Source: an optimization exercise on an open RTL-to-GDS flow (aim: small area). Production flows keep margins and buffers that such runs may drop.
Where RTL was checked, it was by simulation tests only, not by an equivalence proof against the original.
Some runs may be left out. An edit can pass the tests and still lose a function that they never use.
Only the layout flow was run in runs 5 to 8 and 12; the RTL was not checked for function there.

### flow/run.sh
#!/bin/bash
# synth_recipe.tcl (not shown) runs the flow's synth.tcl, then flattens the netlist and writes it again
# the make line also repeats each setting of config.mk as NAME=value (left out here)
make -C /OpenROAD-flow-scripts/flow DESIGN_CONFIG=/design/flow/config.mk WORK_HOME=/design/flow/orfs CLKGATE_MAP_FILE= SYNTH_SCRIPT=/design/flow/synth_recipe.tcl finish
### flow/config.mk
export PLATFORM = sky130hd
export DESIGN_NAME = calc_mvd_cost
export DESIGN_NICKNAME = calc_mvd_cost
export VERILOG_FILES = /design/flow/design.v
export SDC_FILE = /design/flow/constraint.sdc
export NUM_CORES = 4
export LEC_CHECK = 0
export CAP_MARGIN = 20
export CORE_MARGIN = 2
export CORE_UTILIZATION = 40
export SLEW_MARGIN = 20
### flow/constraint.sdc
create_clock -name core_clock -period 9.0 [get_ports {ap_clk}]
set_input_delay 1.8000 -clock core_clock [delete_from_list [all_inputs] [get_ports {ap_clk}]]
set_output_delay 1.8000 -clock core_clock [all_outputs]
set_load 0.01 [all_outputs]
### flow/design.v
module calc_mvd_cost (
    input                       ap_clk,
    input                       ap_rst,
    input                       ap_start,
    input                       ap_ce,
    output logic                ap_done,
    output logic                ap_ready,
    output logic                ap_idle,
    input        [31:0]         x,
    input        [31:0]         y,
    input        [31:0]         mv_shift,
    input        [15:0]         mv_cand_0,
    input        [15:0]         mv_cand_1,
    input        [15:0]         mv_cand_2,
    input        [15:0]         mv_cand_3,
    output logic [63:0]         bitcost,
    output logic                bitcost_ap_vld,
    input        [63:0]         lambda_sqrt_integer_int64,
    input        [63:0]         lambda_sqrt_decimal_int64,
    output logic [63:0]         mvd_cost_int64,
    output logic                mvd_cost_int64_ap_vld
);
    logic        shift_big;
    logic [31:0] xs, ys;
    assign shift_big = |mv_shift[31:5];
    assign xs = shift_big ? 32'd0 : (x << mv_shift[4:0]);
    assign ys = shift_big ? 32'd0 : (y << mv_shift[4:0]);
    function automatic logic [3:0] hi_flags(input logic [15:0] hi);
        logic hzf, hof;
        hzf = ~|hi[15:1];
        hof = &hi[15:1];
        hi_flags = {hof & ~hi[0], hof & hi[0], hzf & hi[0], hzf & ~hi[0]};
    endfunction
    function automatic logic [4:0] comp_class(input logic [15:0] lo, input logic [3:0] hf,
                                              input logic [15:0] c);
        logic [16:0] t;
        logic [15:0] d, a;
        logic        sml, one;
        logic [3:0]  l;
        t = {1'b0, lo} + {1'b0, ~c} + 17'd1;
        d = t[15:0];
        case ({d[15], t[16], c[15]})
            3'b000: sml = hf[1];    
            3'b001: sml = hf[0];    
            3'b010: sml = hf[0];    
            3'b011: sml = hf[2];    
            3'b100: sml = hf[0];    
            3'b101: sml = hf[2];
            3'b110: sml = hf[2];
            default: sml = hf[3];   
        endcase
        a = d[15] ? (~d + 16'd1) : d;
        l = 4'd0;
        for (int i = 1; i < 16; i++)
            if (a[i]) l = i[3:0];
        one = sml & (a == 16'd1);
        comp_class = sml ? {one, l} : {1'b0, 4'd15};
    endfunction
    logic [3:0] xhf, yhf;
    logic [4:0] ca_h, ca_v, cb_h, cb_v;
    logic [5:0] ma, mb, m0;
    assign xhf = hi_flags(xs[31:16]);
    assign yhf = hi_flags(ys[31:16]);
    assign ca_h = comp_class(xs[15:0], xhf, mv_cand_0);
    assign ca_v = comp_class(ys[15:0], yhf, mv_cand_1);
    assign cb_h = comp_class(xs[15:0], xhf, mv_cand_2);
    assign cb_v = comp_class(ys[15:0], yhf, mv_cand_3);
    assign ma = {{1'b0, ca_h[3:0]} + {1'b0, ca_v[3:0]} + {4'd0, ca_h[4] & ca_v[4]}, ca_h[4] ^ ca_v[4]};
    assign mb = {{1'b0, cb_h[3:0]} + {1'b0, cb_v[3:0]} + {4'd0, cb_h[4] & cb_v[4]}, cb_h[4] ^ cb_v[4]};
    assign m0 = (mb < ma) ? mb : ma;
    logic [4:0]  vld;
    logic        ap_idle_r, ap_done_r;
    logic [5:0]  m1, m2, m3, m4, m5;
    logic [29:0] li1, ld1;
    logic [43:0] r2, r3, r4, r5;
    logic [6:0]  n1;
    logic [29:0] p1, q1, h1;
    assign n1 = {1'b0, m1} + 7'd4;
    assign p1 = n1 * ld1;
    assign q1 = n1 * li1;
    assign h1 = q1 + {14'd0, p1[29:14]};
    always_ff @(posedge ap_clk or posedge ap_rst) begin
        if (ap_rst) begin
            vld <= 5'd0;
            ap_idle_r <= 1'b1;
            ap_done_r <= 1'b0;
        end else if (ap_ce) begin
            vld <= {vld[3:0], ap_start};
            ap_idle_r <= ap_idle;
            ap_done_r <= ap_done;
        end
    end
    always_ff @(posedge ap_clk) begin
        if (ap_ce) begin
            m1 <= m0;
            li1 <= lambda_sqrt_integer_int64[29:0];
            ld1 <= lambda_sqrt_decimal_int64[29:0];
            m2 <= m1;
            r2 <= {h1, p1[13:0]};
            m3 <= m2;
            r3 <= r2;
            m4 <= m3;
            r4 <= r3;
            m5 <= m4;
            r5 <= r4;
        end
    end
    logic [6:0] n5;
    assign n5 = {1'b0, m5} + 7'd4;
    assign ap_done = vld[4];
    assign bitcost_ap_vld = vld[4];
    assign mvd_cost_int64_ap_vld = vld[4];
    assign ap_ready = 1'b1;
    assign bitcost = {23'd0, n5, 34'd0};
    assign mvd_cost_int64 = {r5, 20'd0};
    always_comb begin
        ap_idle = ap_idle_r;
        if (ap_start && ap_ce)
            ap_idle = 1'b0;
        else if (ap_done_r && ap_ce)
            ap_idle = 1'b1;
    end
endmodule
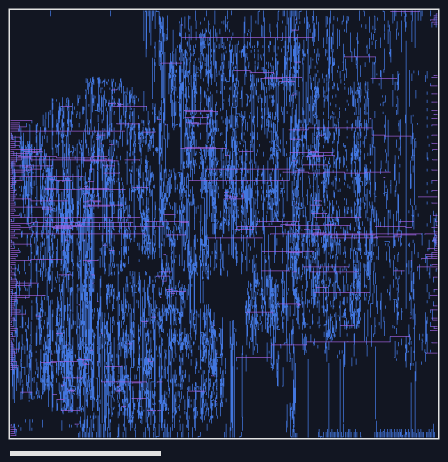
Run 1: routed metal, one colour a layer
The bar under the picture is 100 um long. Only two layers are drawn.
legend:
  purple:
    layer: M3
    wire_length: 3740 um
  blue:
    layer: M2
    wire_length: 38.5 mm
total number of vias: 24871
GRT Overall Usage: 0.193

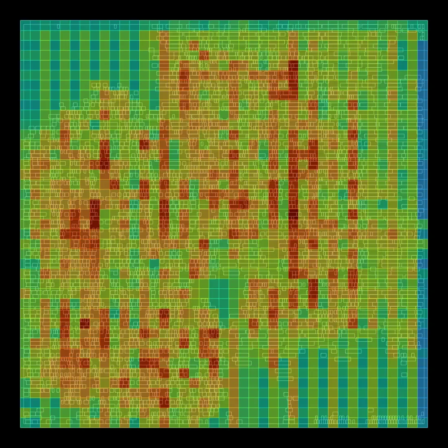
Run 1: routing congestion
M1 GR Usage: 0.253
met2 usage: 0.336
met3 Use GR: 0.0285

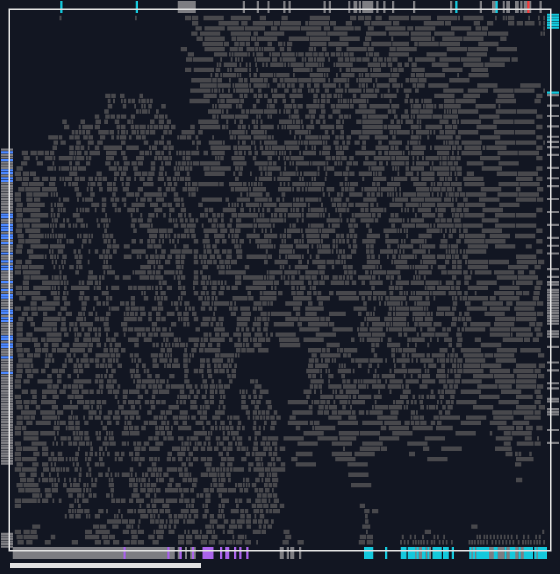
Run 1: pin map
The bar under the picture is 100 um long. Pins as bars across the die edge, other pins in grey.
legend:
  purple:
    port: mv_cand_2
    pins: 16
    direction: input
    edge: bottom
  red:
    port: ap_ce
    pins: 1
    direction: input
    edge: top
  blue:
    port: y
    pins: 32
    direction: input
    edge: left
  cyan:
    port: bitcost
    pins: 64
    direction: output
    edge: 53 bottom, 7 right, 4 top
port bufs: 278
Die Wd: 283 um
Die Y-Extent: 283 um

==> impl_metrics.json, run 1 <==
{
  "so.violations": "setup timing",
  "grt_pass1_vias": 24685,
  "wl_met1_mm": 34.6,
  "synth-simple-area-share": 0.181,
  "multi_input_area_share": 0.532,
  "antenna_cells": 0,
  "cp-endpoint": "r2[42]",
  "fin_crit_sh": 1.05,
  "final_common_cell": "buf_4",
  "synth_mux_area_frac": 0.0635,
  "worstPathRequired_ns": 9.31,
  "grt.busiest_layer": "met2",
  "synth_area_leader_cell": "edfxtp_1",
  "via_per_inst": 4.96,
  "reg2reg_depth": 47,
  "run_status": "finished with violations",
  "synth_edf_count": 266,
  "min_period_ns": 9.42,
  "critical_path_class": "register to register",
  "crit_cells": 47,
  "cts-root-buf": "clkbuf_16",
  "wire_per_inst_um": 15.7,
  "fin_ws_ns": -0.420,
  "gp_congestion": 0.901,
  "synthCells": 3231,
  "area_delta_synth_final_pct": 29.5,
  "setup_viol_count_final": 10,
  "cts_buffer_depth": 3,
  "drc": 0
}
==> run 1: per-stage QoR <==
stage	hold slack [ns]	TNS (ns)	instances	cell area (um2)
final	0.412	-2.87	5019	40300
after CTS	0.416	-3.49	5002	39600
after global placement	0.400	-10.07	4926	38300
after floorplan	0.400	-0.833	3307	31700
after detailed placement	0.405	-12.42	4926	38300
after global routing	0.415	-9.06	5019	40300
==> run 1: how the worst min path moves through the flow <==
stage                   to  startpoint  slack [ns]  cells past startpoint
CTS                 r4[23]      r3[23]        0.42                      0
global placement    r3[23]      r2[23]        0.40                      0
detailed placement   r3[5]       r2[5]        0.40                      0
floorplan            m3[0]       m2[0]        0.40                      0
finish              r4[23]      r3[23]        0.41                      0
global route        r4[23]      r3[23]        0.42                      0
==> run 1: sequential cells by signal, summed over array words and instances (netlist names) <==
name	flops
r2	44
r3	44
r4	44
r5	44
ld1	30
li1	30
m1	6
m2	6
m3	6
m4	6
m5	6
vld	5
ap_done_r	1
ap_idle_r	1
==> run 1: repair_timing <==
action	4_1_cts	5_1_grt
cloned	0	0
pin swaps	45	76
resized for setup	55	119
setup buffers	23	23
endpoints found under the setup margin	18	23
==> run 1 -> run 2 <==
--- a/flow/config.mk
+++ b/flow/config.mk
@@ -8,4 +8,4 @@
 export CAP_MARGIN = 20
 export CORE_MARGIN = 2
-export CORE_UTILIZATION = 40
+export CORE_UTILIZATION = 65
 export SLEW_MARGIN = 20
==> impl_metrics.json, run 2 <==
{
  "synth-simple-area-share": 0.181,
  "run_status": "aborted with a tool error",
  "synth_compound_area_frac": 0.119,
  "synthCells": 3231,
  "yosysWarnings": 1,
  "grt_antenna_before_repair": 22,
  "rows": 80,
  "num_io_pins": 425,
  "port_buffers": 278,
  "yosys-top-cells-count": "inv_1 (429), nand2_1 (357), fa_1 (267)",
  "die_y_um": 223,
  "async_reset_ff_frac": 0.0256,
  "synth_fa_ha_area_frac": 0.233,
  "synth_cell_types": 128,
  "ys.flop_type": "edfxtp_1",
  "cts_buffer_depth": 3,
  "synth_top_family_by_area": "adder cells",
  "synth_mux_area_frac": 0.0635,
  "synth_top_area_frac": 0.257,
  "cts_buffers": 26,
  "synth_seq_cells": 273,
  "worst-endpoint-pin-kind": "register data pin",
  "ys_top_cells_by_area": "edfxtp_1 (26%), fa_1 (17%), ha_1 (5.9%)",
  "gr-total-overflow": 137,
  "synth_edf_count": 266,
  "grt_start_max_net_pins": 106,
  "cts-root-buf": "clkbuf_16",
  "cts_hold_buf": 0,
  "detailed_place_hpwl_mm": 69.9,
  "htree_levels": 1,
  "pre_cts_ws_ns": -1.12,
  "grt-worst-endpoint": "r2[43]$_DFFE_PP_/D",
  "synth_area_per_cell_um2": 9.64,
  "synth_area_leader_cell": "edfxtp_1",
  "synth_xor_xnor_area_share": 0.0516,
  "grt.total_usage": 0.765,
  "synth_area_um2": 31100,
  "fp.dieW_um": 223,
  "gp_congestion": 0.947,
  "initial_core_util": 0.655,
  "failing_step": "global routing (5_1_grt)",
  "cts.sinks": 273,
  "synth-seq-area-share": 0.262,
  "stop_error": "[ERROR GRT-0232] Routing congestion too high. Check the congestion heatmap in the GUI.",
  "synth.most_common_cell": "inv_1"
}
## run 2: cell counts after synthesis
No cell type changed its count.
## run 2: metrics by stage
step / cells / cell area, um2
4_1_cts: 4494 / 38700
3_5_place_dp: 4394 / 36900
3_3_place_gp: 4394 / 36900
2_1_floorplan: 3307 / 31700
## run 2: timing repair
action                                 in CTS
endpoints found under the hold margin       0
resized for setup                          97
pin swaps                                  65
setup buffers                              52
gates cloned                                1
setup endpoints to repair                  25
## run 2: worst min path at each step
stage | to
after detailed placement | m4[1]
after CTS | m3[0]
after floorplan | m3[0]
after global placement | r3[16]
## run 2: layer usage
layer,global-route usage,overflow
met1,0.773,7
met2,0.901,55
met3,0.665,13
met4,0.669,61
met5,0.519,1
## run 2: cell families after synthesis
| group | count (synthesis) |
|---|---|
| compound gates | 534 |
| xor+xnor | 172 |
| fa+ha+maj | 420 |
| buf+inv | 621 |
| flops | 273 |
| mux | 124 |
| other cells | 2 |
| simple gates | 1085 |
==> run 2 -> run 3 <==
==> flow/flow/run.sh (new file) <==
#!/bin/bash
set -euo pipefail
bash standard.sh "BUFFER_PORTS_ARGS=-buffer_cell sky130_fd_sc_hd__buf_1" finish > standard_flow.log 2>&1
==> flow/standard.sh (new file) <==
#!/bin/bash
# synth_recipe.tcl (not shown) runs the flow's synth.tcl, then flattens the netlist and writes it again
# the make line also repeats each setting of config.mk as NAME=value (left out here)
make -C /OpenROAD-flow-scripts/flow DESIGN_CONFIG=/design/flow/config.mk WORK_HOME=/design/flow/orfs CLKGATE_MAP_FILE= SYNTH_SCRIPT=/design/flow/synth_recipe.tcl "${@:-finish}"
--- a/flow/config.mk
+++ b/flow/config.mk
@@ -8,4 +8,4 @@
 export CAP_MARGIN = 20
 export CORE_MARGIN = 2
-export CORE_UTILIZATION = 65
+export CORE_UTILIZATION = 40
 export SLEW_MARGIN = 20
removed: flow/run.sh
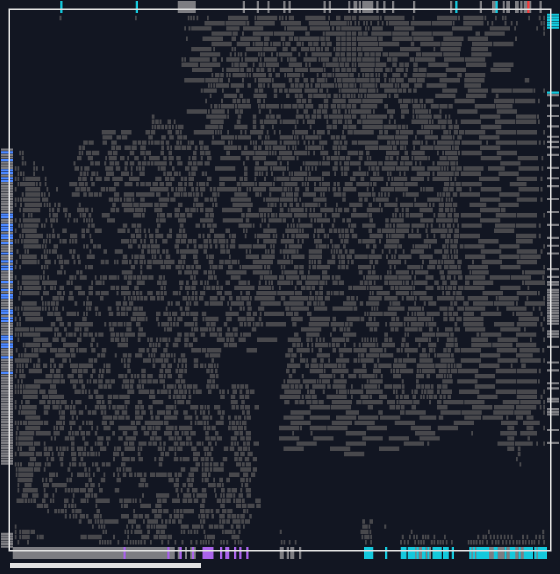
Run 3: pin map
The bar under the picture is 100 um long. Pins as bars across the die edge, other pins in grey.
legend:
  cyan:
    port: bitcost
    pins: 64
    direction: output
    edge: 53 bottom, 7 right, 4 top
  blue:
    port: y
    pins: 32
    direction: input
    edge: left
  red:
    port: ap_ce
    pins: 1
    direction: input
    edge: top
  purple:
    port: mv_cand_2
    pins: 16
    direction: input
    edge: bottom

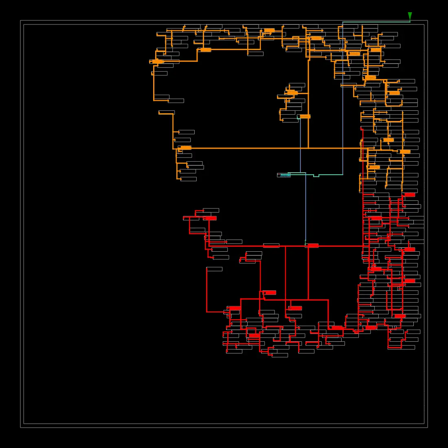
Run 3: the clock tree on the layout
seq_cells: 273
root buffer cell: clkbuf_16
CTS buffer count: 29
H-tree depth: 1
Clock Sinks: 273

==> impl_metrics.json, run 3 <==
{
  "synth_mux_area_frac": 0.0635,
  "fin_ws_ns": -0.727,
  "ys_top_cells_by_area": "edfxtp_1 (26%), fa_1 (17%), ha_1 (5.9%)",
  "synth_edf_count": 266,
  "rows": 102,
  "synth_fa_ha_area_frac": 0.233,
  "synth_xor_xnor_area_share": 0.0516,
  "synth_cell_types": 128,
  "detailed_place_hpwl_mm": 62.2,
  "fp.dieW_um": 283,
  "synth_compound_area_frac": 0.119,
  "port_buffers": 278,
  "synth-simple-area-share": 0.181,
  "dp_cells": 4795,
  "pre_cts_ws_ns": -0.932,
  "initial_core_util": 0.403,
  "so.violations": "setup timing",
  "grt_start_max_net_pins": 81,
  "yosys-top-cells-count": "inv_1 (429), nand2_1 (357), fa_1 (267)",
  "async_reset_ff_frac": 0.0256,
  "cts_setup_buffers": 64,
  "synth_area_um2": 31100,
  "cts_buffer_depth": 3,
  "synth_top_area_frac": 0.257,
  "run_status": "finished with violations",
  "setup_viol_count_final": 13,
  "yosysWarnings": 1,
  "synth-seq-area-share": 0.262,
  "cts_resized": 31
}
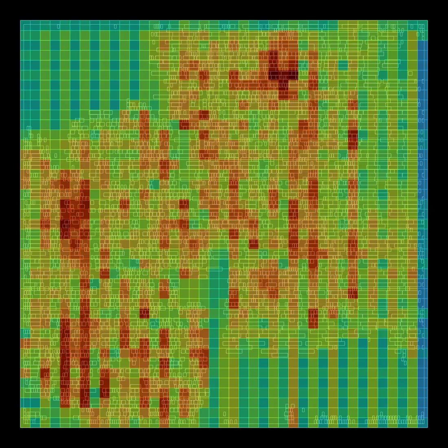
Run 3: routing congestion
met3 Use GR: 0.0256
utilization after layout: 0.489
GRT Overall Usage: 0.191
Most Used Layer, Global Route: met2
met2 usage: 0.327

run 3: cell counts after synthesis:
Identical to the previous run, type by type.
run 3: final timing paths:
| path | from | end | slack, ns |
|---|---|---|---|
| min reg2reg | r2[27] | r3[27] | 0.41 |
| max reg2reg | m1[2] | r2[8] | -0.73 |
| max | m1[2] | r2[8] | -0.73 |
| min in group asynchronous | ap_rst | vld[0] | 1.13 |
| max in group asynchronous | ap_rst | ap_idle_r | 7.61 |
| min | r2[27] | r3[27] | 0.41 |
run 3: cell type report:
class,count,share of cell area
antenna,2,0.000132
clock buffer,35,0.0198
clock inverter,17,0.00662
inverter,433,0.0431
multi-input combinational,2413,0.565
sequential,273,0.216
tap,1040,0.0344
timing repair buffer,711,0.115
run 3: metrics by stage:
step | area (um2)
floorplan | 31700
finish | 37800
detailed placement | 35500
global placement | 35500
CTS | 37100
global route | 37800
run 3: layer usage:
layer  part of all wire  track usage
met1               0.44        0.251
met2               0.48        0.327
met3              0.048       0.0256
met4              0.030       0.0592
met5            0.00096            0
Run 3, routed metal, one colour a layer:
The bar under the picture is 100 um long. Only two layers are drawn.
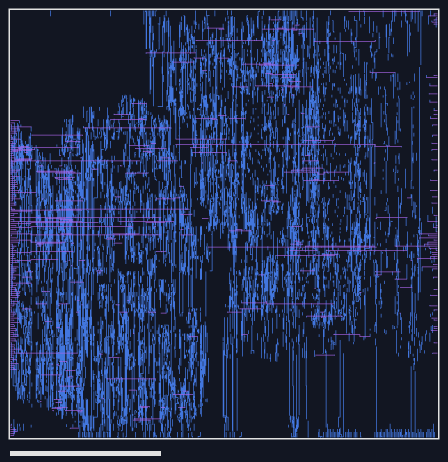

==> run 3 -> run 4 <==
--- a/flow/design.v
+++ b/flow/design.v
@@ -72,12 +72,12 @@
     logic        ap_idle_r, ap_done_r;
     logic [5:0]  m1, m2, m3, m4, m5;
-    logic [29:0] li1, ld1;
-    logic [43:0] r2, r3, r4, r5;
-    logic [6:0]  n1;
-    logic [29:0] p1, q1, h1;
+    logic [29:0] li1, ld1, li2, p2;
+    logic [43:0] r3, r4, r5;
+    logic [6:0]  n1, n2;
+    logic [29:0] p1, h2;
     assign n1 = {1'b0, m1} + 7'd4;
     assign p1 = n1 * ld1;
-    assign q1 = n1 * li1;
-    assign h1 = q1 + {14'd0, p1[29:14]};
+    assign n2 = {1'b0, m2} + 7'd4;
+    assign h2 = n2 * li2 + {14'd0, p2[29:14]};
     always_ff @(posedge ap_clk or posedge ap_rst) begin
         if (ap_rst) begin
@@ -97,7 +97,8 @@
             ld1 <= lambda_sqrt_decimal_int64[29:0];
             m2 <= m1;
-            r2 <= {h1, p1[13:0]};
+            li2 <= li1;
+            p2 <= p1;
             m3 <= m2;
-            r3 <= r2;
+            r3 <= {h2, p2[13:0]};
             m4 <= m3;
             r4 <= r3;
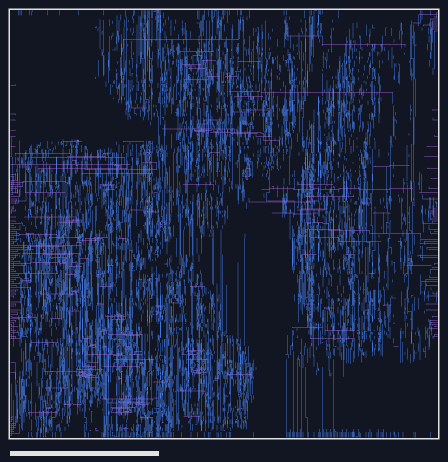
Run 4: routed metal, one colour a layer
The bar under the picture is 100 um long. Only two layers are drawn.
legend:
  purple:
    layer: M3
    wire_length: 3630 um
  blue:
    layer: M2
    wire_length: 38.5 mm
WL final: 79.8 mm
GRT Overall Usage: 0.191

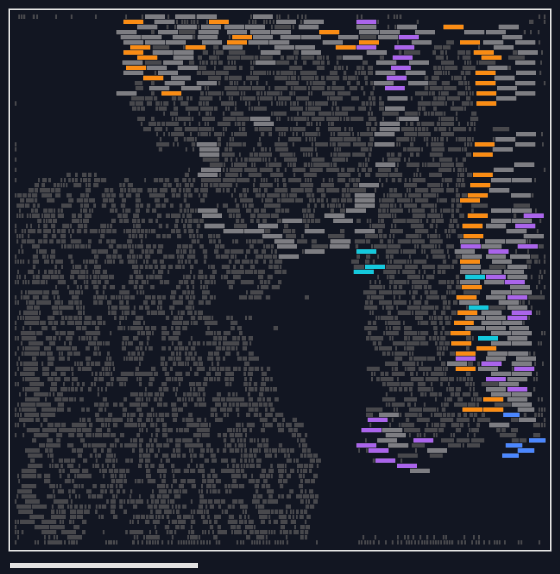
Run 4: register map, names as in the netlist
The bar under the picture is 100 um long.
legend:
  cyan:
    netlist_name: m3
    placed_flops: 6
    where: right middle
  purple:
    netlist_name: li1
    placed_flops: 30
  blue:
    netlist_name: vld
    placed_flops: 5
    where: bottom right
  orange:
    netlist_name: r3
    placed_flops: 44
not coloured: 204
fraction of area in registers: 0.232
register area: 8640 um2
utilization after layout: 0.464

==> impl_metrics.json, run 4 <==
{
  "nNonClkBuffers": 597,
  "taps": 1060,
  "detailed_place_hpwl_mm": 65.1,
  "clockBufferCount": 34,
  "r2r_start": "m2[2]",
  "yosys-top-cells-count": "nand2_1 (361), inv_1 (325), edfxtp_1 (282)",
  "cts_buffers": 31,
  "nMultiInputCombCells": 2514,
  "antenna_cells": 4,
  "setup_viol_count_final": 0,
  "dp_cells": 4784,
  "run_status": "no timing/DRC/antenna violations",
  "cts_setup_buffers": 0,
  "cp-endpoint": "m1[5]",
  "synth_cell_types": 131,
  "bufAreaShareNonClock": 0.0939,
  "initial_core_util": 0.402,
  "synth_area_um2": 32200,
  "synth-seq-area-share": 0.268,
  "cts_resized": 0,
  "inverters": 326,
  "rows": 104,
  "largest_class": "multi-input combinational cells",
  "seq_cells": 289,
  "cts-root-buf": "clkbuf_16"
}
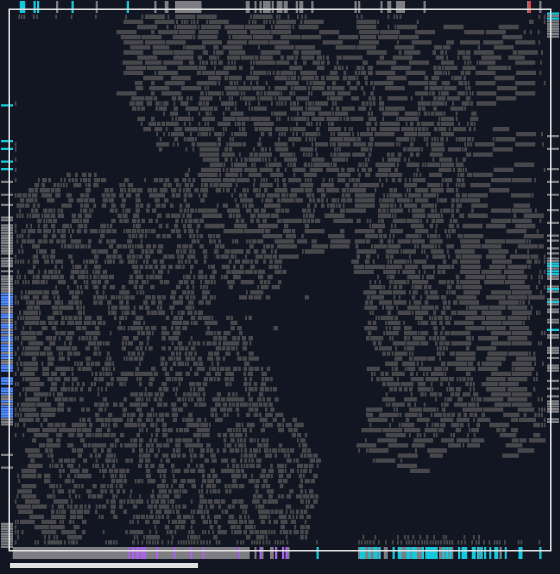
Run 4: pin map
The bar under the picture is 100 um long. Pins as bars across the die edge, other pins in grey.
Die Y-Extent: 288 um
Die Wd: 288 um

[run 4: changes by cell type in the layout (fill, tap and decap cells not counted), moves of 16 or more]
| cell | delta |
|---|---|
| inv_1 | -92 |
| xnor2_2 | -18 |
| mux2i_1 | +19 |
| buf_4 | -109 |
| a21o_1 | +18 |
| a21oi_2 | -19 |
| edfxtp_1 | +16 |
| and2_1 | -43 |
| mux4_2 | +24 |
| a21oi_1 | +28 |
| nor3_1 | +16 |
[run 4: cells by family after synthesis]
kind of cell               after synthesis  synth area share
AOI/OAI and AO/OA                      596             0.131
adders and majority gates              431             0.228
other                                    2          0.000233
xor gates and xnor gates               176            0.0498
buffers and inverters                  521            0.0749
and+or+nand+nor                       1073             0.173
muxes                                  160            0.0742
DFF                                    289             0.268
[run 4: routing by layer]
metal / share of wire / wire length (um) / track usage
met5: 0.00066 / 53 / 0
met4: 0.022 / 1770 / 0.0429
met3: 0.045 / 3630 / 0.0187
met2: 0.48 / 38500 / 0.328
met1: 0.45 / 35800 / 0.261
Run 4, routing congestion:
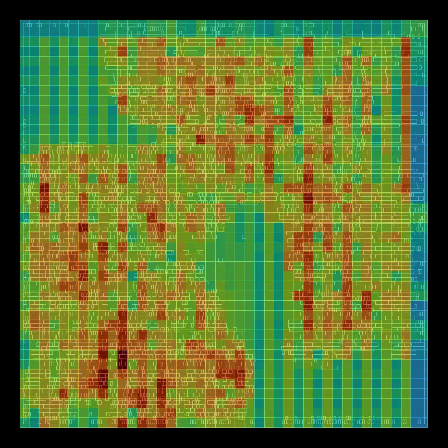

## Run 5: files that changed since run 4, shown whole
removed: flow/flow/run.sh
removed: flow/standard.sh
==> flow/design.v <==
module calc_mvd_cost (
    input                       ap_clk,
    input                       ap_rst,
    input                       ap_start,
    input                       ap_ce,
    output logic                ap_done,
    output logic                ap_ready,
    output logic                ap_idle,
    input        [31:0]         x,
    input        [31:0]         y,
    input        [31:0]         mv_shift,
    input        [15:0]         mv_cand_0,
    input        [15:0]         mv_cand_1,
    input        [15:0]         mv_cand_2,
    input        [15:0]         mv_cand_3,
    output logic [63:0]         bitcost,
    output logic                bitcost_ap_vld,
    input        [63:0]         lambda_sqrt_integer_int64,
    input        [63:0]         lambda_sqrt_decimal_int64,
    output logic [63:0]         mvd_cost_int64,
    output logic                mvd_cost_int64_ap_vld
);
    localparam LAMBDA_DECIMAL_SHIFT_BITS = 14;
    localparam CTX_FRAC_BITS = 15;
    logic [31:0] x_shifted, y_shifted;
    logic [63:0] lambda_sqrt_integer_reg, lambda_sqrt_decimal_reg;
    logic [63:0] lambda_sqrt_integer_s2, lambda_sqrt_decimal_s2;
    logic [63:0] lambda_sqrt_integer_s3, lambda_sqrt_decimal_s3;
    logic [15:0] mv_cand_reg[4];
    logic [3:0] pipeline_valid;
    logic same_cand;
    logic [63:0] cand1_cost, cand2_cost;
    logic [63:0] selected_cost;
    logic [63:0] bitcost_s3;
    logic [63:0] cost_mult_lambda_int;
    logic [63:0] cost_mult_lambda_dec;
    logic ap_idle_r;
    logic ap_done_r;
    always_ff @(posedge ap_clk or posedge ap_rst) begin
        if (ap_rst) begin
            ap_idle_r <= 1'b1;
            ap_done_r <= 1'b0;
            x_shifted <= 32'b0;
            y_shifted <= 32'b0;
            lambda_sqrt_integer_reg <= 64'b0;
            lambda_sqrt_decimal_reg <= 64'b0;
            mv_cand_reg[0] <= 16'b0;
            mv_cand_reg[1] <= 16'b0;
            mv_cand_reg[2] <= 16'b0;
            mv_cand_reg[3] <= 16'b0;
            pipeline_valid[0] <= 1'b0;
            same_cand <= 1'b0;
            cand1_cost <= 64'b0;
            cand2_cost <= 64'b0;
            lambda_sqrt_integer_s2 <= 64'b0;
            lambda_sqrt_decimal_s2 <= 64'b0;
            pipeline_valid[1] <= 1'b0;
            selected_cost <= 0;
            lambda_sqrt_integer_s3 <= 64'b0;
            lambda_sqrt_decimal_s3 <= 64'b0;
            pipeline_valid[2] <= 1'b0;
            bitcost_s3 <= 64'b0;
            cost_mult_lambda_int <= 64'b0;
            cost_mult_lambda_dec <= 64'b0;
            pipeline_valid[3] <= 1'b0;
            bitcost <= 64'b0;
            bitcost_ap_vld <= 1'b0;
            mvd_cost_int64 <= 64'b0;
            mvd_cost_int64_ap_vld <= 1'b0;
        end
        else if (ap_ce) begin
            ap_idle_r <= ap_idle;
            ap_done_r <= ap_done;
            if (ap_start) begin
                x_shifted <= x << mv_shift;
                y_shifted <= y << mv_shift;
                lambda_sqrt_integer_reg <= lambda_sqrt_integer_int64;
                lambda_sqrt_decimal_reg <= lambda_sqrt_decimal_int64;
                mv_cand_reg[0] <= mv_cand_0;
                mv_cand_reg[1] <= mv_cand_1;
                mv_cand_reg[2] <= mv_cand_2;
                mv_cand_reg[3] <= mv_cand_3;
                pipeline_valid[0] <= 1'b1;
            end
            else begin
                pipeline_valid[0] <= 1'b0;
            end
            pipeline_valid[1] <= pipeline_valid[0];
            lambda_sqrt_integer_s2 <= lambda_sqrt_integer_reg;
            lambda_sqrt_decimal_s2 <= lambda_sqrt_decimal_reg;
                same_cand <= (mv_cand_reg[0] == mv_cand_reg[2]) && (mv_cand_reg[1] == mv_cand_reg[3]);
                cand1_cost <= get_mvd_coding_cost(
                    $signed(x_shifted) - $signed(mv_cand_reg[0]),
                    $signed(y_shifted) - $signed(mv_cand_reg[1])
                );
                cand2_cost <= get_mvd_coding_cost(
                    $signed(x_shifted) - $signed(mv_cand_reg[2]),
                    $signed(y_shifted) - $signed(mv_cand_reg[3])
                );
            pipeline_valid[2] <= pipeline_valid[1];
            lambda_sqrt_integer_s3 <= lambda_sqrt_integer_s2;
            lambda_sqrt_decimal_s3 <= lambda_sqrt_decimal_s2;
                if (same_cand) begin
                    selected_cost <= cand1_cost;
                end
                else begin
                    selected_cost <= (cand2_cost < cand1_cost) ? cand2_cost : cand1_cost;
                end
            pipeline_valid[3] <= pipeline_valid[2];
                bitcost_s3 <= selected_cost;
                cost_mult_lambda_int <= selected_cost * lambda_sqrt_integer_s3;
                cost_mult_lambda_dec <= selected_cost * lambda_sqrt_decimal_s3;
            bitcost_ap_vld <= pipeline_valid[3];
            mvd_cost_int64_ap_vld <= pipeline_valid[3];
                bitcost <= bitcost_s3;
                mvd_cost_int64 <= cost_mult_lambda_int + (cost_mult_lambda_dec >> LAMBDA_DECIMAL_SHIFT_BITS);
        end
    end
    assign ap_ready = 1'b1;
    assign ap_done  = mvd_cost_int64_ap_vld;
    always_comb begin
        ap_idle = ap_idle_r;
        if (ap_start && ap_ce) begin
            ap_idle = 0;
        end
        else if (ap_done_r && ap_ce) begin
            ap_idle = 1;
        end
    end
    function automatic logic [63:0] get_mvd_coding_cost(input logic signed [31:0] mvd_hor, input logic signed [31:0] mvd_ver);
        logic [63:0] bitcost_temp;
        logic [63:0] x_abs, y_abs;
        logic [63:0] Q;
        logic [63:0] a, b;
        bitcost_temp = 64'd4 << CTX_FRAC_BITS;
        x_abs = (mvd_hor < 0) ? -mvd_hor : mvd_hor;
        y_abs = (mvd_ver < 0) ? -mvd_ver : mvd_ver;
        Q = 64'd1 << CTX_FRAC_BITS;
        bitcost_temp += (x_abs == 1) ? Q : 64'b0;
        bitcost_temp += (y_abs == 1) ? Q : 64'b0;
        a = get_ep_ex_golomb_bitcost_withpow(x_abs);
        b = get_ep_ex_golomb_bitcost_withpow(y_abs);
        get_mvd_coding_cost = ((a + b + bitcost_temp) >> CTX_FRAC_BITS) << 34;
    endfunction
    function automatic logic [63:0] get_ep_ex_golomb_bitcost_withpow(input logic [63:0] symbol);
        if (symbol >= 32768)
            get_ep_ex_golomb_bitcost_withpow = 64'd983040;
        else if (symbol >= 16384)
            get_ep_ex_golomb_bitcost_withpow = 64'd917504;
        else if (symbol >= 8192)
            get_ep_ex_golomb_bitcost_withpow = 64'd851968;
        else if (symbol >= 4096)
            get_ep_ex_golomb_bitcost_withpow = 64'd786432;
        else if (symbol >= 2048)
            get_ep_ex_golomb_bitcost_withpow = 64'd720896;
        else if (symbol >= 1024)
            get_ep_ex_golomb_bitcost_withpow = 64'd655360;
        else if (symbol >= 512)
            get_ep_ex_golomb_bitcost_withpow = 64'd589824;
        else if (symbol >= 256)
            get_ep_ex_golomb_bitcost_withpow = 64'd524288;
        else if (symbol >= 128)
            get_ep_ex_golomb_bitcost_withpow = 64'd458752;
        else if (symbol >= 64)
            get_ep_ex_golomb_bitcost_withpow = 64'd393216;
        else if (symbol >= 32)
            get_ep_ex_golomb_bitcost_withpow = 64'd327680;
        else if (symbol >= 16)
            get_ep_ex_golomb_bitcost_withpow = 64'd262144;
        else if (symbol >= 8)
            get_ep_ex_golomb_bitcost_withpow = 64'd196608;
        else if (symbol >= 4)
            get_ep_ex_golomb_bitcost_withpow = 64'd131072;
        else if (symbol >= 2)
            get_ep_ex_golomb_bitcost_withpow = 64'd65536;
        else
            get_ep_ex_golomb_bitcost_withpow = 64'd0;
    endfunction
endmodule
==> flow/run.sh <==
#!/bin/bash
# synth_recipe.tcl (not shown) runs the flow's synth.tcl, then flattens the netlist and writes it again
# the make line also repeats each setting of config.mk as NAME=value (left out here)
make -C /OpenROAD-flow-scripts/flow DESIGN_CONFIG=/design/flow/config.mk WORK_HOME=/design/flow/orfs CLKGATE_MAP_FILE= SYNTH_SCRIPT=/design/flow/synth_recipe.tcl finish
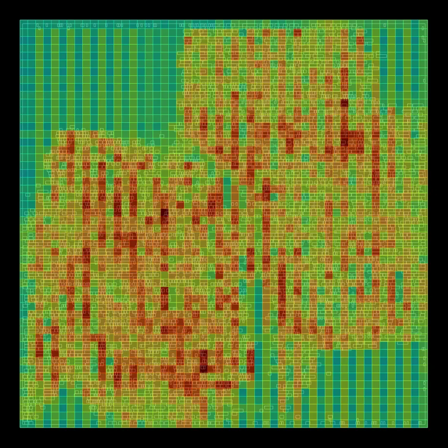
Run 5: routing congestion
met3 Use GR: 0.0219
post-DR wirelength/cell: 18.3 um
utilization after layout: 0.450
GRT Overall Usage: 0.210

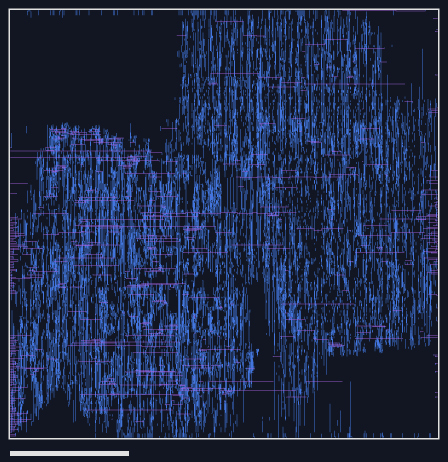
Run 5: routed metal, one colour a layer
The bar under the picture is 100 um long. Only two layers are drawn.
total number of vias: 40584
WL final: 136 mm

==> impl_metrics.json, run 5 <==
{
  "synth_cell_types": 103,
  "cts-root-buf": "clkbuf_16",
  "cts_setup_buffers": 0,
  "use_met2": 0.354,
  "fin_ws_ns": 1.01,
  "grt.busiest_layer": "met2",
  "yosys-top-cells-count": "ha_1 (619), inv_1 (599), nand2_1 (458)",
  "grt_util_met1": 0.284,
  "cts_buffers": 54,
  "wl_met1_mm": 61.6,
  "wl_met2_mm": 64.3,
  "run_status": "no timing/DRC/antenna violations",
  "r2r_start": "selected_cost[38]",
  "detailed_place_hpwl_mm": 108,
  "cp-endpoint": "cost_mult_lambda_int[63]",
  "synthCells": 5545,
  "synth_area_leader_cell": "dfrtp_1",
  "rows": 130,
  "wl_met3_mm": 6.06,
  "placed_area_um2": 54700,
  "via_per_inst": 5.48,
  "setup_viol_count_final": 0,
  "dp_cells": 7300,
  "initial_core_util": 0.403,
  "top_layer": "met5",
  "synth-seq-area-share": 0.225
}
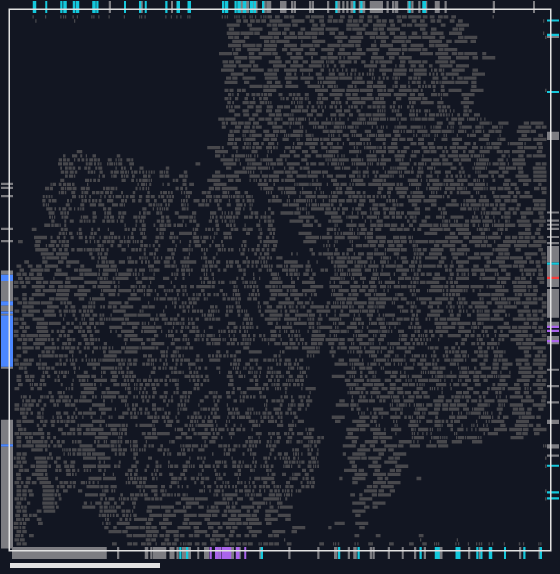
Run 5: pin map
The bar under the picture is 100 um long. Pins as bars across the die edge, other pins in grey.
legend:
  red:
    port: ap_ce
    pins: 1
    direction: input
    edge: right
  cyan:
    port: bitcost
    pins: 64
    direction: output
    edge: 38 top, 19 bottom, 7 right
  blue:
    port: y
    pins: 32
    direction: input
    edge: left
  purple:
    port: mv_cand_2
    pins: 16
    direction: input
    edge: 13 bottom, 3 right
Die Wd: 360 um
Die Y-Extent: 360 um

## run 5: cell count changes after synthesis, moves of 97 or more
cell      previous run  this run
ha_1               148       619
inv_1              325       599
nand2_1            361       458
mux2_2              35       355
clkbuf_1            69       194
a21oi_1            134       274
edfxtp_1           282         0
o21ai_0             85       208
dfrtp_1              6       454
## run 5: area by class of cell
type	count	area (um2)	area share
flip-flops and latches	455	11400	0.201
inverters	599	2250	0.0398
repair buffers	322	3140	0.0555
multi-input cells	4274	35800	0.634
clock inverters	30	373	0.00659
well taps	1650	2060	0.0365
clock buffers	67	1480	0.0262
diodes	3	7.51	0.000133
## run 5: kinds of logic after synthesis
group	Yosys count	synth area share
flops	455	0.225
xor+xnor	259	0.0449
compound gates	1081	0.144
mux	486	0.115
simple gates	1516	0.152
fa+ha+maj	854	0.246
other cells	2	0.000149
buf+inv	892	0.0722
## run 5: critical path: cells and delay by family (launching register included)
kind,cells,cell delay (ns)
AOI/OAI and AO/OA,8,1.57
DFF,1,0.46
adders and majority gates,11,4.17
and+or+nand+nor,4,0.38
xor gates and xnor gates,1,0.12
muxes,1,0.26
buffers and inverters,5,0.89
Run 5, local utilization:
36 x 36 tiles, from black (low) to pale yellow (high), 0 to 100% covered.
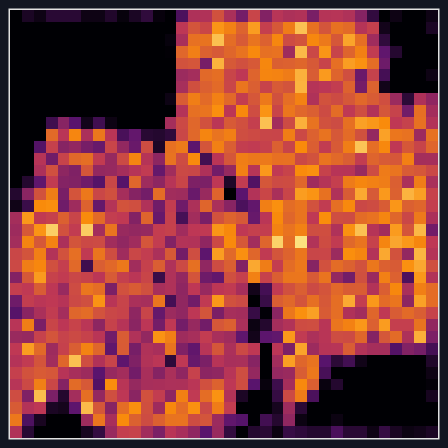

--- run 6: outline of the changes from run 5 ---
flow/design.v: 179 -> 723 lines; modules unchanged: 0
  calc_mvd_cost: edited, 179 -> 723 lines
==> flow/flow/run.sh (new file) <==
#!/bin/bash
set -euo pipefail
bash standard.sh "BUFFER_PORTS_ARGS=-buffer_cell sky130_fd_sc_hd__buf_1" finish > standard_flow.log 2>&1
==> flow/standard.sh (new file) <==
#!/bin/bash
# synth_recipe.tcl (not shown) runs the flow's synth.tcl, then flattens the netlist and writes it again
# the make line also repeats each setting of config.mk as NAME=value (left out here)
make -C /OpenROAD-flow-scripts/flow DESIGN_CONFIG=/design/flow/config.mk WORK_HOME=/design/flow/orfs CLKGATE_MAP_FILE= SYNTH_SCRIPT=/design/flow/synth_recipe.tcl "${@:-finish}"
removed: flow/run.sh
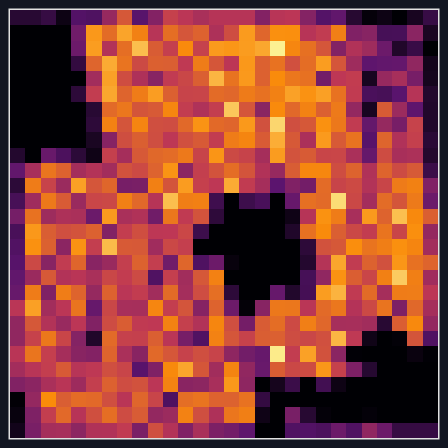
Run 6: local utilization
28 x 28 tiles, from black (low) to pale yellow (high), 0 to 100% covered.
fullest tile: 97%
densest ninth of the die: top middle
nearly empty tiles: 14%
mean over tiles: 43%
core area: 75900 um2
utilization after layout: 0.467
initial core utilization: 0.404

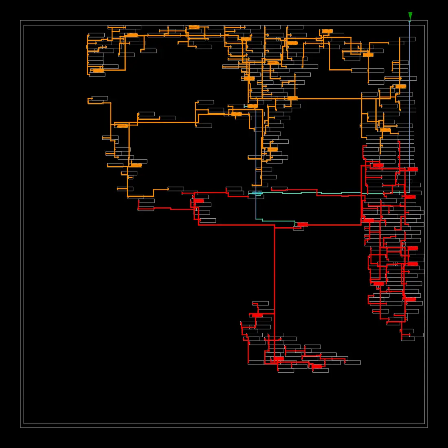
Run 6: the clock tree on the layout
CTS buffer count: 31
Clock Sinks: 289
seq_cells: 289

==> impl_metrics.json, run 6 <==
{
  "yosys-top-cells-count": "inv_1 (435), nand2_1 (336), edfxtp_1 (282)",
  "top_layer": "met4",
  "synth-seq-area-share": 0.282,
  "drc": 0,
  "gr-total-overflow": 0,
  "grt.total_usage": 0.185,
  "grt_util_met1": 0.254,
  "wl_met2_mm": 34.7,
  "synth_area_leader_cell": "edfxtp_1",
  "wire_per_inst_um": 15.5,
  "synthCells": 3190,
  "cp_top_family": "simple AND/OR/NAND/NOR gates",
  "cp_num_buf_inv": 5,
  "wl_met1_mm": 33.9,
  "drv_cap": 0,
  "via_per_inst": 5.03,
  "routed_wl_mm": 73.0,
  "cts_setup_buffers": 0,
  "run_status": "no timing/DRC/antenna violations",
  "detailed_place_hpwl_mm": 58.9,
  "grt.busiest_layer": "met2",
  "synth_cell_types": 105,
  "dp_cells": 4659,
  "num_vias": 23738,
  "wl_met3_mm": 2.72,
  "placed_area_um2": 34300,
  "setup_viol_count_final": 0,
  "use_met2": 0.317,
  "fin_ws_ns": 0.432,
  "cts-root-buf": "clkbuf_16"
}
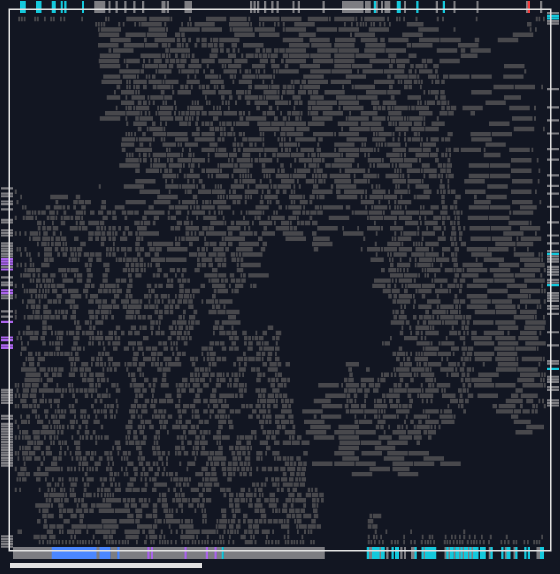
Run 6: pin map
The bar under the picture is 100 um long. Pins as bars across the die edge, other pins in grey.
legend:
  red:
    port: ap_ce
    pins: 1
    direction: input
    edge: top
  purple:
    port: mv_cand_2
    pins: 16
    direction: input
    edge: 11 left, 5 bottom
  blue:
    port: y
    pins: 32
    direction: input
    edge: bottom
  cyan:
    port: bitcost
    pins: 64
    direction: output
    edge: 43 bottom, 16 top, 5 right
all pins by edge: 239 bottom, 70 top, 66 left, 50 right
Die Wd: 281 um
Die Y-Extent: 281 um

==> run 6: cell count changes after synthesis, sizes merged, moves of 83 or more <==
cell,change
inv,-164
edfxtp,+282
nor2,-83
dfrtp,-448
mux2,-332
nand2,-123
o21ai,-110
a21oi,-138
ha,-460
clkbuf,-131
==> run 6: layout make-up <==
type / count / area, um2
multi-input combinational: 2367 / 19800
fill: 7307 / 40500
tap: 1030 / 1290
antenna: 2 / 5.00
sequential: 289 / 8640
clock buffer: 36 / 795
timing repair buffer: 539 / 3040
clock inverter: 20 / 201
inverter: 435 / 1630
==> run 6: worst paths after layout <==
kind	startpoint	to	slack, ns	cells past startpoint
setup / recovery	mv_shift[12]	m1[0]	0.43	33
hold / removal	r3[25]	r4[25]	0.40	0
setup reg to reg	m1[0]	p2[28]	2.22	21
hold reg to reg	r3[25]	r4[25]	0.40	0
max in group asynchronous	ap_rst	ap_idle_r	7.62	2
min in group asynchronous	ap_rst	vld[4]	1.11	2
==> run 6: cell families after synthesis <==
family	synth area share
AO/OA/AOI/OAI	0.111
flip-flops	0.282
AND/OR/NAND/NOR	0.178
other	0.000245
multiplexers	0.0524
adder cells (fa/ha/maj)	0.244
XOR/XNOR	0.0465
buffers and inverters	0.0859
Run 6, routing congestion:
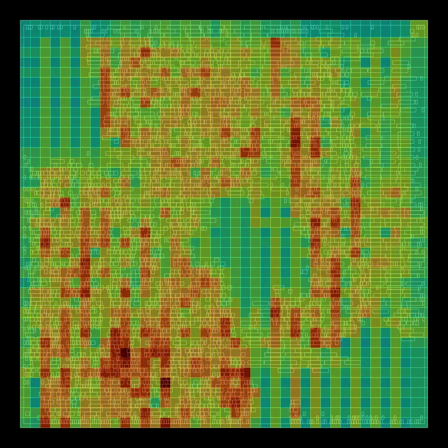

==> run 6 -> run 7 <==
--- a/flow/config.mk
+++ b/flow/config.mk
@@ -9,3 +9,4 @@
 export CORE_MARGIN = 2
 export CORE_UTILIZATION = 40
+export GPL_TIMING_DRIVEN = 0
 export SLEW_MARGIN = 20
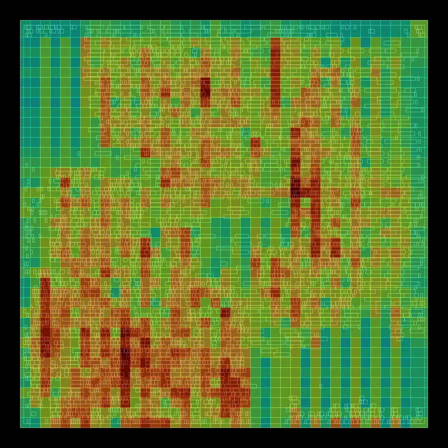
Run 7: routing congestion
post-DR wirelength/cell: 16.5 um
utilization after layout: 0.474
GRT Overall Usage: 0.193
M1 GR Usage: 0.255
met2 usage: 0.326

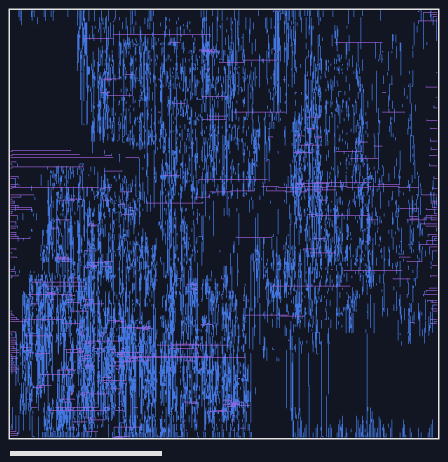
Run 7: routed metal, one colour a layer
The bar under the picture is 100 um long. Only two layers are drawn.
legend:
  purple:
    layer: M3
    wire_length: 3120 um
  blue:
    layer: M2
    wire_length: 36.9 mm
WL final: 77.3 mm
total number of vias: 23748

==> impl_metrics.json, run 7 <==
{
  "run_status": "no timing/DRC/antenna violations",
  "drc": 0,
  "largest_class": "multi-input combinational cells",
  "cp_num_buf_inv": 8,
  "reg2reg_depth": 22,
  "nNonClkBuffers": 511,
  "taps": 1030,
  "synth_area_leader_cell": "edfxtp_1",
  "placed_area_um2": 33500,
  "via_per_inst": 5.05,
  "regArea_um2": 8640,
  "fp.dieW_um": 281,
  "fp.coreArea_um2": 75900,
  "multi_input_area_um2": 20400,
  "holdPathStages": 0,
  "seq_cells": 289,
  "synth_cell_types": 105,
  "drv_cap": 0,
  "antenna_cells": 5,
  "bufAreaShareNonClock": 0.0785,
  "fillers": 7330,
  "yosys-top-cells-count": "inv_1 (435), nand2_1 (336), edfxtp_1 (282)",
  "gr-total-overflow": 0,
  "initial_core_util": 0.404,
  "fin_ws_ns": 0.224
}
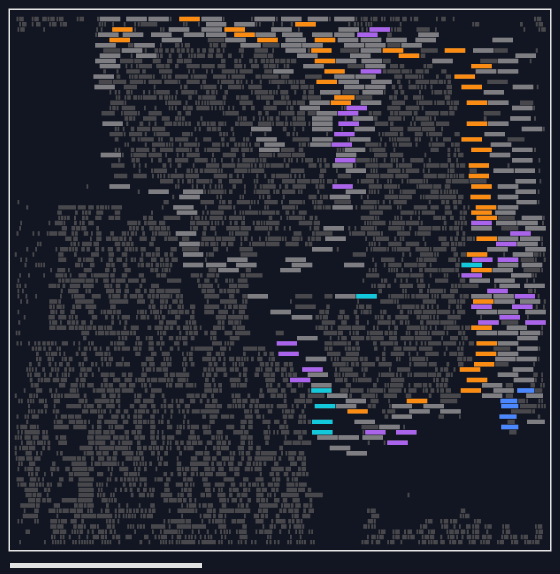
Run 7: register map, names as in the netlist
The bar under the picture is 100 um long.
fraction of area in registers: 0.240

[run 7: cell counts after synthesis]
No cell type changed its count.
[run 7: per-layer routing]
metal / wire length [um] / global-route usage / vias to the layer above
li1: - / - / 11645
met1: 34600 / 0.255 / 11351
met2: 36900 / 0.326 / 606
met3: 3120 / 0.0234 / 138
met4: 2680 / 0.0706 / 8
met5: 52 / 0 / -
[run 7: final timing paths]
path                             end         from  slack [ns]
hold / removal               li2[12]      li1[12]        0.39
max in group asynchronous  ap_idle_r       ap_rst        7.59
setup reg to reg              p2[28]        m1[2]        2.00
min in group asynchronous  ap_done_r       ap_rst        1.14
hold reg to reg              li2[12]      li1[12]        0.39
setup / recovery               m1[0]  mv_shift[0]        0.22
[run 7: cells by family after synthesis]
family	count (synthesis)	synth area share
mux	131	0.0524
compound gates	508	0.111
fa+ha+maj	434	0.244
buf+inv	610	0.0859
xor+xnor	160	0.0465
flops	289	0.282
simple gates	1056	0.178
other cells	2	0.000245
Run 7, the clock tree on the layout:
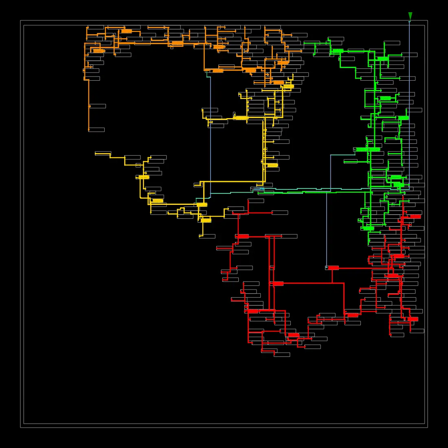

==> run 7 -> run 8 <==
==> flow/flow/run.sh (replaced) <==
#!/bin/bash
set -euo pipefail
bash standard.sh "BUFFER_PORTS_ARGS=-buffer_cell sky130_fd_sc_hd__buf_1" GPL_KEEP_OVERFLOW=0 finish > standard_flow.log 2>&1
--- a/flow/config.mk
+++ b/flow/config.mk
@@ -9,4 +9,3 @@
 export CORE_MARGIN = 2
 export CORE_UTILIZATION = 40
-export GPL_TIMING_DRIVEN = 0
 export SLEW_MARGIN = 20
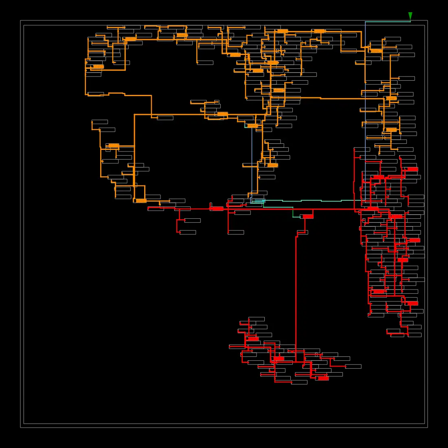
Run 8: the clock tree on the layout

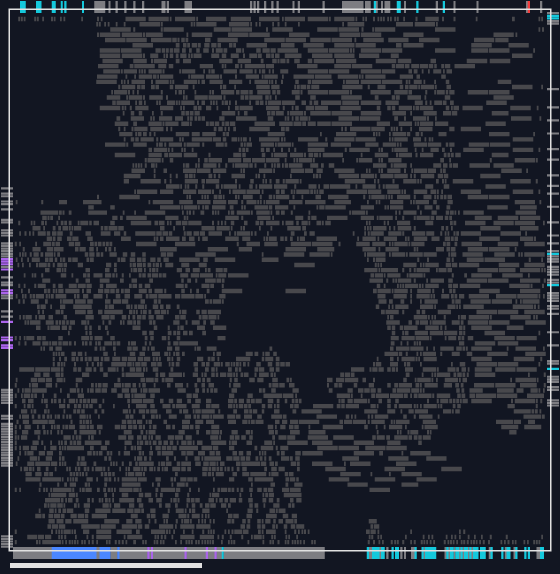
Run 8: pin map
The bar under the picture is 100 um long. Pins as bars across the die edge, other pins in grey.
legend:
  blue:
    port: y
    pins: 32
    direction: input
    edge: bottom
  purple:
    port: mv_cand_2
    pins: 16
    direction: input
    edge: 11 left, 5 bottom
  cyan:
    port: bitcost
    pins: 64
    direction: output
    edge: 43 bottom, 16 top, 5 right
  red:
    port: ap_ce
    pins: 1
    direction: input
    edge: top

==> impl_metrics.json, run 8 <==
{
  "final_common_cell": "inv_1",
  "fp.dieW_um": 281,
  "regArea_um2": 8640,
  "synth_fa_ha_area_frac": 0.244,
  "synth_area_leader_cell": "edfxtp_1",
  "num_vias": 23043,
  "synth-simple-area-share": 0.178,
  "via_per_inst": 5.11,
  "yosys-top-cells-count": "inv_1 (435), nand2_1 (336), edfxtp_1 (282)",
  "gr-total-overflow": 0,
  "cp_num_buf_inv": 6,
  "synth_cell_types": 105,
  "placed_area_um2": 32700,
  "initial_core_util": 0.404,
  "min_from": "r3[26]",
  "r2r_start": "m1[1]",
  "synth_compound_area_frac": 0.111,
  "synth_edf_count": 282,
  "ys_top_cells_by_area": "edfxtp_1 (28%), fa_1 (18%), ha_1 (6.5%)",
  "reg2reg_depth": 22,
  "routed_wl_mm": 72.5,
  "r2r-end": "p2[28]",
  "synth_area_um2": 30600,
  "grt_antenna_before_repair": 5,
  "run_status": "no timing/DRC/antenna violations",
  "fillers": 7309,
  "max_stage_delay_ns": 0.59,
  "wire_per_inst_um": 16.1,
  "cp-endpoint": "m1[5]",
  "setup_viol_count_final": 0,
  "fp.coreArea_um2": 75900,
  "r2r_setup_slack_ns": 2.24,
  "drc": 0,
  "fin_ws_ns": 0.271,
  "die_area_um2": 78800,
  "synth_top_family_by_area": "adder cells",
  "synth_mux_area_frac": 0.0524,
  "holdPathStages": 0,
  "synth_top_area_frac": 0.276,
  "holdPathEnd": "r4[26]",
  "synth_xor_xnor_area_share": 0.0465,
  "multi_input_area_um2": 20300,
  "drv_cap": 0
}
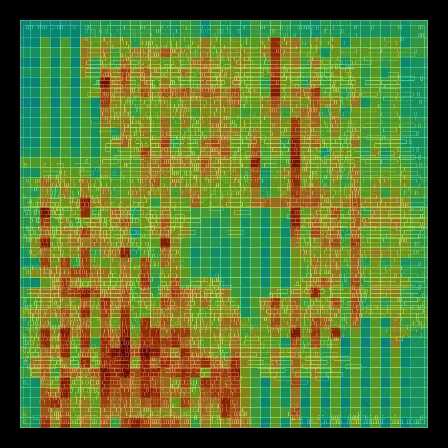
Run 8: routing congestion
GRT Overall Usage: 0.182
utilization after layout: 0.458

==> run 8: what timing repair did <==
action,CTS,global route
hold buffers,0,0
endpoints found under the setup margin,6,6
setup buffers,7,16
cloned,2,3
resized for setup,41,77
pin swaps,8,17
==> run 8: area by class of cell <==
cell class,count,area share
multi-input cells,2368,0.583
flip-flops and latches,289,0.249
repair buffers,326,0.0520
inverters,435,0.0474
well taps,1030,0.0371
clock buffers,37,0.0230
clock inverters,19,0.00849
repair inverters,1,0.000144
diodes,2,0.000144
==> run 8: metal layers <==
layer / track usage / vias to the layer above / part of all wire
li1: - / 11270 / -
met2: 0.304 / 524 / 0.47
met3: 0.0216 / 124 / 0.046
met5: 0 / - / 0.00063
met4: 0.0535 / 6 / 0.028
met1: 0.247 / 11119 / 0.45
Run 8, routed metal, one colour a layer:
The bar under the picture is 100 um long. Only two layers are drawn.
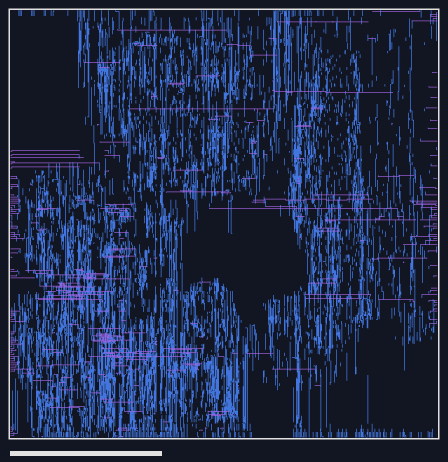

==> run 8 -> run 9 <==
--- a/flow/design.v
+++ b/flow/design.v
@@ -59,5 +59,5 @@
     logic [17:0] xa, ya;
     logic [4:0]  ca_h, ca_v, cb_h, cb_v;
-    logic [5:0]  ma, mb, m0;
+    logic [5:0]  ma, mb;
     assign xa = shift_axis(x, mv_shift[4:0], shift_big);
     assign ya = shift_axis(y, mv_shift[4:0], shift_big);
@@ -68,8 +68,8 @@
     assign ma = {{1'b0, ca_h[3:0]} + {1'b0, ca_v[3:0]} + {4'd0, ca_h[4] & ca_v[4]}, ca_h[4] ^ ca_v[4]};
     assign mb = {{1'b0, cb_h[3:0]} + {1'b0, cb_v[3:0]} + {4'd0, cb_h[4] & cb_v[4]}, cb_h[4] ^ cb_v[4]};
-    assign m0 = (mb < ma) ? mb : ma;
     logic [4:0]  vld;
     logic        ap_idle_r, ap_done_r;
-    logic [5:0]  m1, m2, m3, m4, m5;
+    logic [5:0]  ma1, mb1, m1, m2, m3, m4, m5;
+    assign m1 = (mb1 < ma1) ? mb1 : ma1;
     logic [29:0] li1, ld1, li2, p2;
     logic [43:0] r3, r4, r5;
@@ -692,5 +692,6 @@
     always_ff @(posedge ap_clk) begin
         if (ap_ce) begin
-            m1 <= m0;
+            ma1 <= ma;
+            mb1 <= mb;
             li1 <= lambda_sqrt_integer_int64[29:0];
             ld1 <= lambda_sqrt_decimal_int64[29:0];
==> flow/flow/run.sh (replaced) <==
#!/bin/bash
set -euo pipefail
bash standard.sh "BUFFER_PORTS_ARGS=-buffer_cell sky130_fd_sc_hd__buf_1" finish > standard_flow.log 2>&1
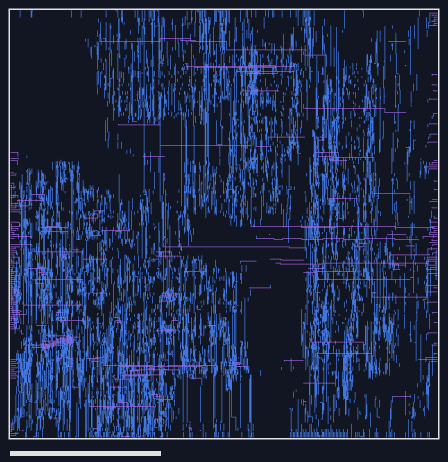
Run 9: routed metal, one colour a layer
The bar under the picture is 100 um long. Only two layers are drawn.
WL final: 70.8 mm
post-DR wirelength/cell: 15.7 um
total number of vias: 22892

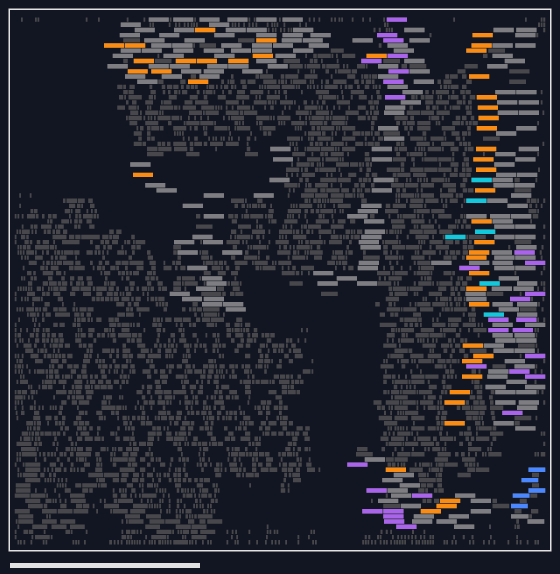
Run 9: register map, names as in the netlist
The bar under the picture is 100 um long.
legend:
  purple:
    netlist_name: li1
    placed_flops: 30
  cyan:
    netlist_name: m3
    placed_flops: 6
    where: right middle
  blue:
    netlist_name: vld
    placed_flops: 5
    where: bottom right
  orange:
    netlist_name: r3
    placed_flops: 44
    where: spread over the die
not coloured: 210
fraction of area in registers: 0.258
register area: 8820 um2
utilization after layout: 0.442

==> impl_metrics.json, run 9 <==
{
  "fillers": 7545,
  "r2r-end": "p2[28]",
  "synth_area_leader_cell": "edfxtp_1",
  "grt_antenna_before_repair": 7,
  "wl_met1_mm": 32.4,
  "r2r_setup_slack_ns": 0.74,
  "cts_hold_buf": 0,
  "cp_num_buf_inv": 7,
  "wl_met2_mm": 33.6,
  "use_met3": 0.0198,
  "cts_setup_buffers": 0,
  "synth_mux_area_frac": 0.0655,
  "synth_edf_count": 288,
  "wl_met3_mm": 3.12,
  "die_area_um2": 80600,
  "multi_input_area_um2": 20000,
  "run_status": "no timing/DRC/antenna violations",
  "grt.total_usage": 0.173,
  "top_layer": "met5",
  "holdPathEnd": "r5[26]",
  "synth_compound_area_frac": 0.110,
  "via_per_inst": 5.09,
  "synth_cell_types": 118,
  "use_met2": 0.294,
  "yosys-top-cells-count": "inv_1 (451), nand2_1 (345), edfxtp_1 (288)"
}
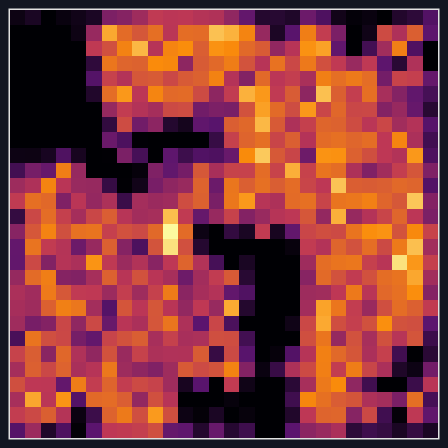
Run 9: local utilization
28 x 28 tiles, from black (low) to pale yellow (high), 0 to 100% covered.
tiles over 75% full: 5.4%
emptiest ninth of the die: top left
nearly empty tiles: 14%
core area: 77500 um2
initial core utilization: 0.404

## run 9: worst max path at each step
stage                     start      to  cells after the start
floorplan           mv_shift[0]  mb1[3]                     30
global placement         mb1[1]  p2[28]                     29
detailed placement       ma1[1]  p2[28]                     30
CTS                      ma1[1]  p2[28]                     30
global route             ma1[1]  p2[26]                     30
finish                   ma1[1]  p2[28]                     30
## run 9: area by class of cell
| class | instances | share of cell area |
|---|---|---|
| clock inverters | 23 | 0.00635 |
| diodes | 3 | 0.000219 |
| flip-flops and latches | 295 | 0.258 |
| well taps | 1040 | 0.0380 |
| repair buffers | 321 | 0.0405 |
| multi-input cells | 2329 | 0.585 |
| inverters | 453 | 0.0496 |
| clock buffers | 35 | 0.0231 |
## run 9: through the flow
step	area [um2]	hold slack (ns)
detailed placement	33200	0.405
floorplan	31600	0.400
global placement	33200	0.401
global route	34300	0.412
finish	34300	0.411
CTS	34300	0.414
Run 9, the clock tree on the layout:
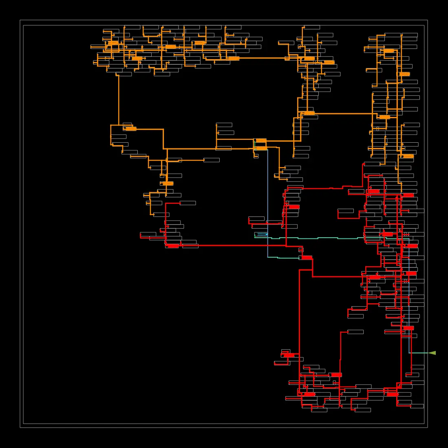

==> run 9 -> run 10 <==
==> flow/flow/run.sh (replaced) <==
#!/bin/bash
set -euo pipefail
work=$(pwd)
mkdir -p custom
# ORFS's synth.tcl, with the ABC script swapped after the preamble sets it
sed 's|^source \$::env(SCRIPTS_DIR)/synth_preamble.tcl$|&\nset abc_args [lreplace $abc_args 1 1 '"$work"'/flow/abc_area_timing.script]|' \
    "$FLOW_HOME/scripts/synth.tcl" > custom/synth.tcl
grep -q abc_area_timing custom/synth.tcl
sed 's|^source \$::env(SCRIPTS_DIR)/synth.tcl$|source '"$work"'/custom/synth.tcl|' synth_recipe.tcl > custom/synth_recipe.tcl
grep -q custom/synth.tcl custom/synth_recipe.tcl
bash standard.sh SYNTH_SCRIPT="$work/custom/synth_recipe.tcl" SYNTH_ARGS=-noabc \
    "BUFFER_PORTS_ARGS=-buffer_cell sky130_fd_sc_hd__buf_1" GPL_KEEP_OVERFLOW=0 finish > standard_flow.log 2>&1
==> flow/flow/abc_area_timing.script (new file) <==
&get -n
&st
&dch
&nf -R 1000
&put
buffer -c
topo
stime -c
upsize -c
dnsize -c
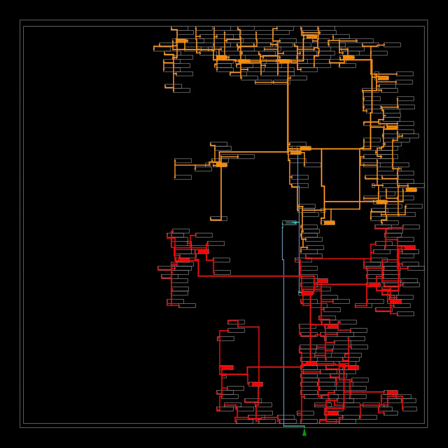
Run 10: the clock tree on the layout
Clock Sinks: 295
CTS buffer count: 29
seq_cells: 295

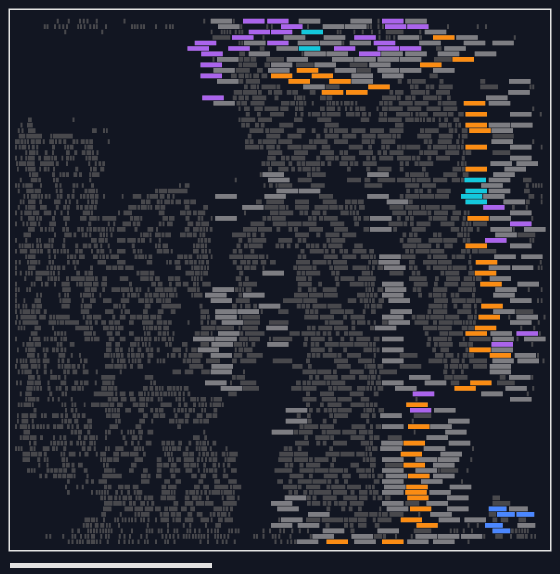
Run 10: register map, names as in the netlist
The bar under the picture is 100 um long.
utilization after layout: 0.455
fraction of area in registers: 0.282

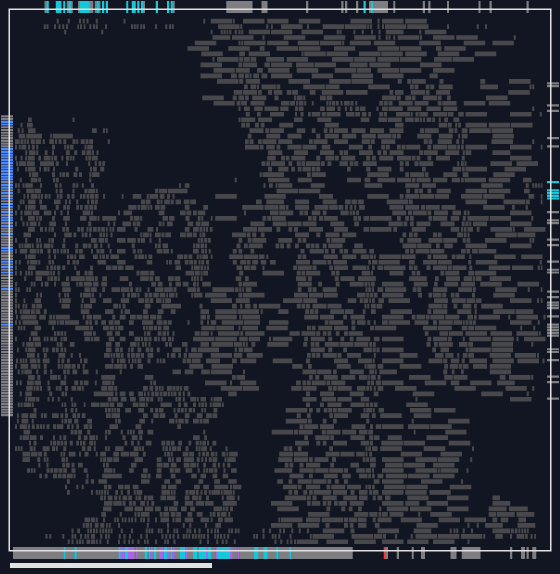
Run 10: pin map
The bar under the picture is 100 um long. Pins as bars across the die edge, other pins in grey.
legend:
  blue:
    port: y
    pins: 32
    direction: input
    edge: left
  red:
    port: ap_ce
    pins: 1
    direction: input
    edge: bottom
  cyan:
    port: bitcost
    pins: 64
    direction: output
    edge: 35 bottom, 24 top, 5 right
  purple:
    port: mv_cand_2
    pins: 16
    direction: input
    edge: bottom
Die Y-Extent: 268 um
Die Wd: 268 um

==> impl_metrics.json, run 10 <==
{
  "run_status": "no timing/DRC/antenna violations",
  "routed_wl_mm": 62.7,
  "num_vias": 19645,
  "synth_area_leader_cell": "edfxtp_1",
  "holdWs_ns": 0.415,
  "rows": 96,
  "synth_cell_types": 74,
  "grt_antenna_before_repair": 4,
  "cts_hold_buf": 0,
  "wl_met1_mm": 27.4,
  "wire_per_inst_um": 16.2,
  "area_delta_synth_final_pct": 12.4,
  "clk_pin_slew_ns": 0.07,
  "via_per_inst": 5.07,
  "gr-total-overflow": 0,
  "cp-endpoint": "mb1[3]",
  "r2r-end": "p2[29]",
  "use_met2": 0.313,
  "grt.total_usage": 0.173,
  "use_met3": 0.0168,
  "ys_top_cells_by_area": "edfxtp_1 (31%), fa_1 (20%), ha_1 (7.7%)",
  "r2r_setup_slack_ns": 0.77,
  "crit_start": "mv_shift[0]",
  "grt_start_max_net_pins": 55,
  "placed_area_um2": 30000,
  "top_layer": "met5",
  "initial_core_util": 0.405,
  "synth_edf_count": 288,
  "synth_top_family_by_area": "adder cells",
  "wl_met2_mm": 31.5,
  "final_cells": 3878,
  "synth_mux_area_frac": 0.0371,
  "synth_compound_area_frac": 0.0895,
  "yosys-top-cells-count": "edfxtp_1 (288), fa_1 (272), nand2_1 (211)",
  "fp.coreArea_um2": 68800,
  "wl_met3_mm": 2.53,
  "fillers": 6512
}
run 10: metrics by stage:
| step | worst slack, ns | TNS, ns |
|---|---|---|
| 6_report | 0.447 | 0 |
| 3_3_place_gp | -6.57 | -1335.85 |
| 2_1_floorplan | 0.222 | 0 |
| 5_1_grt | 0.00977 | 0 |
| 3_5_place_dp | -0.874 | -6.59 |
| 4_1_cts | 0.00540 | 0 |
run 10: cell type report:
type	instances	area, um2	area share
antenna	3	7.51	0.000240
clock buffer	31	733	0.0234
clock inverter	21	231	0.00739
inverter	100	382	0.0122
sequential	295	8820	0.282
multi-input combinational	2163	18200	0.580
timing repair buffer	334	1830	0.0584
tap	931	1160	0.0372
run 10: critical path: cells and delay by family:
family                     cells  cell delay (ns)
AOI/OAI and AO/OA              8             1.59
and+or+nand+nor               13             2.21
buffers and inverters          4             0.93
xor gates and xnor gates       3             0.81
adders and majority gates      3             1.29
muxes                          1             0.20
Run 10, local utilization:
27 x 27 tiles, from black (low) to pale yellow (high), 0 to 100% covered.
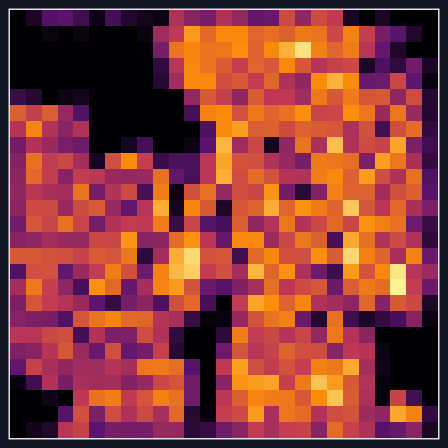

==> run 10 -> run 11 <==
--- a/flow/flow/run.sh
+++ b/flow/flow/run.sh
@@ -10,3 +10,3 @@
 grep -q custom/synth.tcl custom/synth_recipe.tcl
 bash standard.sh SYNTH_SCRIPT="$work/custom/synth_recipe.tcl" SYNTH_ARGS=-noabc \
-    "BUFFER_PORTS_ARGS=-buffer_cell sky130_fd_sc_hd__buf_1" GPL_KEEP_OVERFLOW=0 finish > standard_flow.log 2>&1
+    "BUFFER_PORTS_ARGS=-buffer_cell sky130_fd_sc_hd__buf_1" finish > standard_flow.log 2>&1
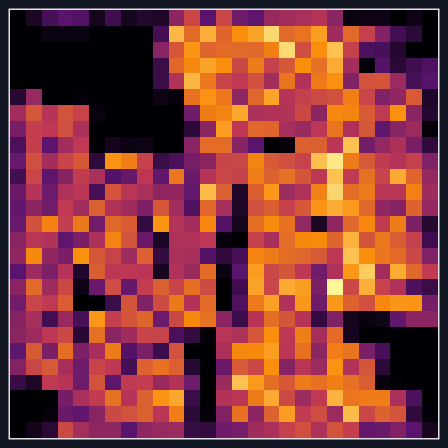
Run 11: local utilization
27 x 27 tiles, from black (low) to pale yellow (high), 0 to 100% covered.
densest ninth of the die: right middle
nearly empty tiles: 14%
emptiest ninth of the die: top left
fullest tile: 98%
mean over tiles: 41%
tiles over 75% full: 8.9%
core area: 68800 um2
initial core utilization: 0.405
utilization after layout: 0.448

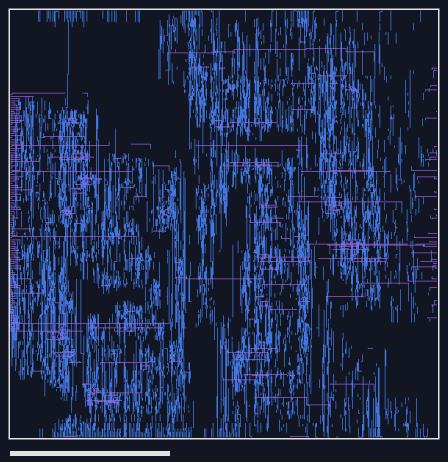
Run 11: routed metal, one colour a layer
The bar under the picture is 100 um long. Only two layers are drawn.
legend:
  blue:
    layer: M2
    wire_length: 32.8 mm
  purple:
    layer: M3
    wire_length: 3020 um
post-DR wirelength/cell: 16.6 um
GRT Overall Usage: 0.177
total number of vias: 19748
WL final: 64.2 mm

==> impl_metrics.json, run 11 <==
{
  "regArea_um2": 8820,
  "final_cells": 3870,
  "cts_hold_buf": 0,
  "synth_seq_cells": 295,
  "crit_cells": 31,
  "clk_latency_ns": 0.57,
  "multi_input_area_um2": 18000,
  "via_per_inst": 5.10,
  "cts_buffers": 30,
  "crit_start": "mv_shift[15]",
  "synth_cell_types": 74,
  "synth_area_leader_cell": "edfxtp_1",
  "synth_top_family_by_area": "adder cells",
  "fin_crit_sh": 0.910,
  "cts.sinks": 295,
  "cts-root-buf": "clkbuf_16",
  "holdWs_ns": 0.415,
  "synth_edf_count": 288,
  "area_delta_synth_final_pct": 10.7,
  "pre_cts_ws_ns": 0.232,
  "synth_xor_xnor_area_share": 0.0657,
  "cts_buffer_depth": 3,
  "clk_pin_slew_ns": 0.06,
  "ys_top_cells_by_area": "edfxtp_1 (31%), fa_1 (20%), ha_1 (7.7%)",
  "cp_max_fo": 12,
  "grt_start_max_net_pins": 169,
  "die_y_um": 268,
  "async_reset_ff_frac": 0.0237,
  "run_status": "no timing/DRC/antenna violations",
  "synth_fa_ha_area_frac": 0.273,
  "yosys-top-cells-count": "edfxtp_1 (288), fa_1 (272), nand2_1 (211)",
  "fillers": 6511,
  "placed_area_um2": 29800,
  "tns_ns": 0,
  "fp.dieW_um": 268,
  "cp_top_family": "simple AND/OR/NAND/NOR gates",
  "fin_ws_ns": 0.811,
  "synth_mux_area_frac": 0.0371,
  "gr-total-overflow": 0,
  "rows": 96
}
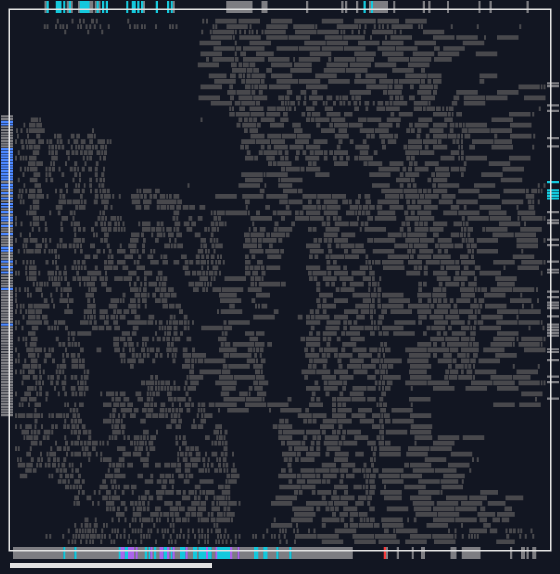
Run 11: pin map
The bar under the picture is 100 um long. Pins as bars across the die edge, other pins in grey.
legend:
  blue:
    port: y
    pins: 32
    direction: input
    edge: left
  cyan:
    port: bitcost
    pins: 64
    direction: output
    edge: 35 bottom, 24 top, 5 right
  red:
    port: ap_ce
    pins: 1
    direction: input
    edge: bottom
  purple:
    port: mv_cand_2
    pins: 16
    direction: input
    edge: bottom
all pins by edge: 208 bottom, 110 left, 71 top, 36 right

==> run 11: worst paths after layout <==
kind	end	slack (ns)
worst max-delay path	mb1[3]	0.81
worst min-delay path	r5[34]	0.41
worst max register to register	p2[29]	1.19
worst min register to register	r5[34]	0.41
max in group asynchronous	ap_idle_r	7.60
min in group asynchronous	vld[0]	1.13
==> run 11: kinds of logic (layout without fill, tap and decap cells) <==
group / Yosys count / after routing
mux: 95 / 95
simple gates: 907 / 907
other cells: 2 / 80
compound gates: 433 / 433
xor+xnor: 204 / 204
fa+ha+maj: 444 / 444
flops: 295 / 295
buf+inv: 267 / 481
==> run 11: area by class of cell <==
| cell class | count | area share |
|---|---|---|
| antenna | 2 | 0.000162 |
| clock buffer | 33 | 0.0254 |
| tap | 931 | 0.0378 |
| clock inverter | 23 | 0.00698 |
| timing repair buffer | 325 | 0.0467 |
| sequential | 295 | 0.286 |
| inverter | 100 | 0.0123 |
| multi-input combinational | 2161 | 0.585 |
==> run 11: layer usage <==
metal	wire (um)	up-vias	track usage	share of wire
li1	-	9530	-	-
met1	27300	9667	0.222	0.43
met2	32800	468	0.326	0.51
met3	3020	73	0.0213	0.047
met4	1050	10	0.0368	0.016
met5	52	-	0	0.00081
Run 11, the clock tree on the layout:
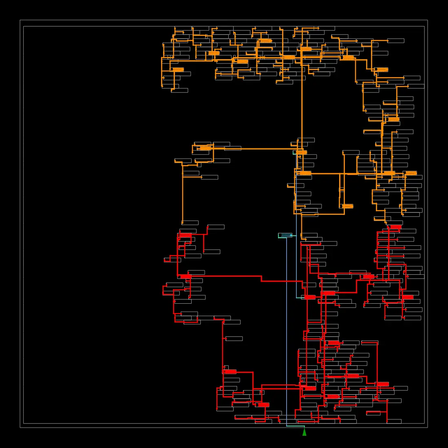

==> run 12: too many edits to list; what changed since run 11 <==
flow/design.v: 724 -> 942 lines; modules unchanged: 0
  calc_mvd_cost: edited, 724 -> 942 lines
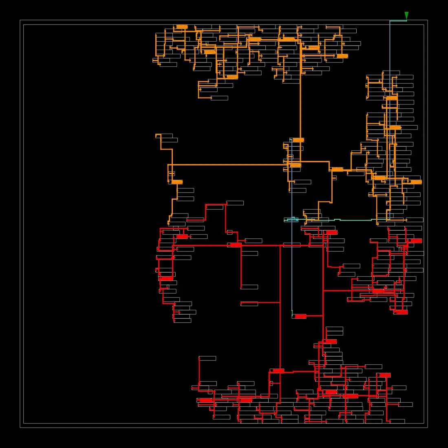
Run 12: the clock tree on the layout
Clock Sinks: 303
CTS buffer count: 31
seq_cells: 303

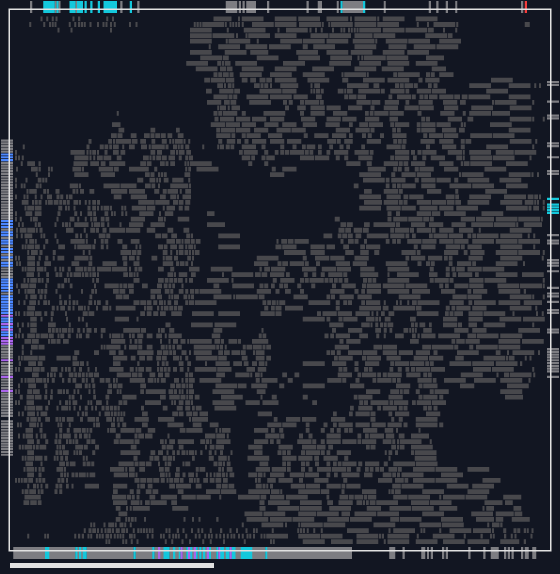
Run 12: pin map
The bar under the picture is 100 um long. Pins as bars across the die edge, other pins in grey.
legend:
  red:
    port: ap_ce
    pins: 1
    direction: input
    edge: top
  blue:
    port: y
    pins: 32
    direction: input
    edge: left
  purple:
    port: mv_cand_2
    pins: 16
    direction: input
    edge: 9 left, 7 bottom
  cyan:
    port: bitcost
    pins: 64
    direction: output
    edge: 33 bottom, 26 top, 5 right
all pins by edge: 204 bottom, 113 left, 68 top, 40 right
Die Wd: 264 um
Die Y-Extent: 264 um

==> impl_metrics.json, run 12 <==
{
  "use_met3": 0.0257,
  "rows": 95,
  "via_per_inst": 5.00,
  "area_delta_synth_final_pct": 15.1,
  "clk_latency_ns": 0.58,
  "synth_fa_ha_area_frac": 0.305,
  "cp_top_family": "simple AND/OR/NAND/NOR gates",
  "r2r_setup_slack_ns": 0.66,
  "num_vias": 18063,
  "grt_pass1_wl_mm": 97.6,
  "grt.busiest_layer": "met2",
  "drc": 0,
  "r2r-end": "p2[27]",
  "wl_met2_mm": 31.3,
  "routed_wl_mm": 60.1,
  "initial_core_util": 0.404,
  "synth_edf_count": 296,
  "run_status": "no timing/DRC/antenna violations",
  "grt_util_met1": 0.214,
  "fin_util": 0.465,
  "synth_mux_area_frac": 0.0400,
  "top_layer": "met5",
  "clock_skew_ns": 0.0233,
  "holdPathEnd": "r4[11]",
  "wl_met1_mm": 24.7,
  "final_cells": 3611,
  "synth_top_family_by_area": "adder cells",
  "use_met2": 0.315,
  "cts_tree": "built",
  "crit_start": "mv_shift[17]",
  "synth_xor_xnor_area_share": 0.0513,
  "synth_cell_types": 71,
  "ys_top_cells_by_area": "edfxtp_1 (33%), fa_1 (26%), and2_1 (5.1%)",
  "critical_path_class": "input pin to register",
  "clk_pin_slew_ns": 0.07,
  "crit_cells": 28,
  "grt_start_max_net_pins": 79,
  "gr-total-overflow": 0,
  "synth_area_leader_cell": "edfxtp_1",
  "wire_per_inst_um": 16.6,
  "cts-root-buf": "clkbuf_16"
}
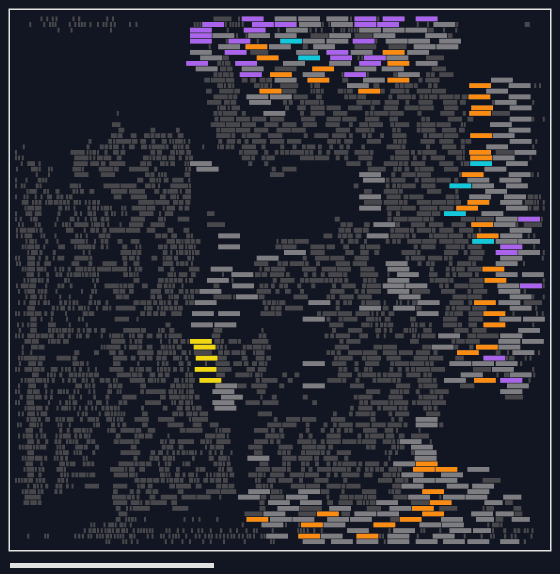
Run 12: register map, names as in the netlist
The bar under the picture is 100 um long.
legend:
  orange:
    netlist_name: r3
    placed_flops: 44
  purple:
    netlist_name: li1
    placed_flops: 30
  yellow:
    netlist_name: cb_h1
    placed_flops: 5
  cyan:
    netlist_name: m3
    placed_flops: 6
register area: 9060 um2

[run 12: cell count changes after synthesis, moves of 42 or more]
cell	before	now
and2_1	168	220
fa_1	272	352
a21oi_1	183	99
nor2b_1	178	124
inv_1	99	50
ha_1	172	96
xnor2_1	136	94
[run 12: final cells by class]
cell class	count	area, um2
multi-input combinational	1891	17500
timing repair buffer	434	2300
antenna	2	5.00
tap	873	1090
fill	6222	35900
clock inverter	21	234
clock buffer	35	791
sequential	303	9060
inverter	52	195
[run 12: logic make-up (layout without fill, tap and decap cells)]
kind of cell,after synthesis,after routing
other,2,80
buffers and inverters,217,542
xor gates and xnor gates,155,155
adders and majority gates,448,448
AOI/OAI and AO/OA,255,255
muxes,101,101
DFF,303,303
and+or+nand+nor,854,854
[run 12: metrics by stage]
step	setup TNS (ns)	area [um2]	worst slack (ns)	hold slack [ns]
2_1_floorplan	-0.201	27600	-0.0991	0.400
3_3_place_gp	-0.572	30000	-0.228	0.400
3_5_place_dp	-1.13	30000	-0.243	0.405
4_1_cts	0	31000	0.243	0.401
5_1_grt	0	31100	0.0156	0.409
6_report	0	31100	0.340	0.407
Run 12, routed metal, one colour a layer:
The bar under the picture is 100 um long. Only two layers are drawn.
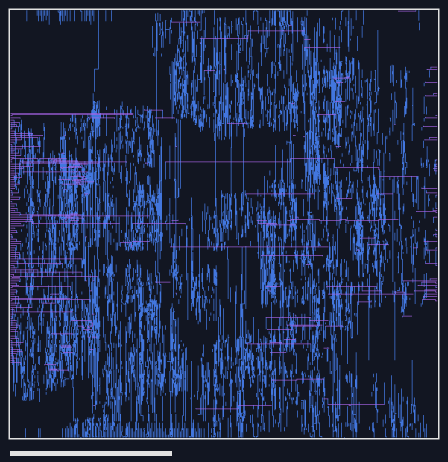

==> run 12 -> run 13 <==
--- a/flow/design.v
+++ b/flow/design.v
@@ -39,6 +39,5 @@
         logic        cl, ch;
         logic [15:0] d;
-        logic [14:0] u;
-        logic [15:1] th;
+        logic [15:0] a;
         logic        sgn, sml, one;
         logic [3:0]  l;
@@ -59,14 +58,9 @@
         sgn = d[15];
         sml = (d[15] ^ t[16] ^ c[15]) ? xa[16] : xa[17];
-        u = d[14:0] ^ {15{sgn}};
-        for (int i = 1; i < 15; i++)
-            th[i] = (|(u >> i)) | (sgn & (&(u | ~((15'd1 << i) - 15'd1))));
-        th[15] = sgn & (&u);
-        l[3] = th[8];
-        l[2] = (th[4] & ~th[8]) | th[12];
-        l[1] = (th[2] & ~th[4]) | (th[6] & ~th[8]) | (th[10] & ~th[12]) | th[14];
-        l[0] = (th[1] & ~th[2]) | (th[3] & ~th[4]) | (th[5] & ~th[6]) | (th[7] & ~th[8]) |
-               (th[9] & ~th[10]) | (th[11] & ~th[12]) | (th[13] & ~th[14]) | th[15];
-        one = (u[14:1] == 14'd0) & (u[0] ^ sgn);
+        a = sgn ? (~d + 16'd1) : d;
+        l = 4'd0;
+        for (int i = 1; i < 16; i++)
+            if (a[i]) l = i[3:0];
+        one = (a == 16'd1);
         comp_class = {one & sml, l | {4{~sml}}};
     endfunction
--- a/flow/config.mk
+++ b/flow/config.mk
@@ -9,3 +9,4 @@
 export CORE_MARGIN = 2
 export CORE_UTILIZATION = 40
+export CTS_BUF_LIST = sky130_fd_sc_hd__clkbuf_4
 export SLEW_MARGIN = 20
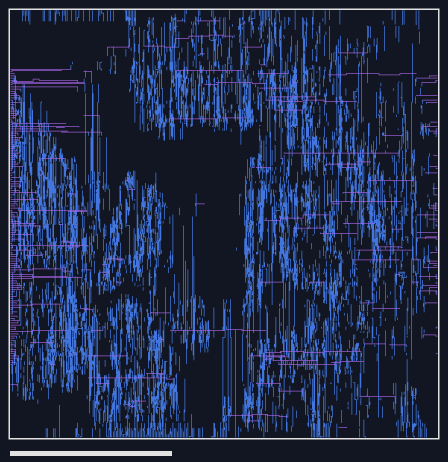
Run 13: routed metal, one colour a layer
The bar under the picture is 100 um long. Only two layers are drawn.
GRT Overall Usage: 0.173
post-DR wirelength/cell: 16.6 um
WL final: 59.6 mm
total number of vias: 17854

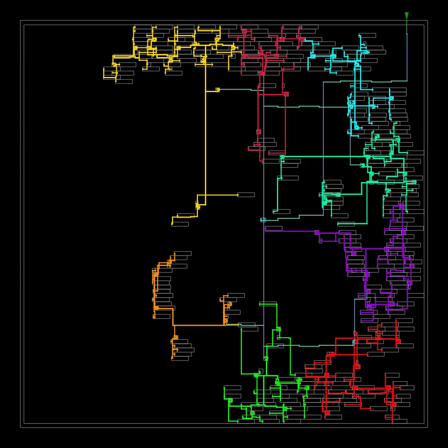
Run 13: the clock tree on the layout
root buffer cell: clkbuf_4
CTS buffer count: 79

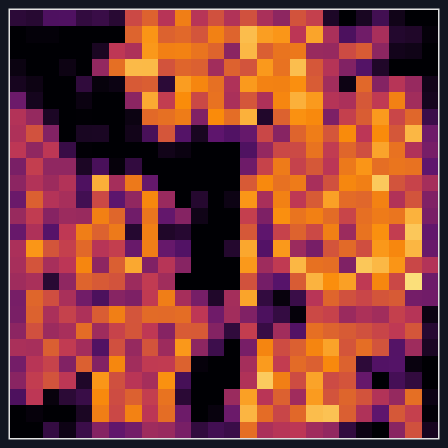
Run 13: local utilization
26 x 26 tiles, from black (low) to pale yellow (high), 0 to 100% covered.
fullest tile: 93%
densest ninth of the die: right middle
nearly empty tiles: 14%
tiles over 75% full: 8.9%
mean over tiles: 41%
emptiest ninth of the die: top left
utilization after layout: 0.447
initial core utilization: 0.403
core area: 67000 um2

==> impl_metrics.json, run 13 <==
{
  "cts.sinks": 303,
  "pre_cts_ws_ns": -0.0761,
  "grt_pass1_vias": 19438,
  "clk_pin_slew_ns": 0.06,
  "synth_mux_area_frac": 0.0405,
  "drc": 0,
  "holdWs_ns": 0.380,
  "grt_start_max_net_pins": 80,
  "cp_top_family": "adder cells",
  "synth_top_family_by_area": "adder cells",
  "ys_top_cells_by_area": "edfxtp_1 (33%), fa_1 (26%), and2_1 (5.1%)",
  "grt_util_met1": 0.205,
  "synth_cell_types": 73,
  "use_met3": 0.0365,
  "use_met2": 0.311,
  "clock_skew_ns": 0.0672,
  "clk_latency_ns": 0.80,
  "via_per_inst": 4.96,
  "synth_edf_count": 296,
  "area_delta_synth_final_pct": 10.8,
  "synth_xor_xnor_area_share": 0.0498,
  "fin_ws_ns": 0.688,
  "setup_viol_count_final": 0,
  "crit_start": "ca_h1[4]",
  "synth_area_um2": 27000,
  "cts_hold_buf": 0,
  "cts_tree": "built",
  "r2r_setup_slack_ns": 0.69,
  "rows": 95,
  "endpoint_kind": "register",
  "die_y_um": 264,
  "critical_path_class": "register to register",
  "synth_area_leader_cell": "edfxtp_1",
  "final_cells": 3598,
  "synth_fa_ha_area_frac": 0.305,
  "run_status": "no timing/DRC/antenna violations",
  "tns_ns": 0,
  "fp.dieW_um": 264,
  "final_area_um2": 30000,
  "placed_area_um2": 28900,
  "gr-total-overflow": 0,
  "fillers": 6351,
  "grt_pass1_wl_mm": 96.9
}
## run 13: changes by cell type after synthesis, sizes merged, moves of 16 or more
cell    delta
o21ai     +17
buf       +16
nor2      +16
clkbuf    -17
## run 13: cell type report
cell class | count | area [um2] | area share
timing repair buffer | 336 | 1490 | 0.0497
antenna | 4 | 10.0 | 0.000334
sequential | 303 | 9060 | 0.302
multi-input combinational | 1896 | 17100 | 0.571
tap | 873 | 1090 | 0.0364
inverter | 45 | 169 | 0.00563
clock buffer | 110 | 826 | 0.0275
clock inverter | 31 | 210 | 0.00701
## run 13: metal layers
layer  share of wire  vias up
met5          0.0016        -
met4           0.025       14
met3           0.050       96
met2            0.52      416
met1            0.40     8804
li1                -     8524
## run 13: path summary, 6_finish.rpt
check,to,cells after the start
worst min-delay path,m4[5],0
min in group asynchronous,vld[0],2
worst max register to register,p2[27],31
worst max-delay path,p2[27],31
worst min register to register,m4[5],0
max in group asynchronous,ap_idle_r,2
Run 13, register map, names as in the netlist:
The bar under the picture is 100 um long.
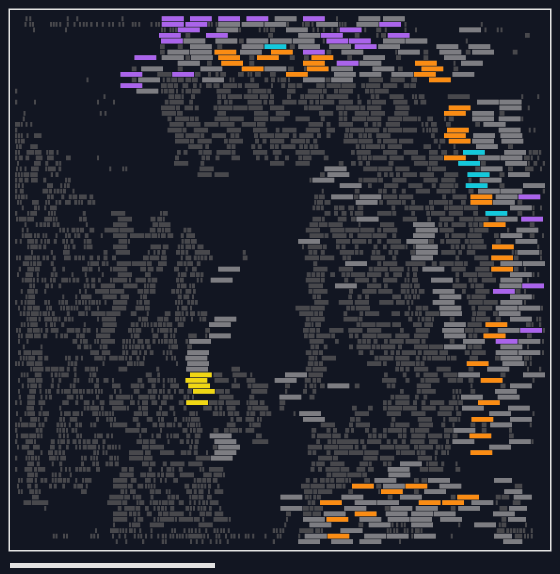

==> run 13 -> run 14 <==
--- a/flow/config.mk
+++ b/flow/config.mk
@@ -9,4 +9,5 @@
 export CORE_MARGIN = 2
 export CORE_UTILIZATION = 40
-export CTS_BUF_LIST = sky130_fd_sc_hd__clkbuf_4
+export CTS_CLUSTER_DIAMETER = 150
+export CTS_CLUSTER_SIZE = 30
 export SLEW_MARGIN = 20
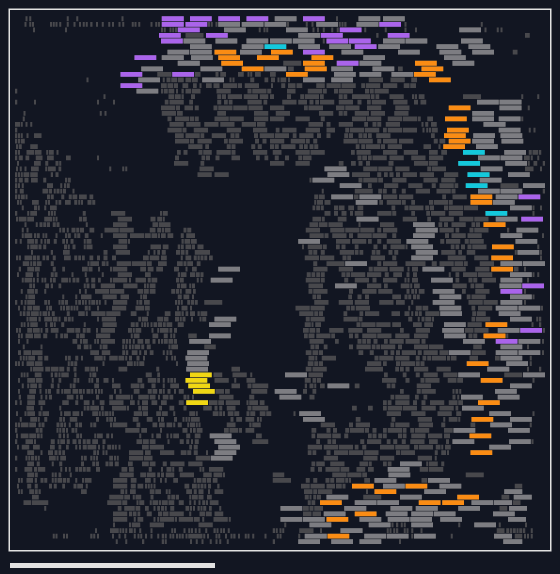
Run 14: register map, names as in the netlist
The bar under the picture is 100 um long.
utilization after layout: 0.438
fraction of area in registers: 0.309

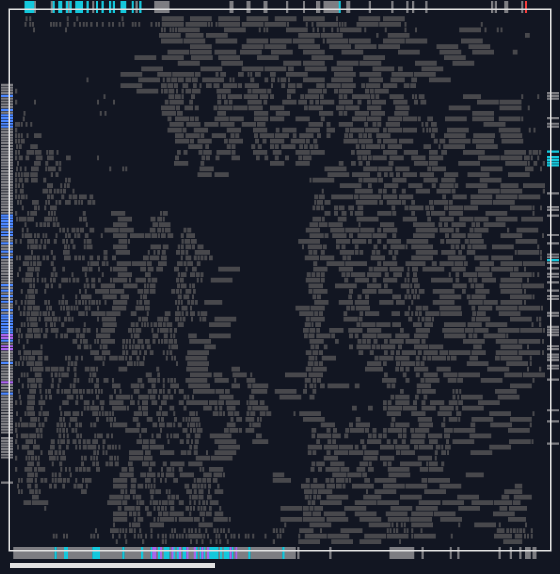
Run 14: pin map
The bar under the picture is 100 um long. Pins as bars across the die edge, other pins in grey.
legend:
  purple:
    port: mv_cand_2
    pins: 16
    direction: input
    edge: 11 bottom, 5 left
  red:
    port: ap_ce
    pins: 1
    direction: input
    edge: top
  cyan:
    port: bitcost
    pins: 64
    direction: output
    edge: 33 bottom, 25 top, 6 right
  blue:
    port: y
    pins: 32
    direction: input
    edge: left
Die Y-Extent: 264 um
Die Wd: 264 um

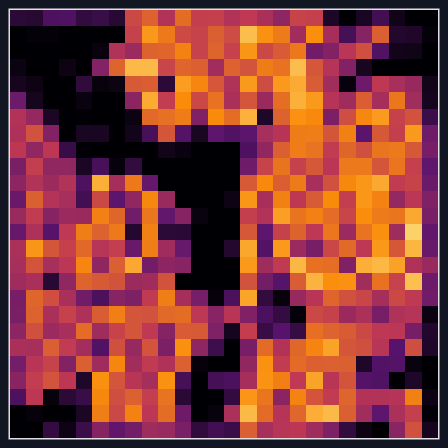
Run 14: local utilization
26 x 26 tiles, from black (low) to pale yellow (high), 0 to 100% covered.
nearly empty tiles: 14%
mean over tiles: 41%
densest ninth of the die: right middle
tiles over 75% full: 8.4%
emptiest ninth of the die: top left
fullest tile: 90%

==> impl_metrics.json, run 14 <==
{
  "synth_area_um2": 27000,
  "final_cells": 3474,
  "routed_wl_mm": 58.7,
  "largest_class": "multi-input combinational cells",
  "grt.total_usage": 0.168,
  "taps": 873,
  "via_per_inst": 5.03,
  "cts_buffers": 14,
  "grt_pass1_wl_mm": 95.2,
  "cp_top_family": "adder cells",
  "endpoint_kind": "register",
  "gr-total-overflow": 0,
  "fp.coreArea_um2": 67000,
  "nNonClkBuffers": 337,
  "seq_cells": 303,
  "use_met2": 0.309,
  "clk_pin_slew_ns": 0.11,
  "r2r_setup_slack_ns": 0.66,
  "inverters": 45,
  "grt_util_met1": 0.207,
  "grt_start_max_net_pins": 80,
  "clk_latency_ns": 0.54,
  "multi_input_area_um2": 17100,
  "area_delta_synth_final_pct": 8.54,
  "wire_per_inst_um": 16.9,
  "antenna_cells": 0,
  "clockNetworkAreaShare": 0.0143,
  "cts-root-buf": "clkbuf_16",
  "regArea_um2": 9060,
  "run_status": "no timing/DRC/antenna violations"
}
==> run 14: through the flow <==
stage	hold WS [ns]	TNS (ns)	setup WS (ns)
detailed placement	0.405	-0.0761	-0.0761
finish	0.425	0	0.599
floorplan	0.400	0	0.266
CTS	0.418	0	0.453
global placement	0.400	0	0.0598
global route	0.429	0	0.0242
==> run 14: cells by family (layout without fill, tap and decap cells) <==
| family | count (synthesis) | in the layout | synth area share |
|---|---|---|---|
| other | 2 | 78 | 0.000278 |
| xor gates and xnor gates | 153 | 153 | 0.0498 |
| AOI/OAI and AO/OA | 275 | 275 | 0.0578 |
| adders and majority gates | 448 | 448 | 0.305 |
| DFF | 303 | 303 | 0.335 |
| buffers and inverters | 209 | 402 | 0.0451 |
| and+or+nand+nor | 841 | 841 | 0.166 |
| muxes | 101 | 101 | 0.0405 |
==> run 14: layer usage <==
metal	wire length, um	part of all wire
met1	24100	0.41
met2	30700	0.52
met3	2670	0.045
met4	1160	0.020
met5	97	0.0017
==> run 14: what timing repair did <==
action                     4_1_cts  5_1_grt
buffers inserted                 0        1
resized for setup                0        1
setup endpoints to repair        0        6
hold buffers                     0        0
Run 14, routing congestion:
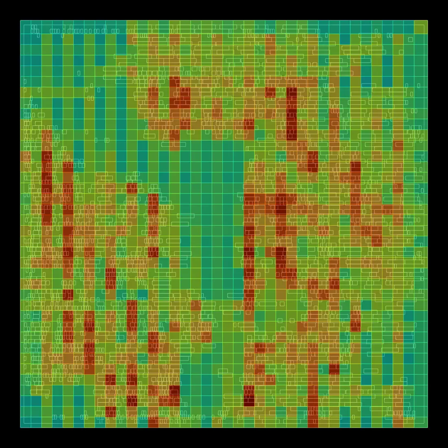

==> run 14 -> run 15 <==
--- a/flow/config.mk
+++ b/flow/config.mk
@@ -9,5 +9,5 @@
 export CORE_MARGIN = 2
 export CORE_UTILIZATION = 40
-export CTS_CLUSTER_DIAMETER = 150
-export CTS_CLUSTER_SIZE = 30
+export CTS_CLUSTER_DIAMETER = 100
+export CTS_CLUSTER_SIZE = 24
 export SLEW_MARGIN = 20
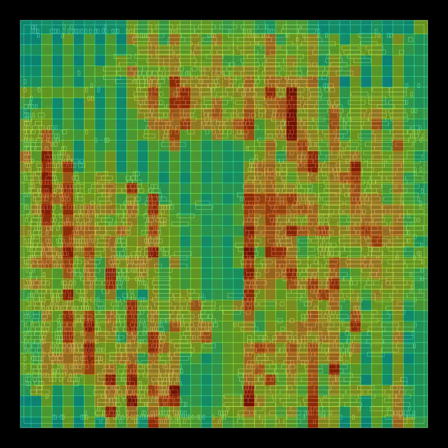
Run 15: routing congestion
post-DR wirelength/cell: 17.0 um
GRT Overall Usage: 0.169

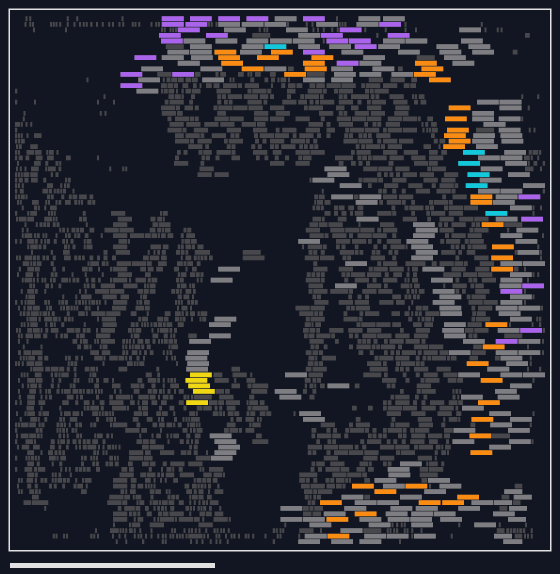
Run 15: register map, names as in the netlist
The bar under the picture is 100 um long.
fraction of area in registers: 0.307
utilization after layout: 0.440

==> impl_metrics.json, run 15 <==
{
  "synth_mux_area_frac": 0.0405,
  "synth_xor_xnor_area_share": 0.0498,
  "via_per_inst": 5.04,
  "fp.coreArea_um2": 67000,
  "routed_wl_mm": 59.1,
  "area_delta_synth_final_pct": 9.07,
  "clk_pin_slew_ns": 0.09,
  "taps": 873,
  "nNonClkBuffers": 337,
  "synth-simple-area-share": 0.166,
  "final_cells": 3482,
  "holdWs_ns": 0.421,
  "clockNetworkAreaShare": 0.0191,
  "endpoint_kind": "register",
  "largest_class": "multi-input combinational cells",
  "fp.dieW_um": 264,
  "clk_latency_ns": 0.54,
  "seq_cells": 303,
  "cp_top_family": "adder cells",
  "synth_fa_ha_area_frac": 0.305,
  "synth_top_family_by_area": "adder cells",
  "run_status": "no timing/DRC/antenna violations",
  "tns_ns": 0,
  "die_y_um": 264,
  "cts-root-buf": "clkbuf_16",
  "inverters": 45,
  "grt_pass1_wl_mm": 95.4,
  "regArea_um2": 9060,
  "synth_area_um2": 27000
}
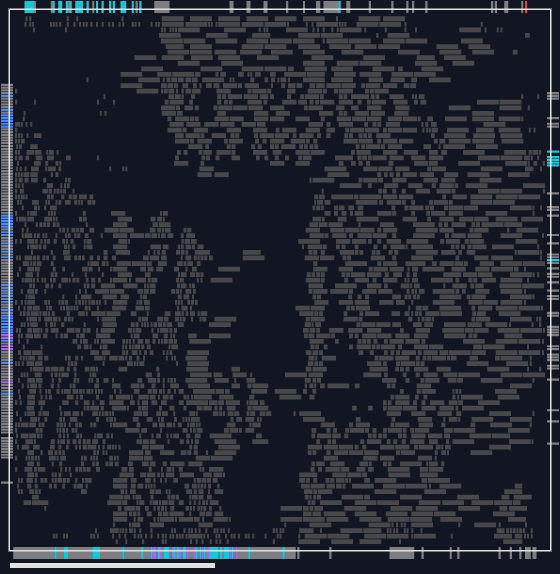
Run 15: pin map
The bar under the picture is 100 um long. Pins as bars across the die edge, other pins in grey.

run 15: repair_timing:
action                                 in CTS  in global routing
endpoints found under the hold margin       0                  0
buffers inserted                            0                  1
gates resized for setup                     0                  1
setup endpoints to repair                   0                  6
run 15: path summary, 6_finish.rpt:
kind | start | endpoint | slack, ns
worst max-delay path | mv_shift[7] | ca_h1[0] | 0.59
worst min register to register | r4[2] | r5[2] | 0.42
min in group asynchronous | ap_rst | vld[0] | 1.15
worst min-delay path | r4[2] | r5[2] | 0.42
worst max register to register | ca_h1[4] | p2[27] | 0.71
max in group asynchronous | ap_rst | ap_idle_r | 7.59
run 15: layer usage:
metal	vias up	global-route usage	wire length, um	part of all wire
met5	-	0	97	0.0016
met4	14	0.0465	1430	0.024
met3	83	0.0242	2680	0.045
met2	382	0.309	30600	0.52
met1	8734	0.207	24200	0.41
li1	8325	-	-	-
==> run 15 -> run 16 <==
--- a/flow/config.mk
+++ b/flow/config.mk
@@ -6,8 +6,8 @@
 export NUM_CORES = 4
 export LEC_CHECK = 0
-export CAP_MARGIN = 20
+export CAP_MARGIN = 5
 export CORE_MARGIN = 2
 export CORE_UTILIZATION = 40
 export CTS_CLUSTER_DIAMETER = 100
 export CTS_CLUSTER_SIZE = 24
-export SLEW_MARGIN = 20
+export SLEW_MARGIN = 5
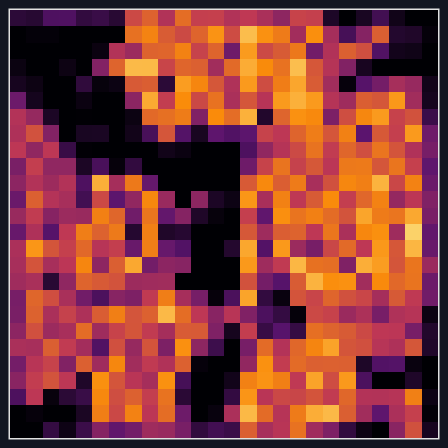
Run 16: local utilization
26 x 26 tiles, from black (low) to pale yellow (high), 0 to 100% covered.
nearly empty tiles: 14%
densest ninth of the die: right middle
tiles over 75% full: 8.4%
mean over tiles: 41%
emptiest ninth of the die: top left

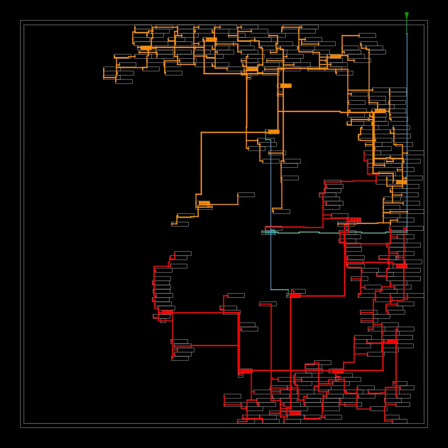
Run 16: the clock tree on the layout
root buffer cell: clkbuf_16
CTS buffer count: 18

==> impl_metrics.json, run 16 <==
{
  "run_status": "no timing/DRC/antenna violations",
  "wl_met1_mm": 24.2,
  "tns_ns": 0,
  "use_met2": 0.309,
  "clk_latency_ns": 0.54,
  "cp_top_family": "adder cells",
  "area_delta_synth_final_pct": 9.07,
  "largest_class": "multi-input combinational cells",
  "die_y_um": 264,
  "regArea_um2": 9060,
  "synth_area_um2": 27000,
  "fin_util": 0.440,
  "fp.coreArea_um2": 67000,
  "seq_cells": 303,
  "cts_setup_buffers": 0,
  "fp.dieW_um": 264,
  "top_layer": "met5",
  "nNonClkBuffers": 337,
  "wl_met2_mm": 30.6,
  "endpoint_kind": "register",
  "inverters": 45,
  "wl_met3_mm": 2.68,
  "grt.busiest_layer": "met2",
  "holdPathEnd": "r5[2]",
  "grt_util_met1": 0.207,
  "use_met3": 0.0242,
  "cts_resized": 0
}
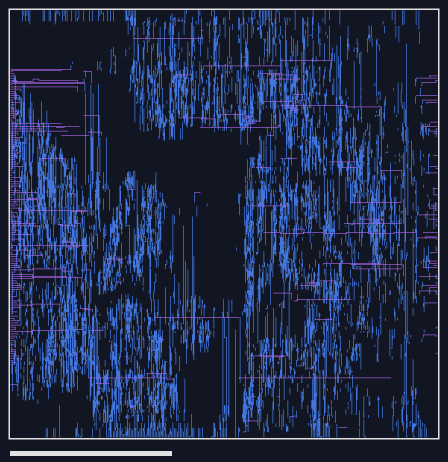
Run 16: routed metal, one colour a layer
The bar under the picture is 100 um long. Only two layers are drawn.
legend:
  purple:
    layer: M3
    wire_length: 2680 um
  blue:
    layer: M2
    wire_length: 30.6 mm
total number of vias: 17538
WL final: 59.1 mm

-- run 16: worst max path at each step --
stage                     depth (start not counted)         start       end
final                                            32   mv_shift[7]  ca_h1[0]
after global routing                             32   mv_shift[7]  ca_h1[0]
after CTS                                        31   mv_shift[7]  ca_h1[0]
after detailed placement                         31   mv_shift[7]  ca_h1[0]
after global placement                           31  mv_shift[13]  ca_h1[0]
after floorplan                                  29   mv_shift[9]  ca_v1[0]
-- run 16: cells by family (layout without fill, tap and decap cells) --
group / after synthesis / count (layout) / synth area share
muxes: 101 / 101 / 0.0405
AOI/OAI and AO/OA: 275 / 275 / 0.0578
DFF: 303 / 303 / 0.335
other: 2 / 78 / 0.000278
buffers and inverters: 209 / 410 / 0.0451
and+or+nand+nor: 841 / 841 / 0.166
xor gates and xnor gates: 153 / 153 / 0.0498
adders and majority gates: 448 / 448 / 0.305
==> run 16 -> run 17 <==
--- a/flow/config.mk
+++ b/flow/config.mk
@@ -6,8 +6,6 @@
 export NUM_CORES = 4
 export LEC_CHECK = 0
-export CAP_MARGIN = 5
+export CAP_MARGIN = 20
 export CORE_MARGIN = 2
 export CORE_UTILIZATION = 40
-export CTS_CLUSTER_DIAMETER = 100
-export CTS_CLUSTER_SIZE = 24
-export SLEW_MARGIN = 5
+export SLEW_MARGIN = 20
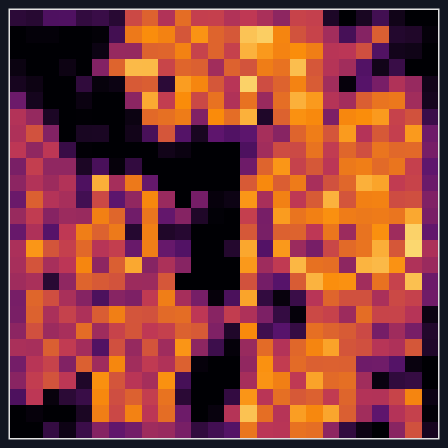
Run 17: local utilization
26 x 26 tiles, from black (low) to pale yellow (high), 0 to 100% covered.
tiles over 75% full: 8.9%
emptiest ninth of the die: top left
mean over tiles: 42%
fullest tile: 91%
nearly empty tiles: 14%
densest ninth of the die: right middle
utilization after layout: 0.448

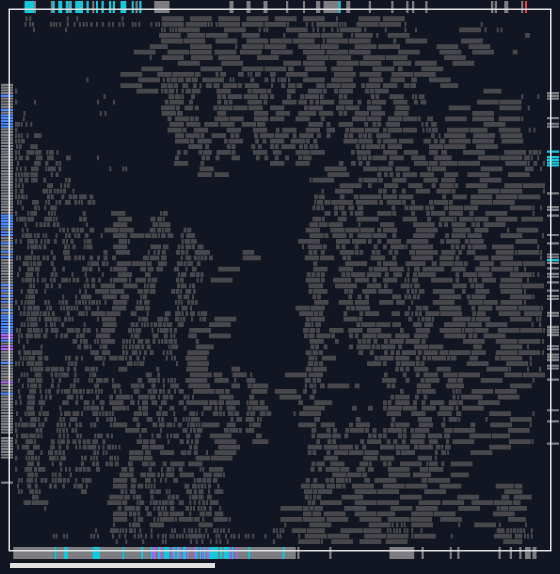
Run 17: pin map
The bar under the picture is 100 um long. Pins as bars across the die edge, other pins in grey.
legend:
  cyan:
    port: bitcost
    pins: 64
    direction: output
    edge: 33 bottom, 25 top, 6 right
  purple:
    port: mv_cand_2
    pins: 16
    direction: input
    edge: 11 bottom, 5 left
  blue:
    port: y
    pins: 32
    direction: input
    edge: left
  red:
    port: ap_ce
    pins: 1
    direction: input
    edge: top
all pins by edge: 176 bottom, 135 left, 69 top, 45 right

==> impl_metrics.json, run 17 <==
{
  "die_area_um2": 69700,
  "antenna_cells": 0,
  "endpoint_kind": "register",
  "cp_top_family": "adder cells",
  "critical_path_class": "register to register",
  "run_status": "no timing/DRC/antenna violations",
  "fp.dieW_um": 264,
  "area_delta_synth_final_pct": 10.9,
  "grt.busiest_layer": "met2",
  "min_from": "r4[4]",
  "die_y_um": 264,
  "fin_crit_sh": 0.924,
  "max_slew_margin": 0.351,
  "crit_start": "ca_h1[4]",
  "report.final.slew_viol_count": 0,
  "routed_wl_mm": 59.2,
  "async_reset_ff_frac": 0.0231,
  "gr-total-overflow": 0,
  "clk_pin_slew_ns": 0.06,
  "via_per_inst": 5.01,
  "synth-seq-area-share": 0.335,
  "yosys-top-cells-count": "fa_1 (352), edfxtp_1 (296), and2_1 (219)",
  "top_layer": "met5",
  "wl_met1_mm": 24.1,
  "grt_util_met1": 0.206,
  "synth_area_um2": 27000,
  "cts_buffer_depth": 3,
  "clk_latency_ns": 0.53,
  "tns_ns": 0,
  "num_vias": 17572,
  "holdWs_ns": 0.405,
  "fp.coreArea_um2": 67000,
  "synth_cell_types": 73,
  "use_met3": 0.0314,
  "use_met2": 0.308,
  "wl_met3_mm": 2.89,
  "placed_area_um2": 28900,
  "wl_met2_mm": 30.7,
  "pre_cts_ws_ns": -0.0761,
  "nNetsFinal": 3357,
  "synth.most_common_cell": "fa_1",
  "clock_skew_ns": 0.0191,
  "r2r_start": "ca_h1[4]",
  "grt_antenna_before_repair": 7,
  "grt_pass1_vias": 18954,
  "cts_buffers": 34,
  "cts_hold_buf": 0,
  "cts-root-buf": "clkbuf_16"
}
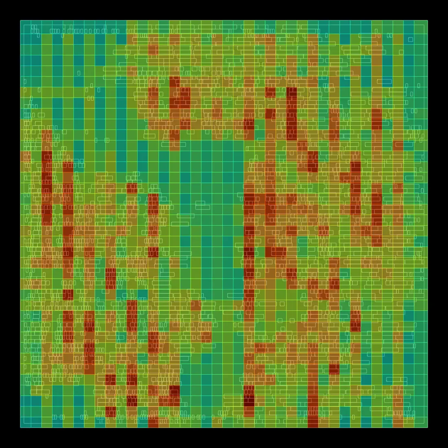
Run 17: routing congestion
GRT Overall Usage: 0.170
post-DR wirelength/cell: 16.9 um

run 17: cell counts after synthesis:
Identical to the previous run, type by type.
run 17: path summary, 6_finish.rpt:
path / end / slack, ns / cells past startpoint
setup / recovery: p2[22] / 0.68 / 32
hold reg to reg: r5[4] / 0.41 / 0
setup reg to reg: p2[22] / 0.68 / 32
hold / removal: r5[4] / 0.41 / 0
min in group asynchronous: vld[0] / 1.17 / 2
max in group asynchronous: ap_idle_r / 7.57 / 2
run 17: final cells by class:
type / count / area (um2)
clock buffer: 38 / 887
clock inverter: 17 / 176
fill: 6295 / 37000
inverter: 45 / 169
multi-input combinational: 1896 / 17100
sequential: 303 / 9060
tap: 873 / 1090
timing repair buffer: 337 / 1500
run 17: repair_timing:
| item | 4_1_cts | 5_1_grt |
|---|---|---|
| setup buffers | 0 | 1 |
| resized for setup | 0 | 2 |
| setup endpoints to repair | 0 | 3 |
run 17: cells by family after synthesis:
kind of cell | share of synthesized area
AND/OR/NAND/NOR | 0.166
adder cells (fa/ha/maj) | 0.305
flip-flops | 0.335
AO/OA/AOI/OAI | 0.0578
buffers and inverters | 0.0451
XOR/XNOR | 0.0498
multiplexers | 0.0405
other | 0.000278
Run 17, routed metal, one colour a layer:
The bar under the picture is 100 um long. Only two layers are drawn.
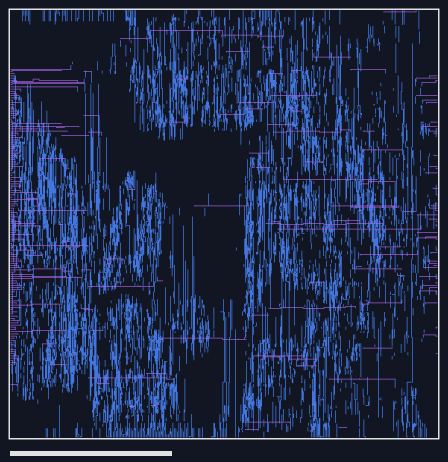

==> run 17 -> run 18 <==
==> flow/flow/abc_area_timing.script (replaced) <==
&get -n
&st
&dch
&nf -R 1000
&st
&dch
&nf -R 1000
&put
buffer -c
topo
stime -c
upsize -c
dnsize -c
--- a/flow/config.mk
+++ b/flow/config.mk
@@ -8,4 +8,7 @@
 export CAP_MARGIN = 20
 export CORE_MARGIN = 2
-export CORE_UTILIZATION = 40
+export CORE_UTILIZATION = 50
+export CTS_CLUSTER_DIAMETER = 100
+export CTS_CLUSTER_SIZE = 24
+export PLACE_DENSITY = 0.7
 export SLEW_MARGIN = 20
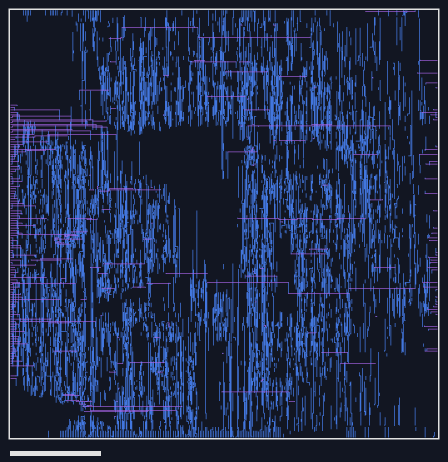
Run 18: routed metal, one colour a layer
The bar under the picture is 50 um long. Only two layers are drawn.
legend:
  blue:
    layer: M2
    wire_length: 29.3 mm
  purple:
    layer: M3
    wire_length: 2460 um
GRT Overall Usage: 0.202
total number of vias: 17584

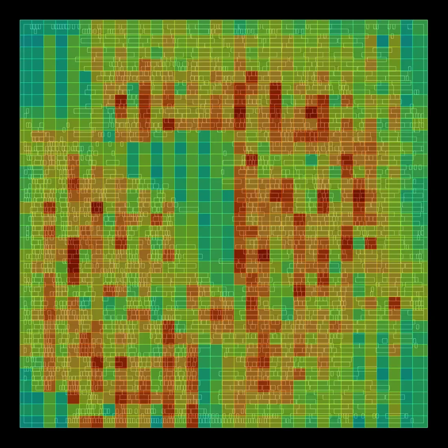
Run 18: routing congestion
met2 usage: 0.375
utilization after layout: 0.546

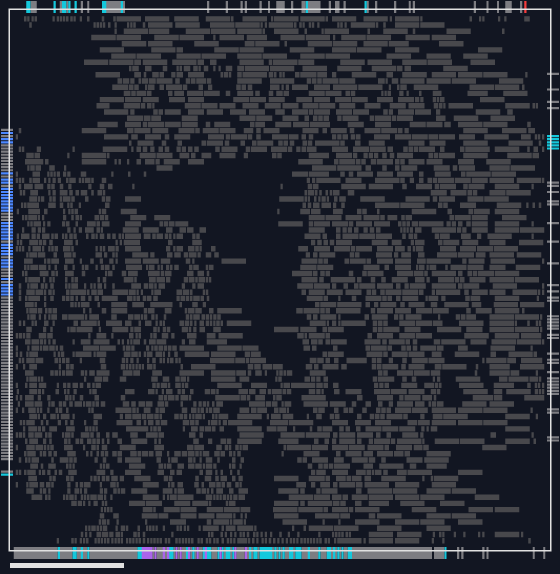
Run 18: pin map
The bar under the picture is 50 um long. Pins as bars across the die edge, other pins in grey.
legend:
  red:
    port: ap_ce
    pins: 1
    direction: input
    edge: top
  cyan:
    port: bitcost
    pins: 64
    direction: output
    edge: 46 bottom, 12 top, 5 right, 1 left
  purple:
    port: mv_cand_2
    pins: 16
    direction: input
    edge: bottom
  blue:
    port: y
    pins: 32
    direction: input
    edge: left
Die Y-Extent: 236 um
Die Wd: 236 um

==> impl_metrics.json, run 18 <==
{
  "fin_crit_sh": 0.941,
  "cts_hold_buf": 0,
  "grt_util_met1": 0.247,
  "holdPathEnd": "r5[1]",
  "antenna_cells": 2,
  "fp.coreArea_um2": 53600,
  "critical_path_class": "input pin to register",
  "cts-root-buf": "clkbuf_16",
  "nMultiInputCombCells": 1906,
  "cp-endpoint": "ca_v1[0]",
  "grt_pass1_vias": 18878,
  "clk_pin_slew_ns": 0.10,
  "clockNetworkAreaShare": 0.0194,
  "area_delta_synth_final_pct": 8.37,
  "wl_met3_mm": 2.46,
  "clock_skew_ns": 0.0314,
  "run_status": "no timing/DRC/antenna violations",
  "synth.most_common_cell": "fa_1",
  "gr-total-overflow": 0,
  "holdPathStages": 0,
  "taps": 696,
  "clockBufferCount": 23,
  "max_slew_margin": 0.335
}
-- run 18: cell families (layout without fill, tap and decap cells) --
family	Yosys count	count (layout)	synth area share
buf+inv	218	419	0.0441
simple gates	861	861	0.170
flops	303	303	0.336
compound gates	280	280	0.0581
mux	93	93	0.0378
other cells	2	80	0.000278
xor+xnor	146	146	0.0490
fa+ha+maj	448	448	0.305
-- run 18: worst reg2reg max path: cells and delay by family (launching register included) --
kind                       cells  cell delay (ns)
adders and majority gates      9             3.79
buffers and inverters          4             0.60
and+or+nand+nor                8             0.89
AOI/OAI and AO/OA             10             1.90
DFF                            1             0.39
muxes                          1             0.44
-- run 18: repair_timing --
action | CTS | global route
endpoints found under the hold margin | 0 | 0
setup buffers | 0 | 1
endpoints found under the setup margin | 0 | 5
gates resized for setup | 0 | 2

[separate check: timing with driven ports]
How much do the figures lean on ideal ports? The routed layouts below were timed once more, with nothing changed but the port constraints.
Step 1 (the two cells are an assumption about what drives the block):
set clk [get_ports {ap_clk}]
set_driving_cell -lib_cell sky130_fd_sc_hd__clkbuf_16 $clk
set_driving_cell -lib_cell sky130_fd_sc_hd__buf_2 [delete_from_list [all_inputs] $clk]
Step 2 adds t to the input delays and takes it off the output delays; t is the mean of the earliest and latest rising clock arrival at the registers after step 1. Input paths then give back, and output paths get back, about the clock's delay inside the block.
Slacks: ideal / step 1 / step 2; pairs: ideal / step 1.
run	t (ns)	slack for setup (ns)	clock arrival spread, ns
run 1	0.615	-0.420 / -0.420 / -0.420	0.020 / 0.021
run 3	0.615	-0.727 / -0.727 / -0.727	0.012 / 0.012
run 4	0.627	0.449 / 0.482 / -0.146	0.026 / 0.025
run 5	0.729	1.012 / 1.012 / 1.012	0.021 / 0.022
run 6	0.643	0.432 / 0.466 / -0.177	0.024 / 0.025
run 7	0.597	0.224 / 0.254 / -0.343	0.032 / 0.031
run 8	0.647	0.271 / 0.295 / -0.352	0.035 / 0.035
run 9	0.625	0.735 / 0.735 / 0.616	0.020 / 0.020
run 10	0.601	0.447 / 0.470 / -0.131	0.017 / 0.016
run 11	0.611	0.811 / 0.826 / 0.215	0.017 / 0.018
run 12	0.619	0.340 / 0.372 / -0.247	0.026 / 0.025
run 13	0.819	0.688 / 0.688 / -0.089	0.067 / 0.067
run 14	0.579	0.599 / 0.638 / 0.059	0.033 / 0.033
run 15	0.589	0.585 / 0.625 / 0.037	0.024 / 0.023
run 16	0.589	0.585 / 0.625 / 0.037	0.024 / 0.023
run 17	0.577	0.682 / 0.682 / 0.146	0.021 / 0.021
run 18	0.587	0.531 / 0.571 / -0.015	0.031 / 0.031
Met with ideal ports but missed after step 2: setup timing in 8 of these runs. The setup slack of run 13, which loses most, moves by 0.000 ns with the drivers and by -0.777 ns with both steps.
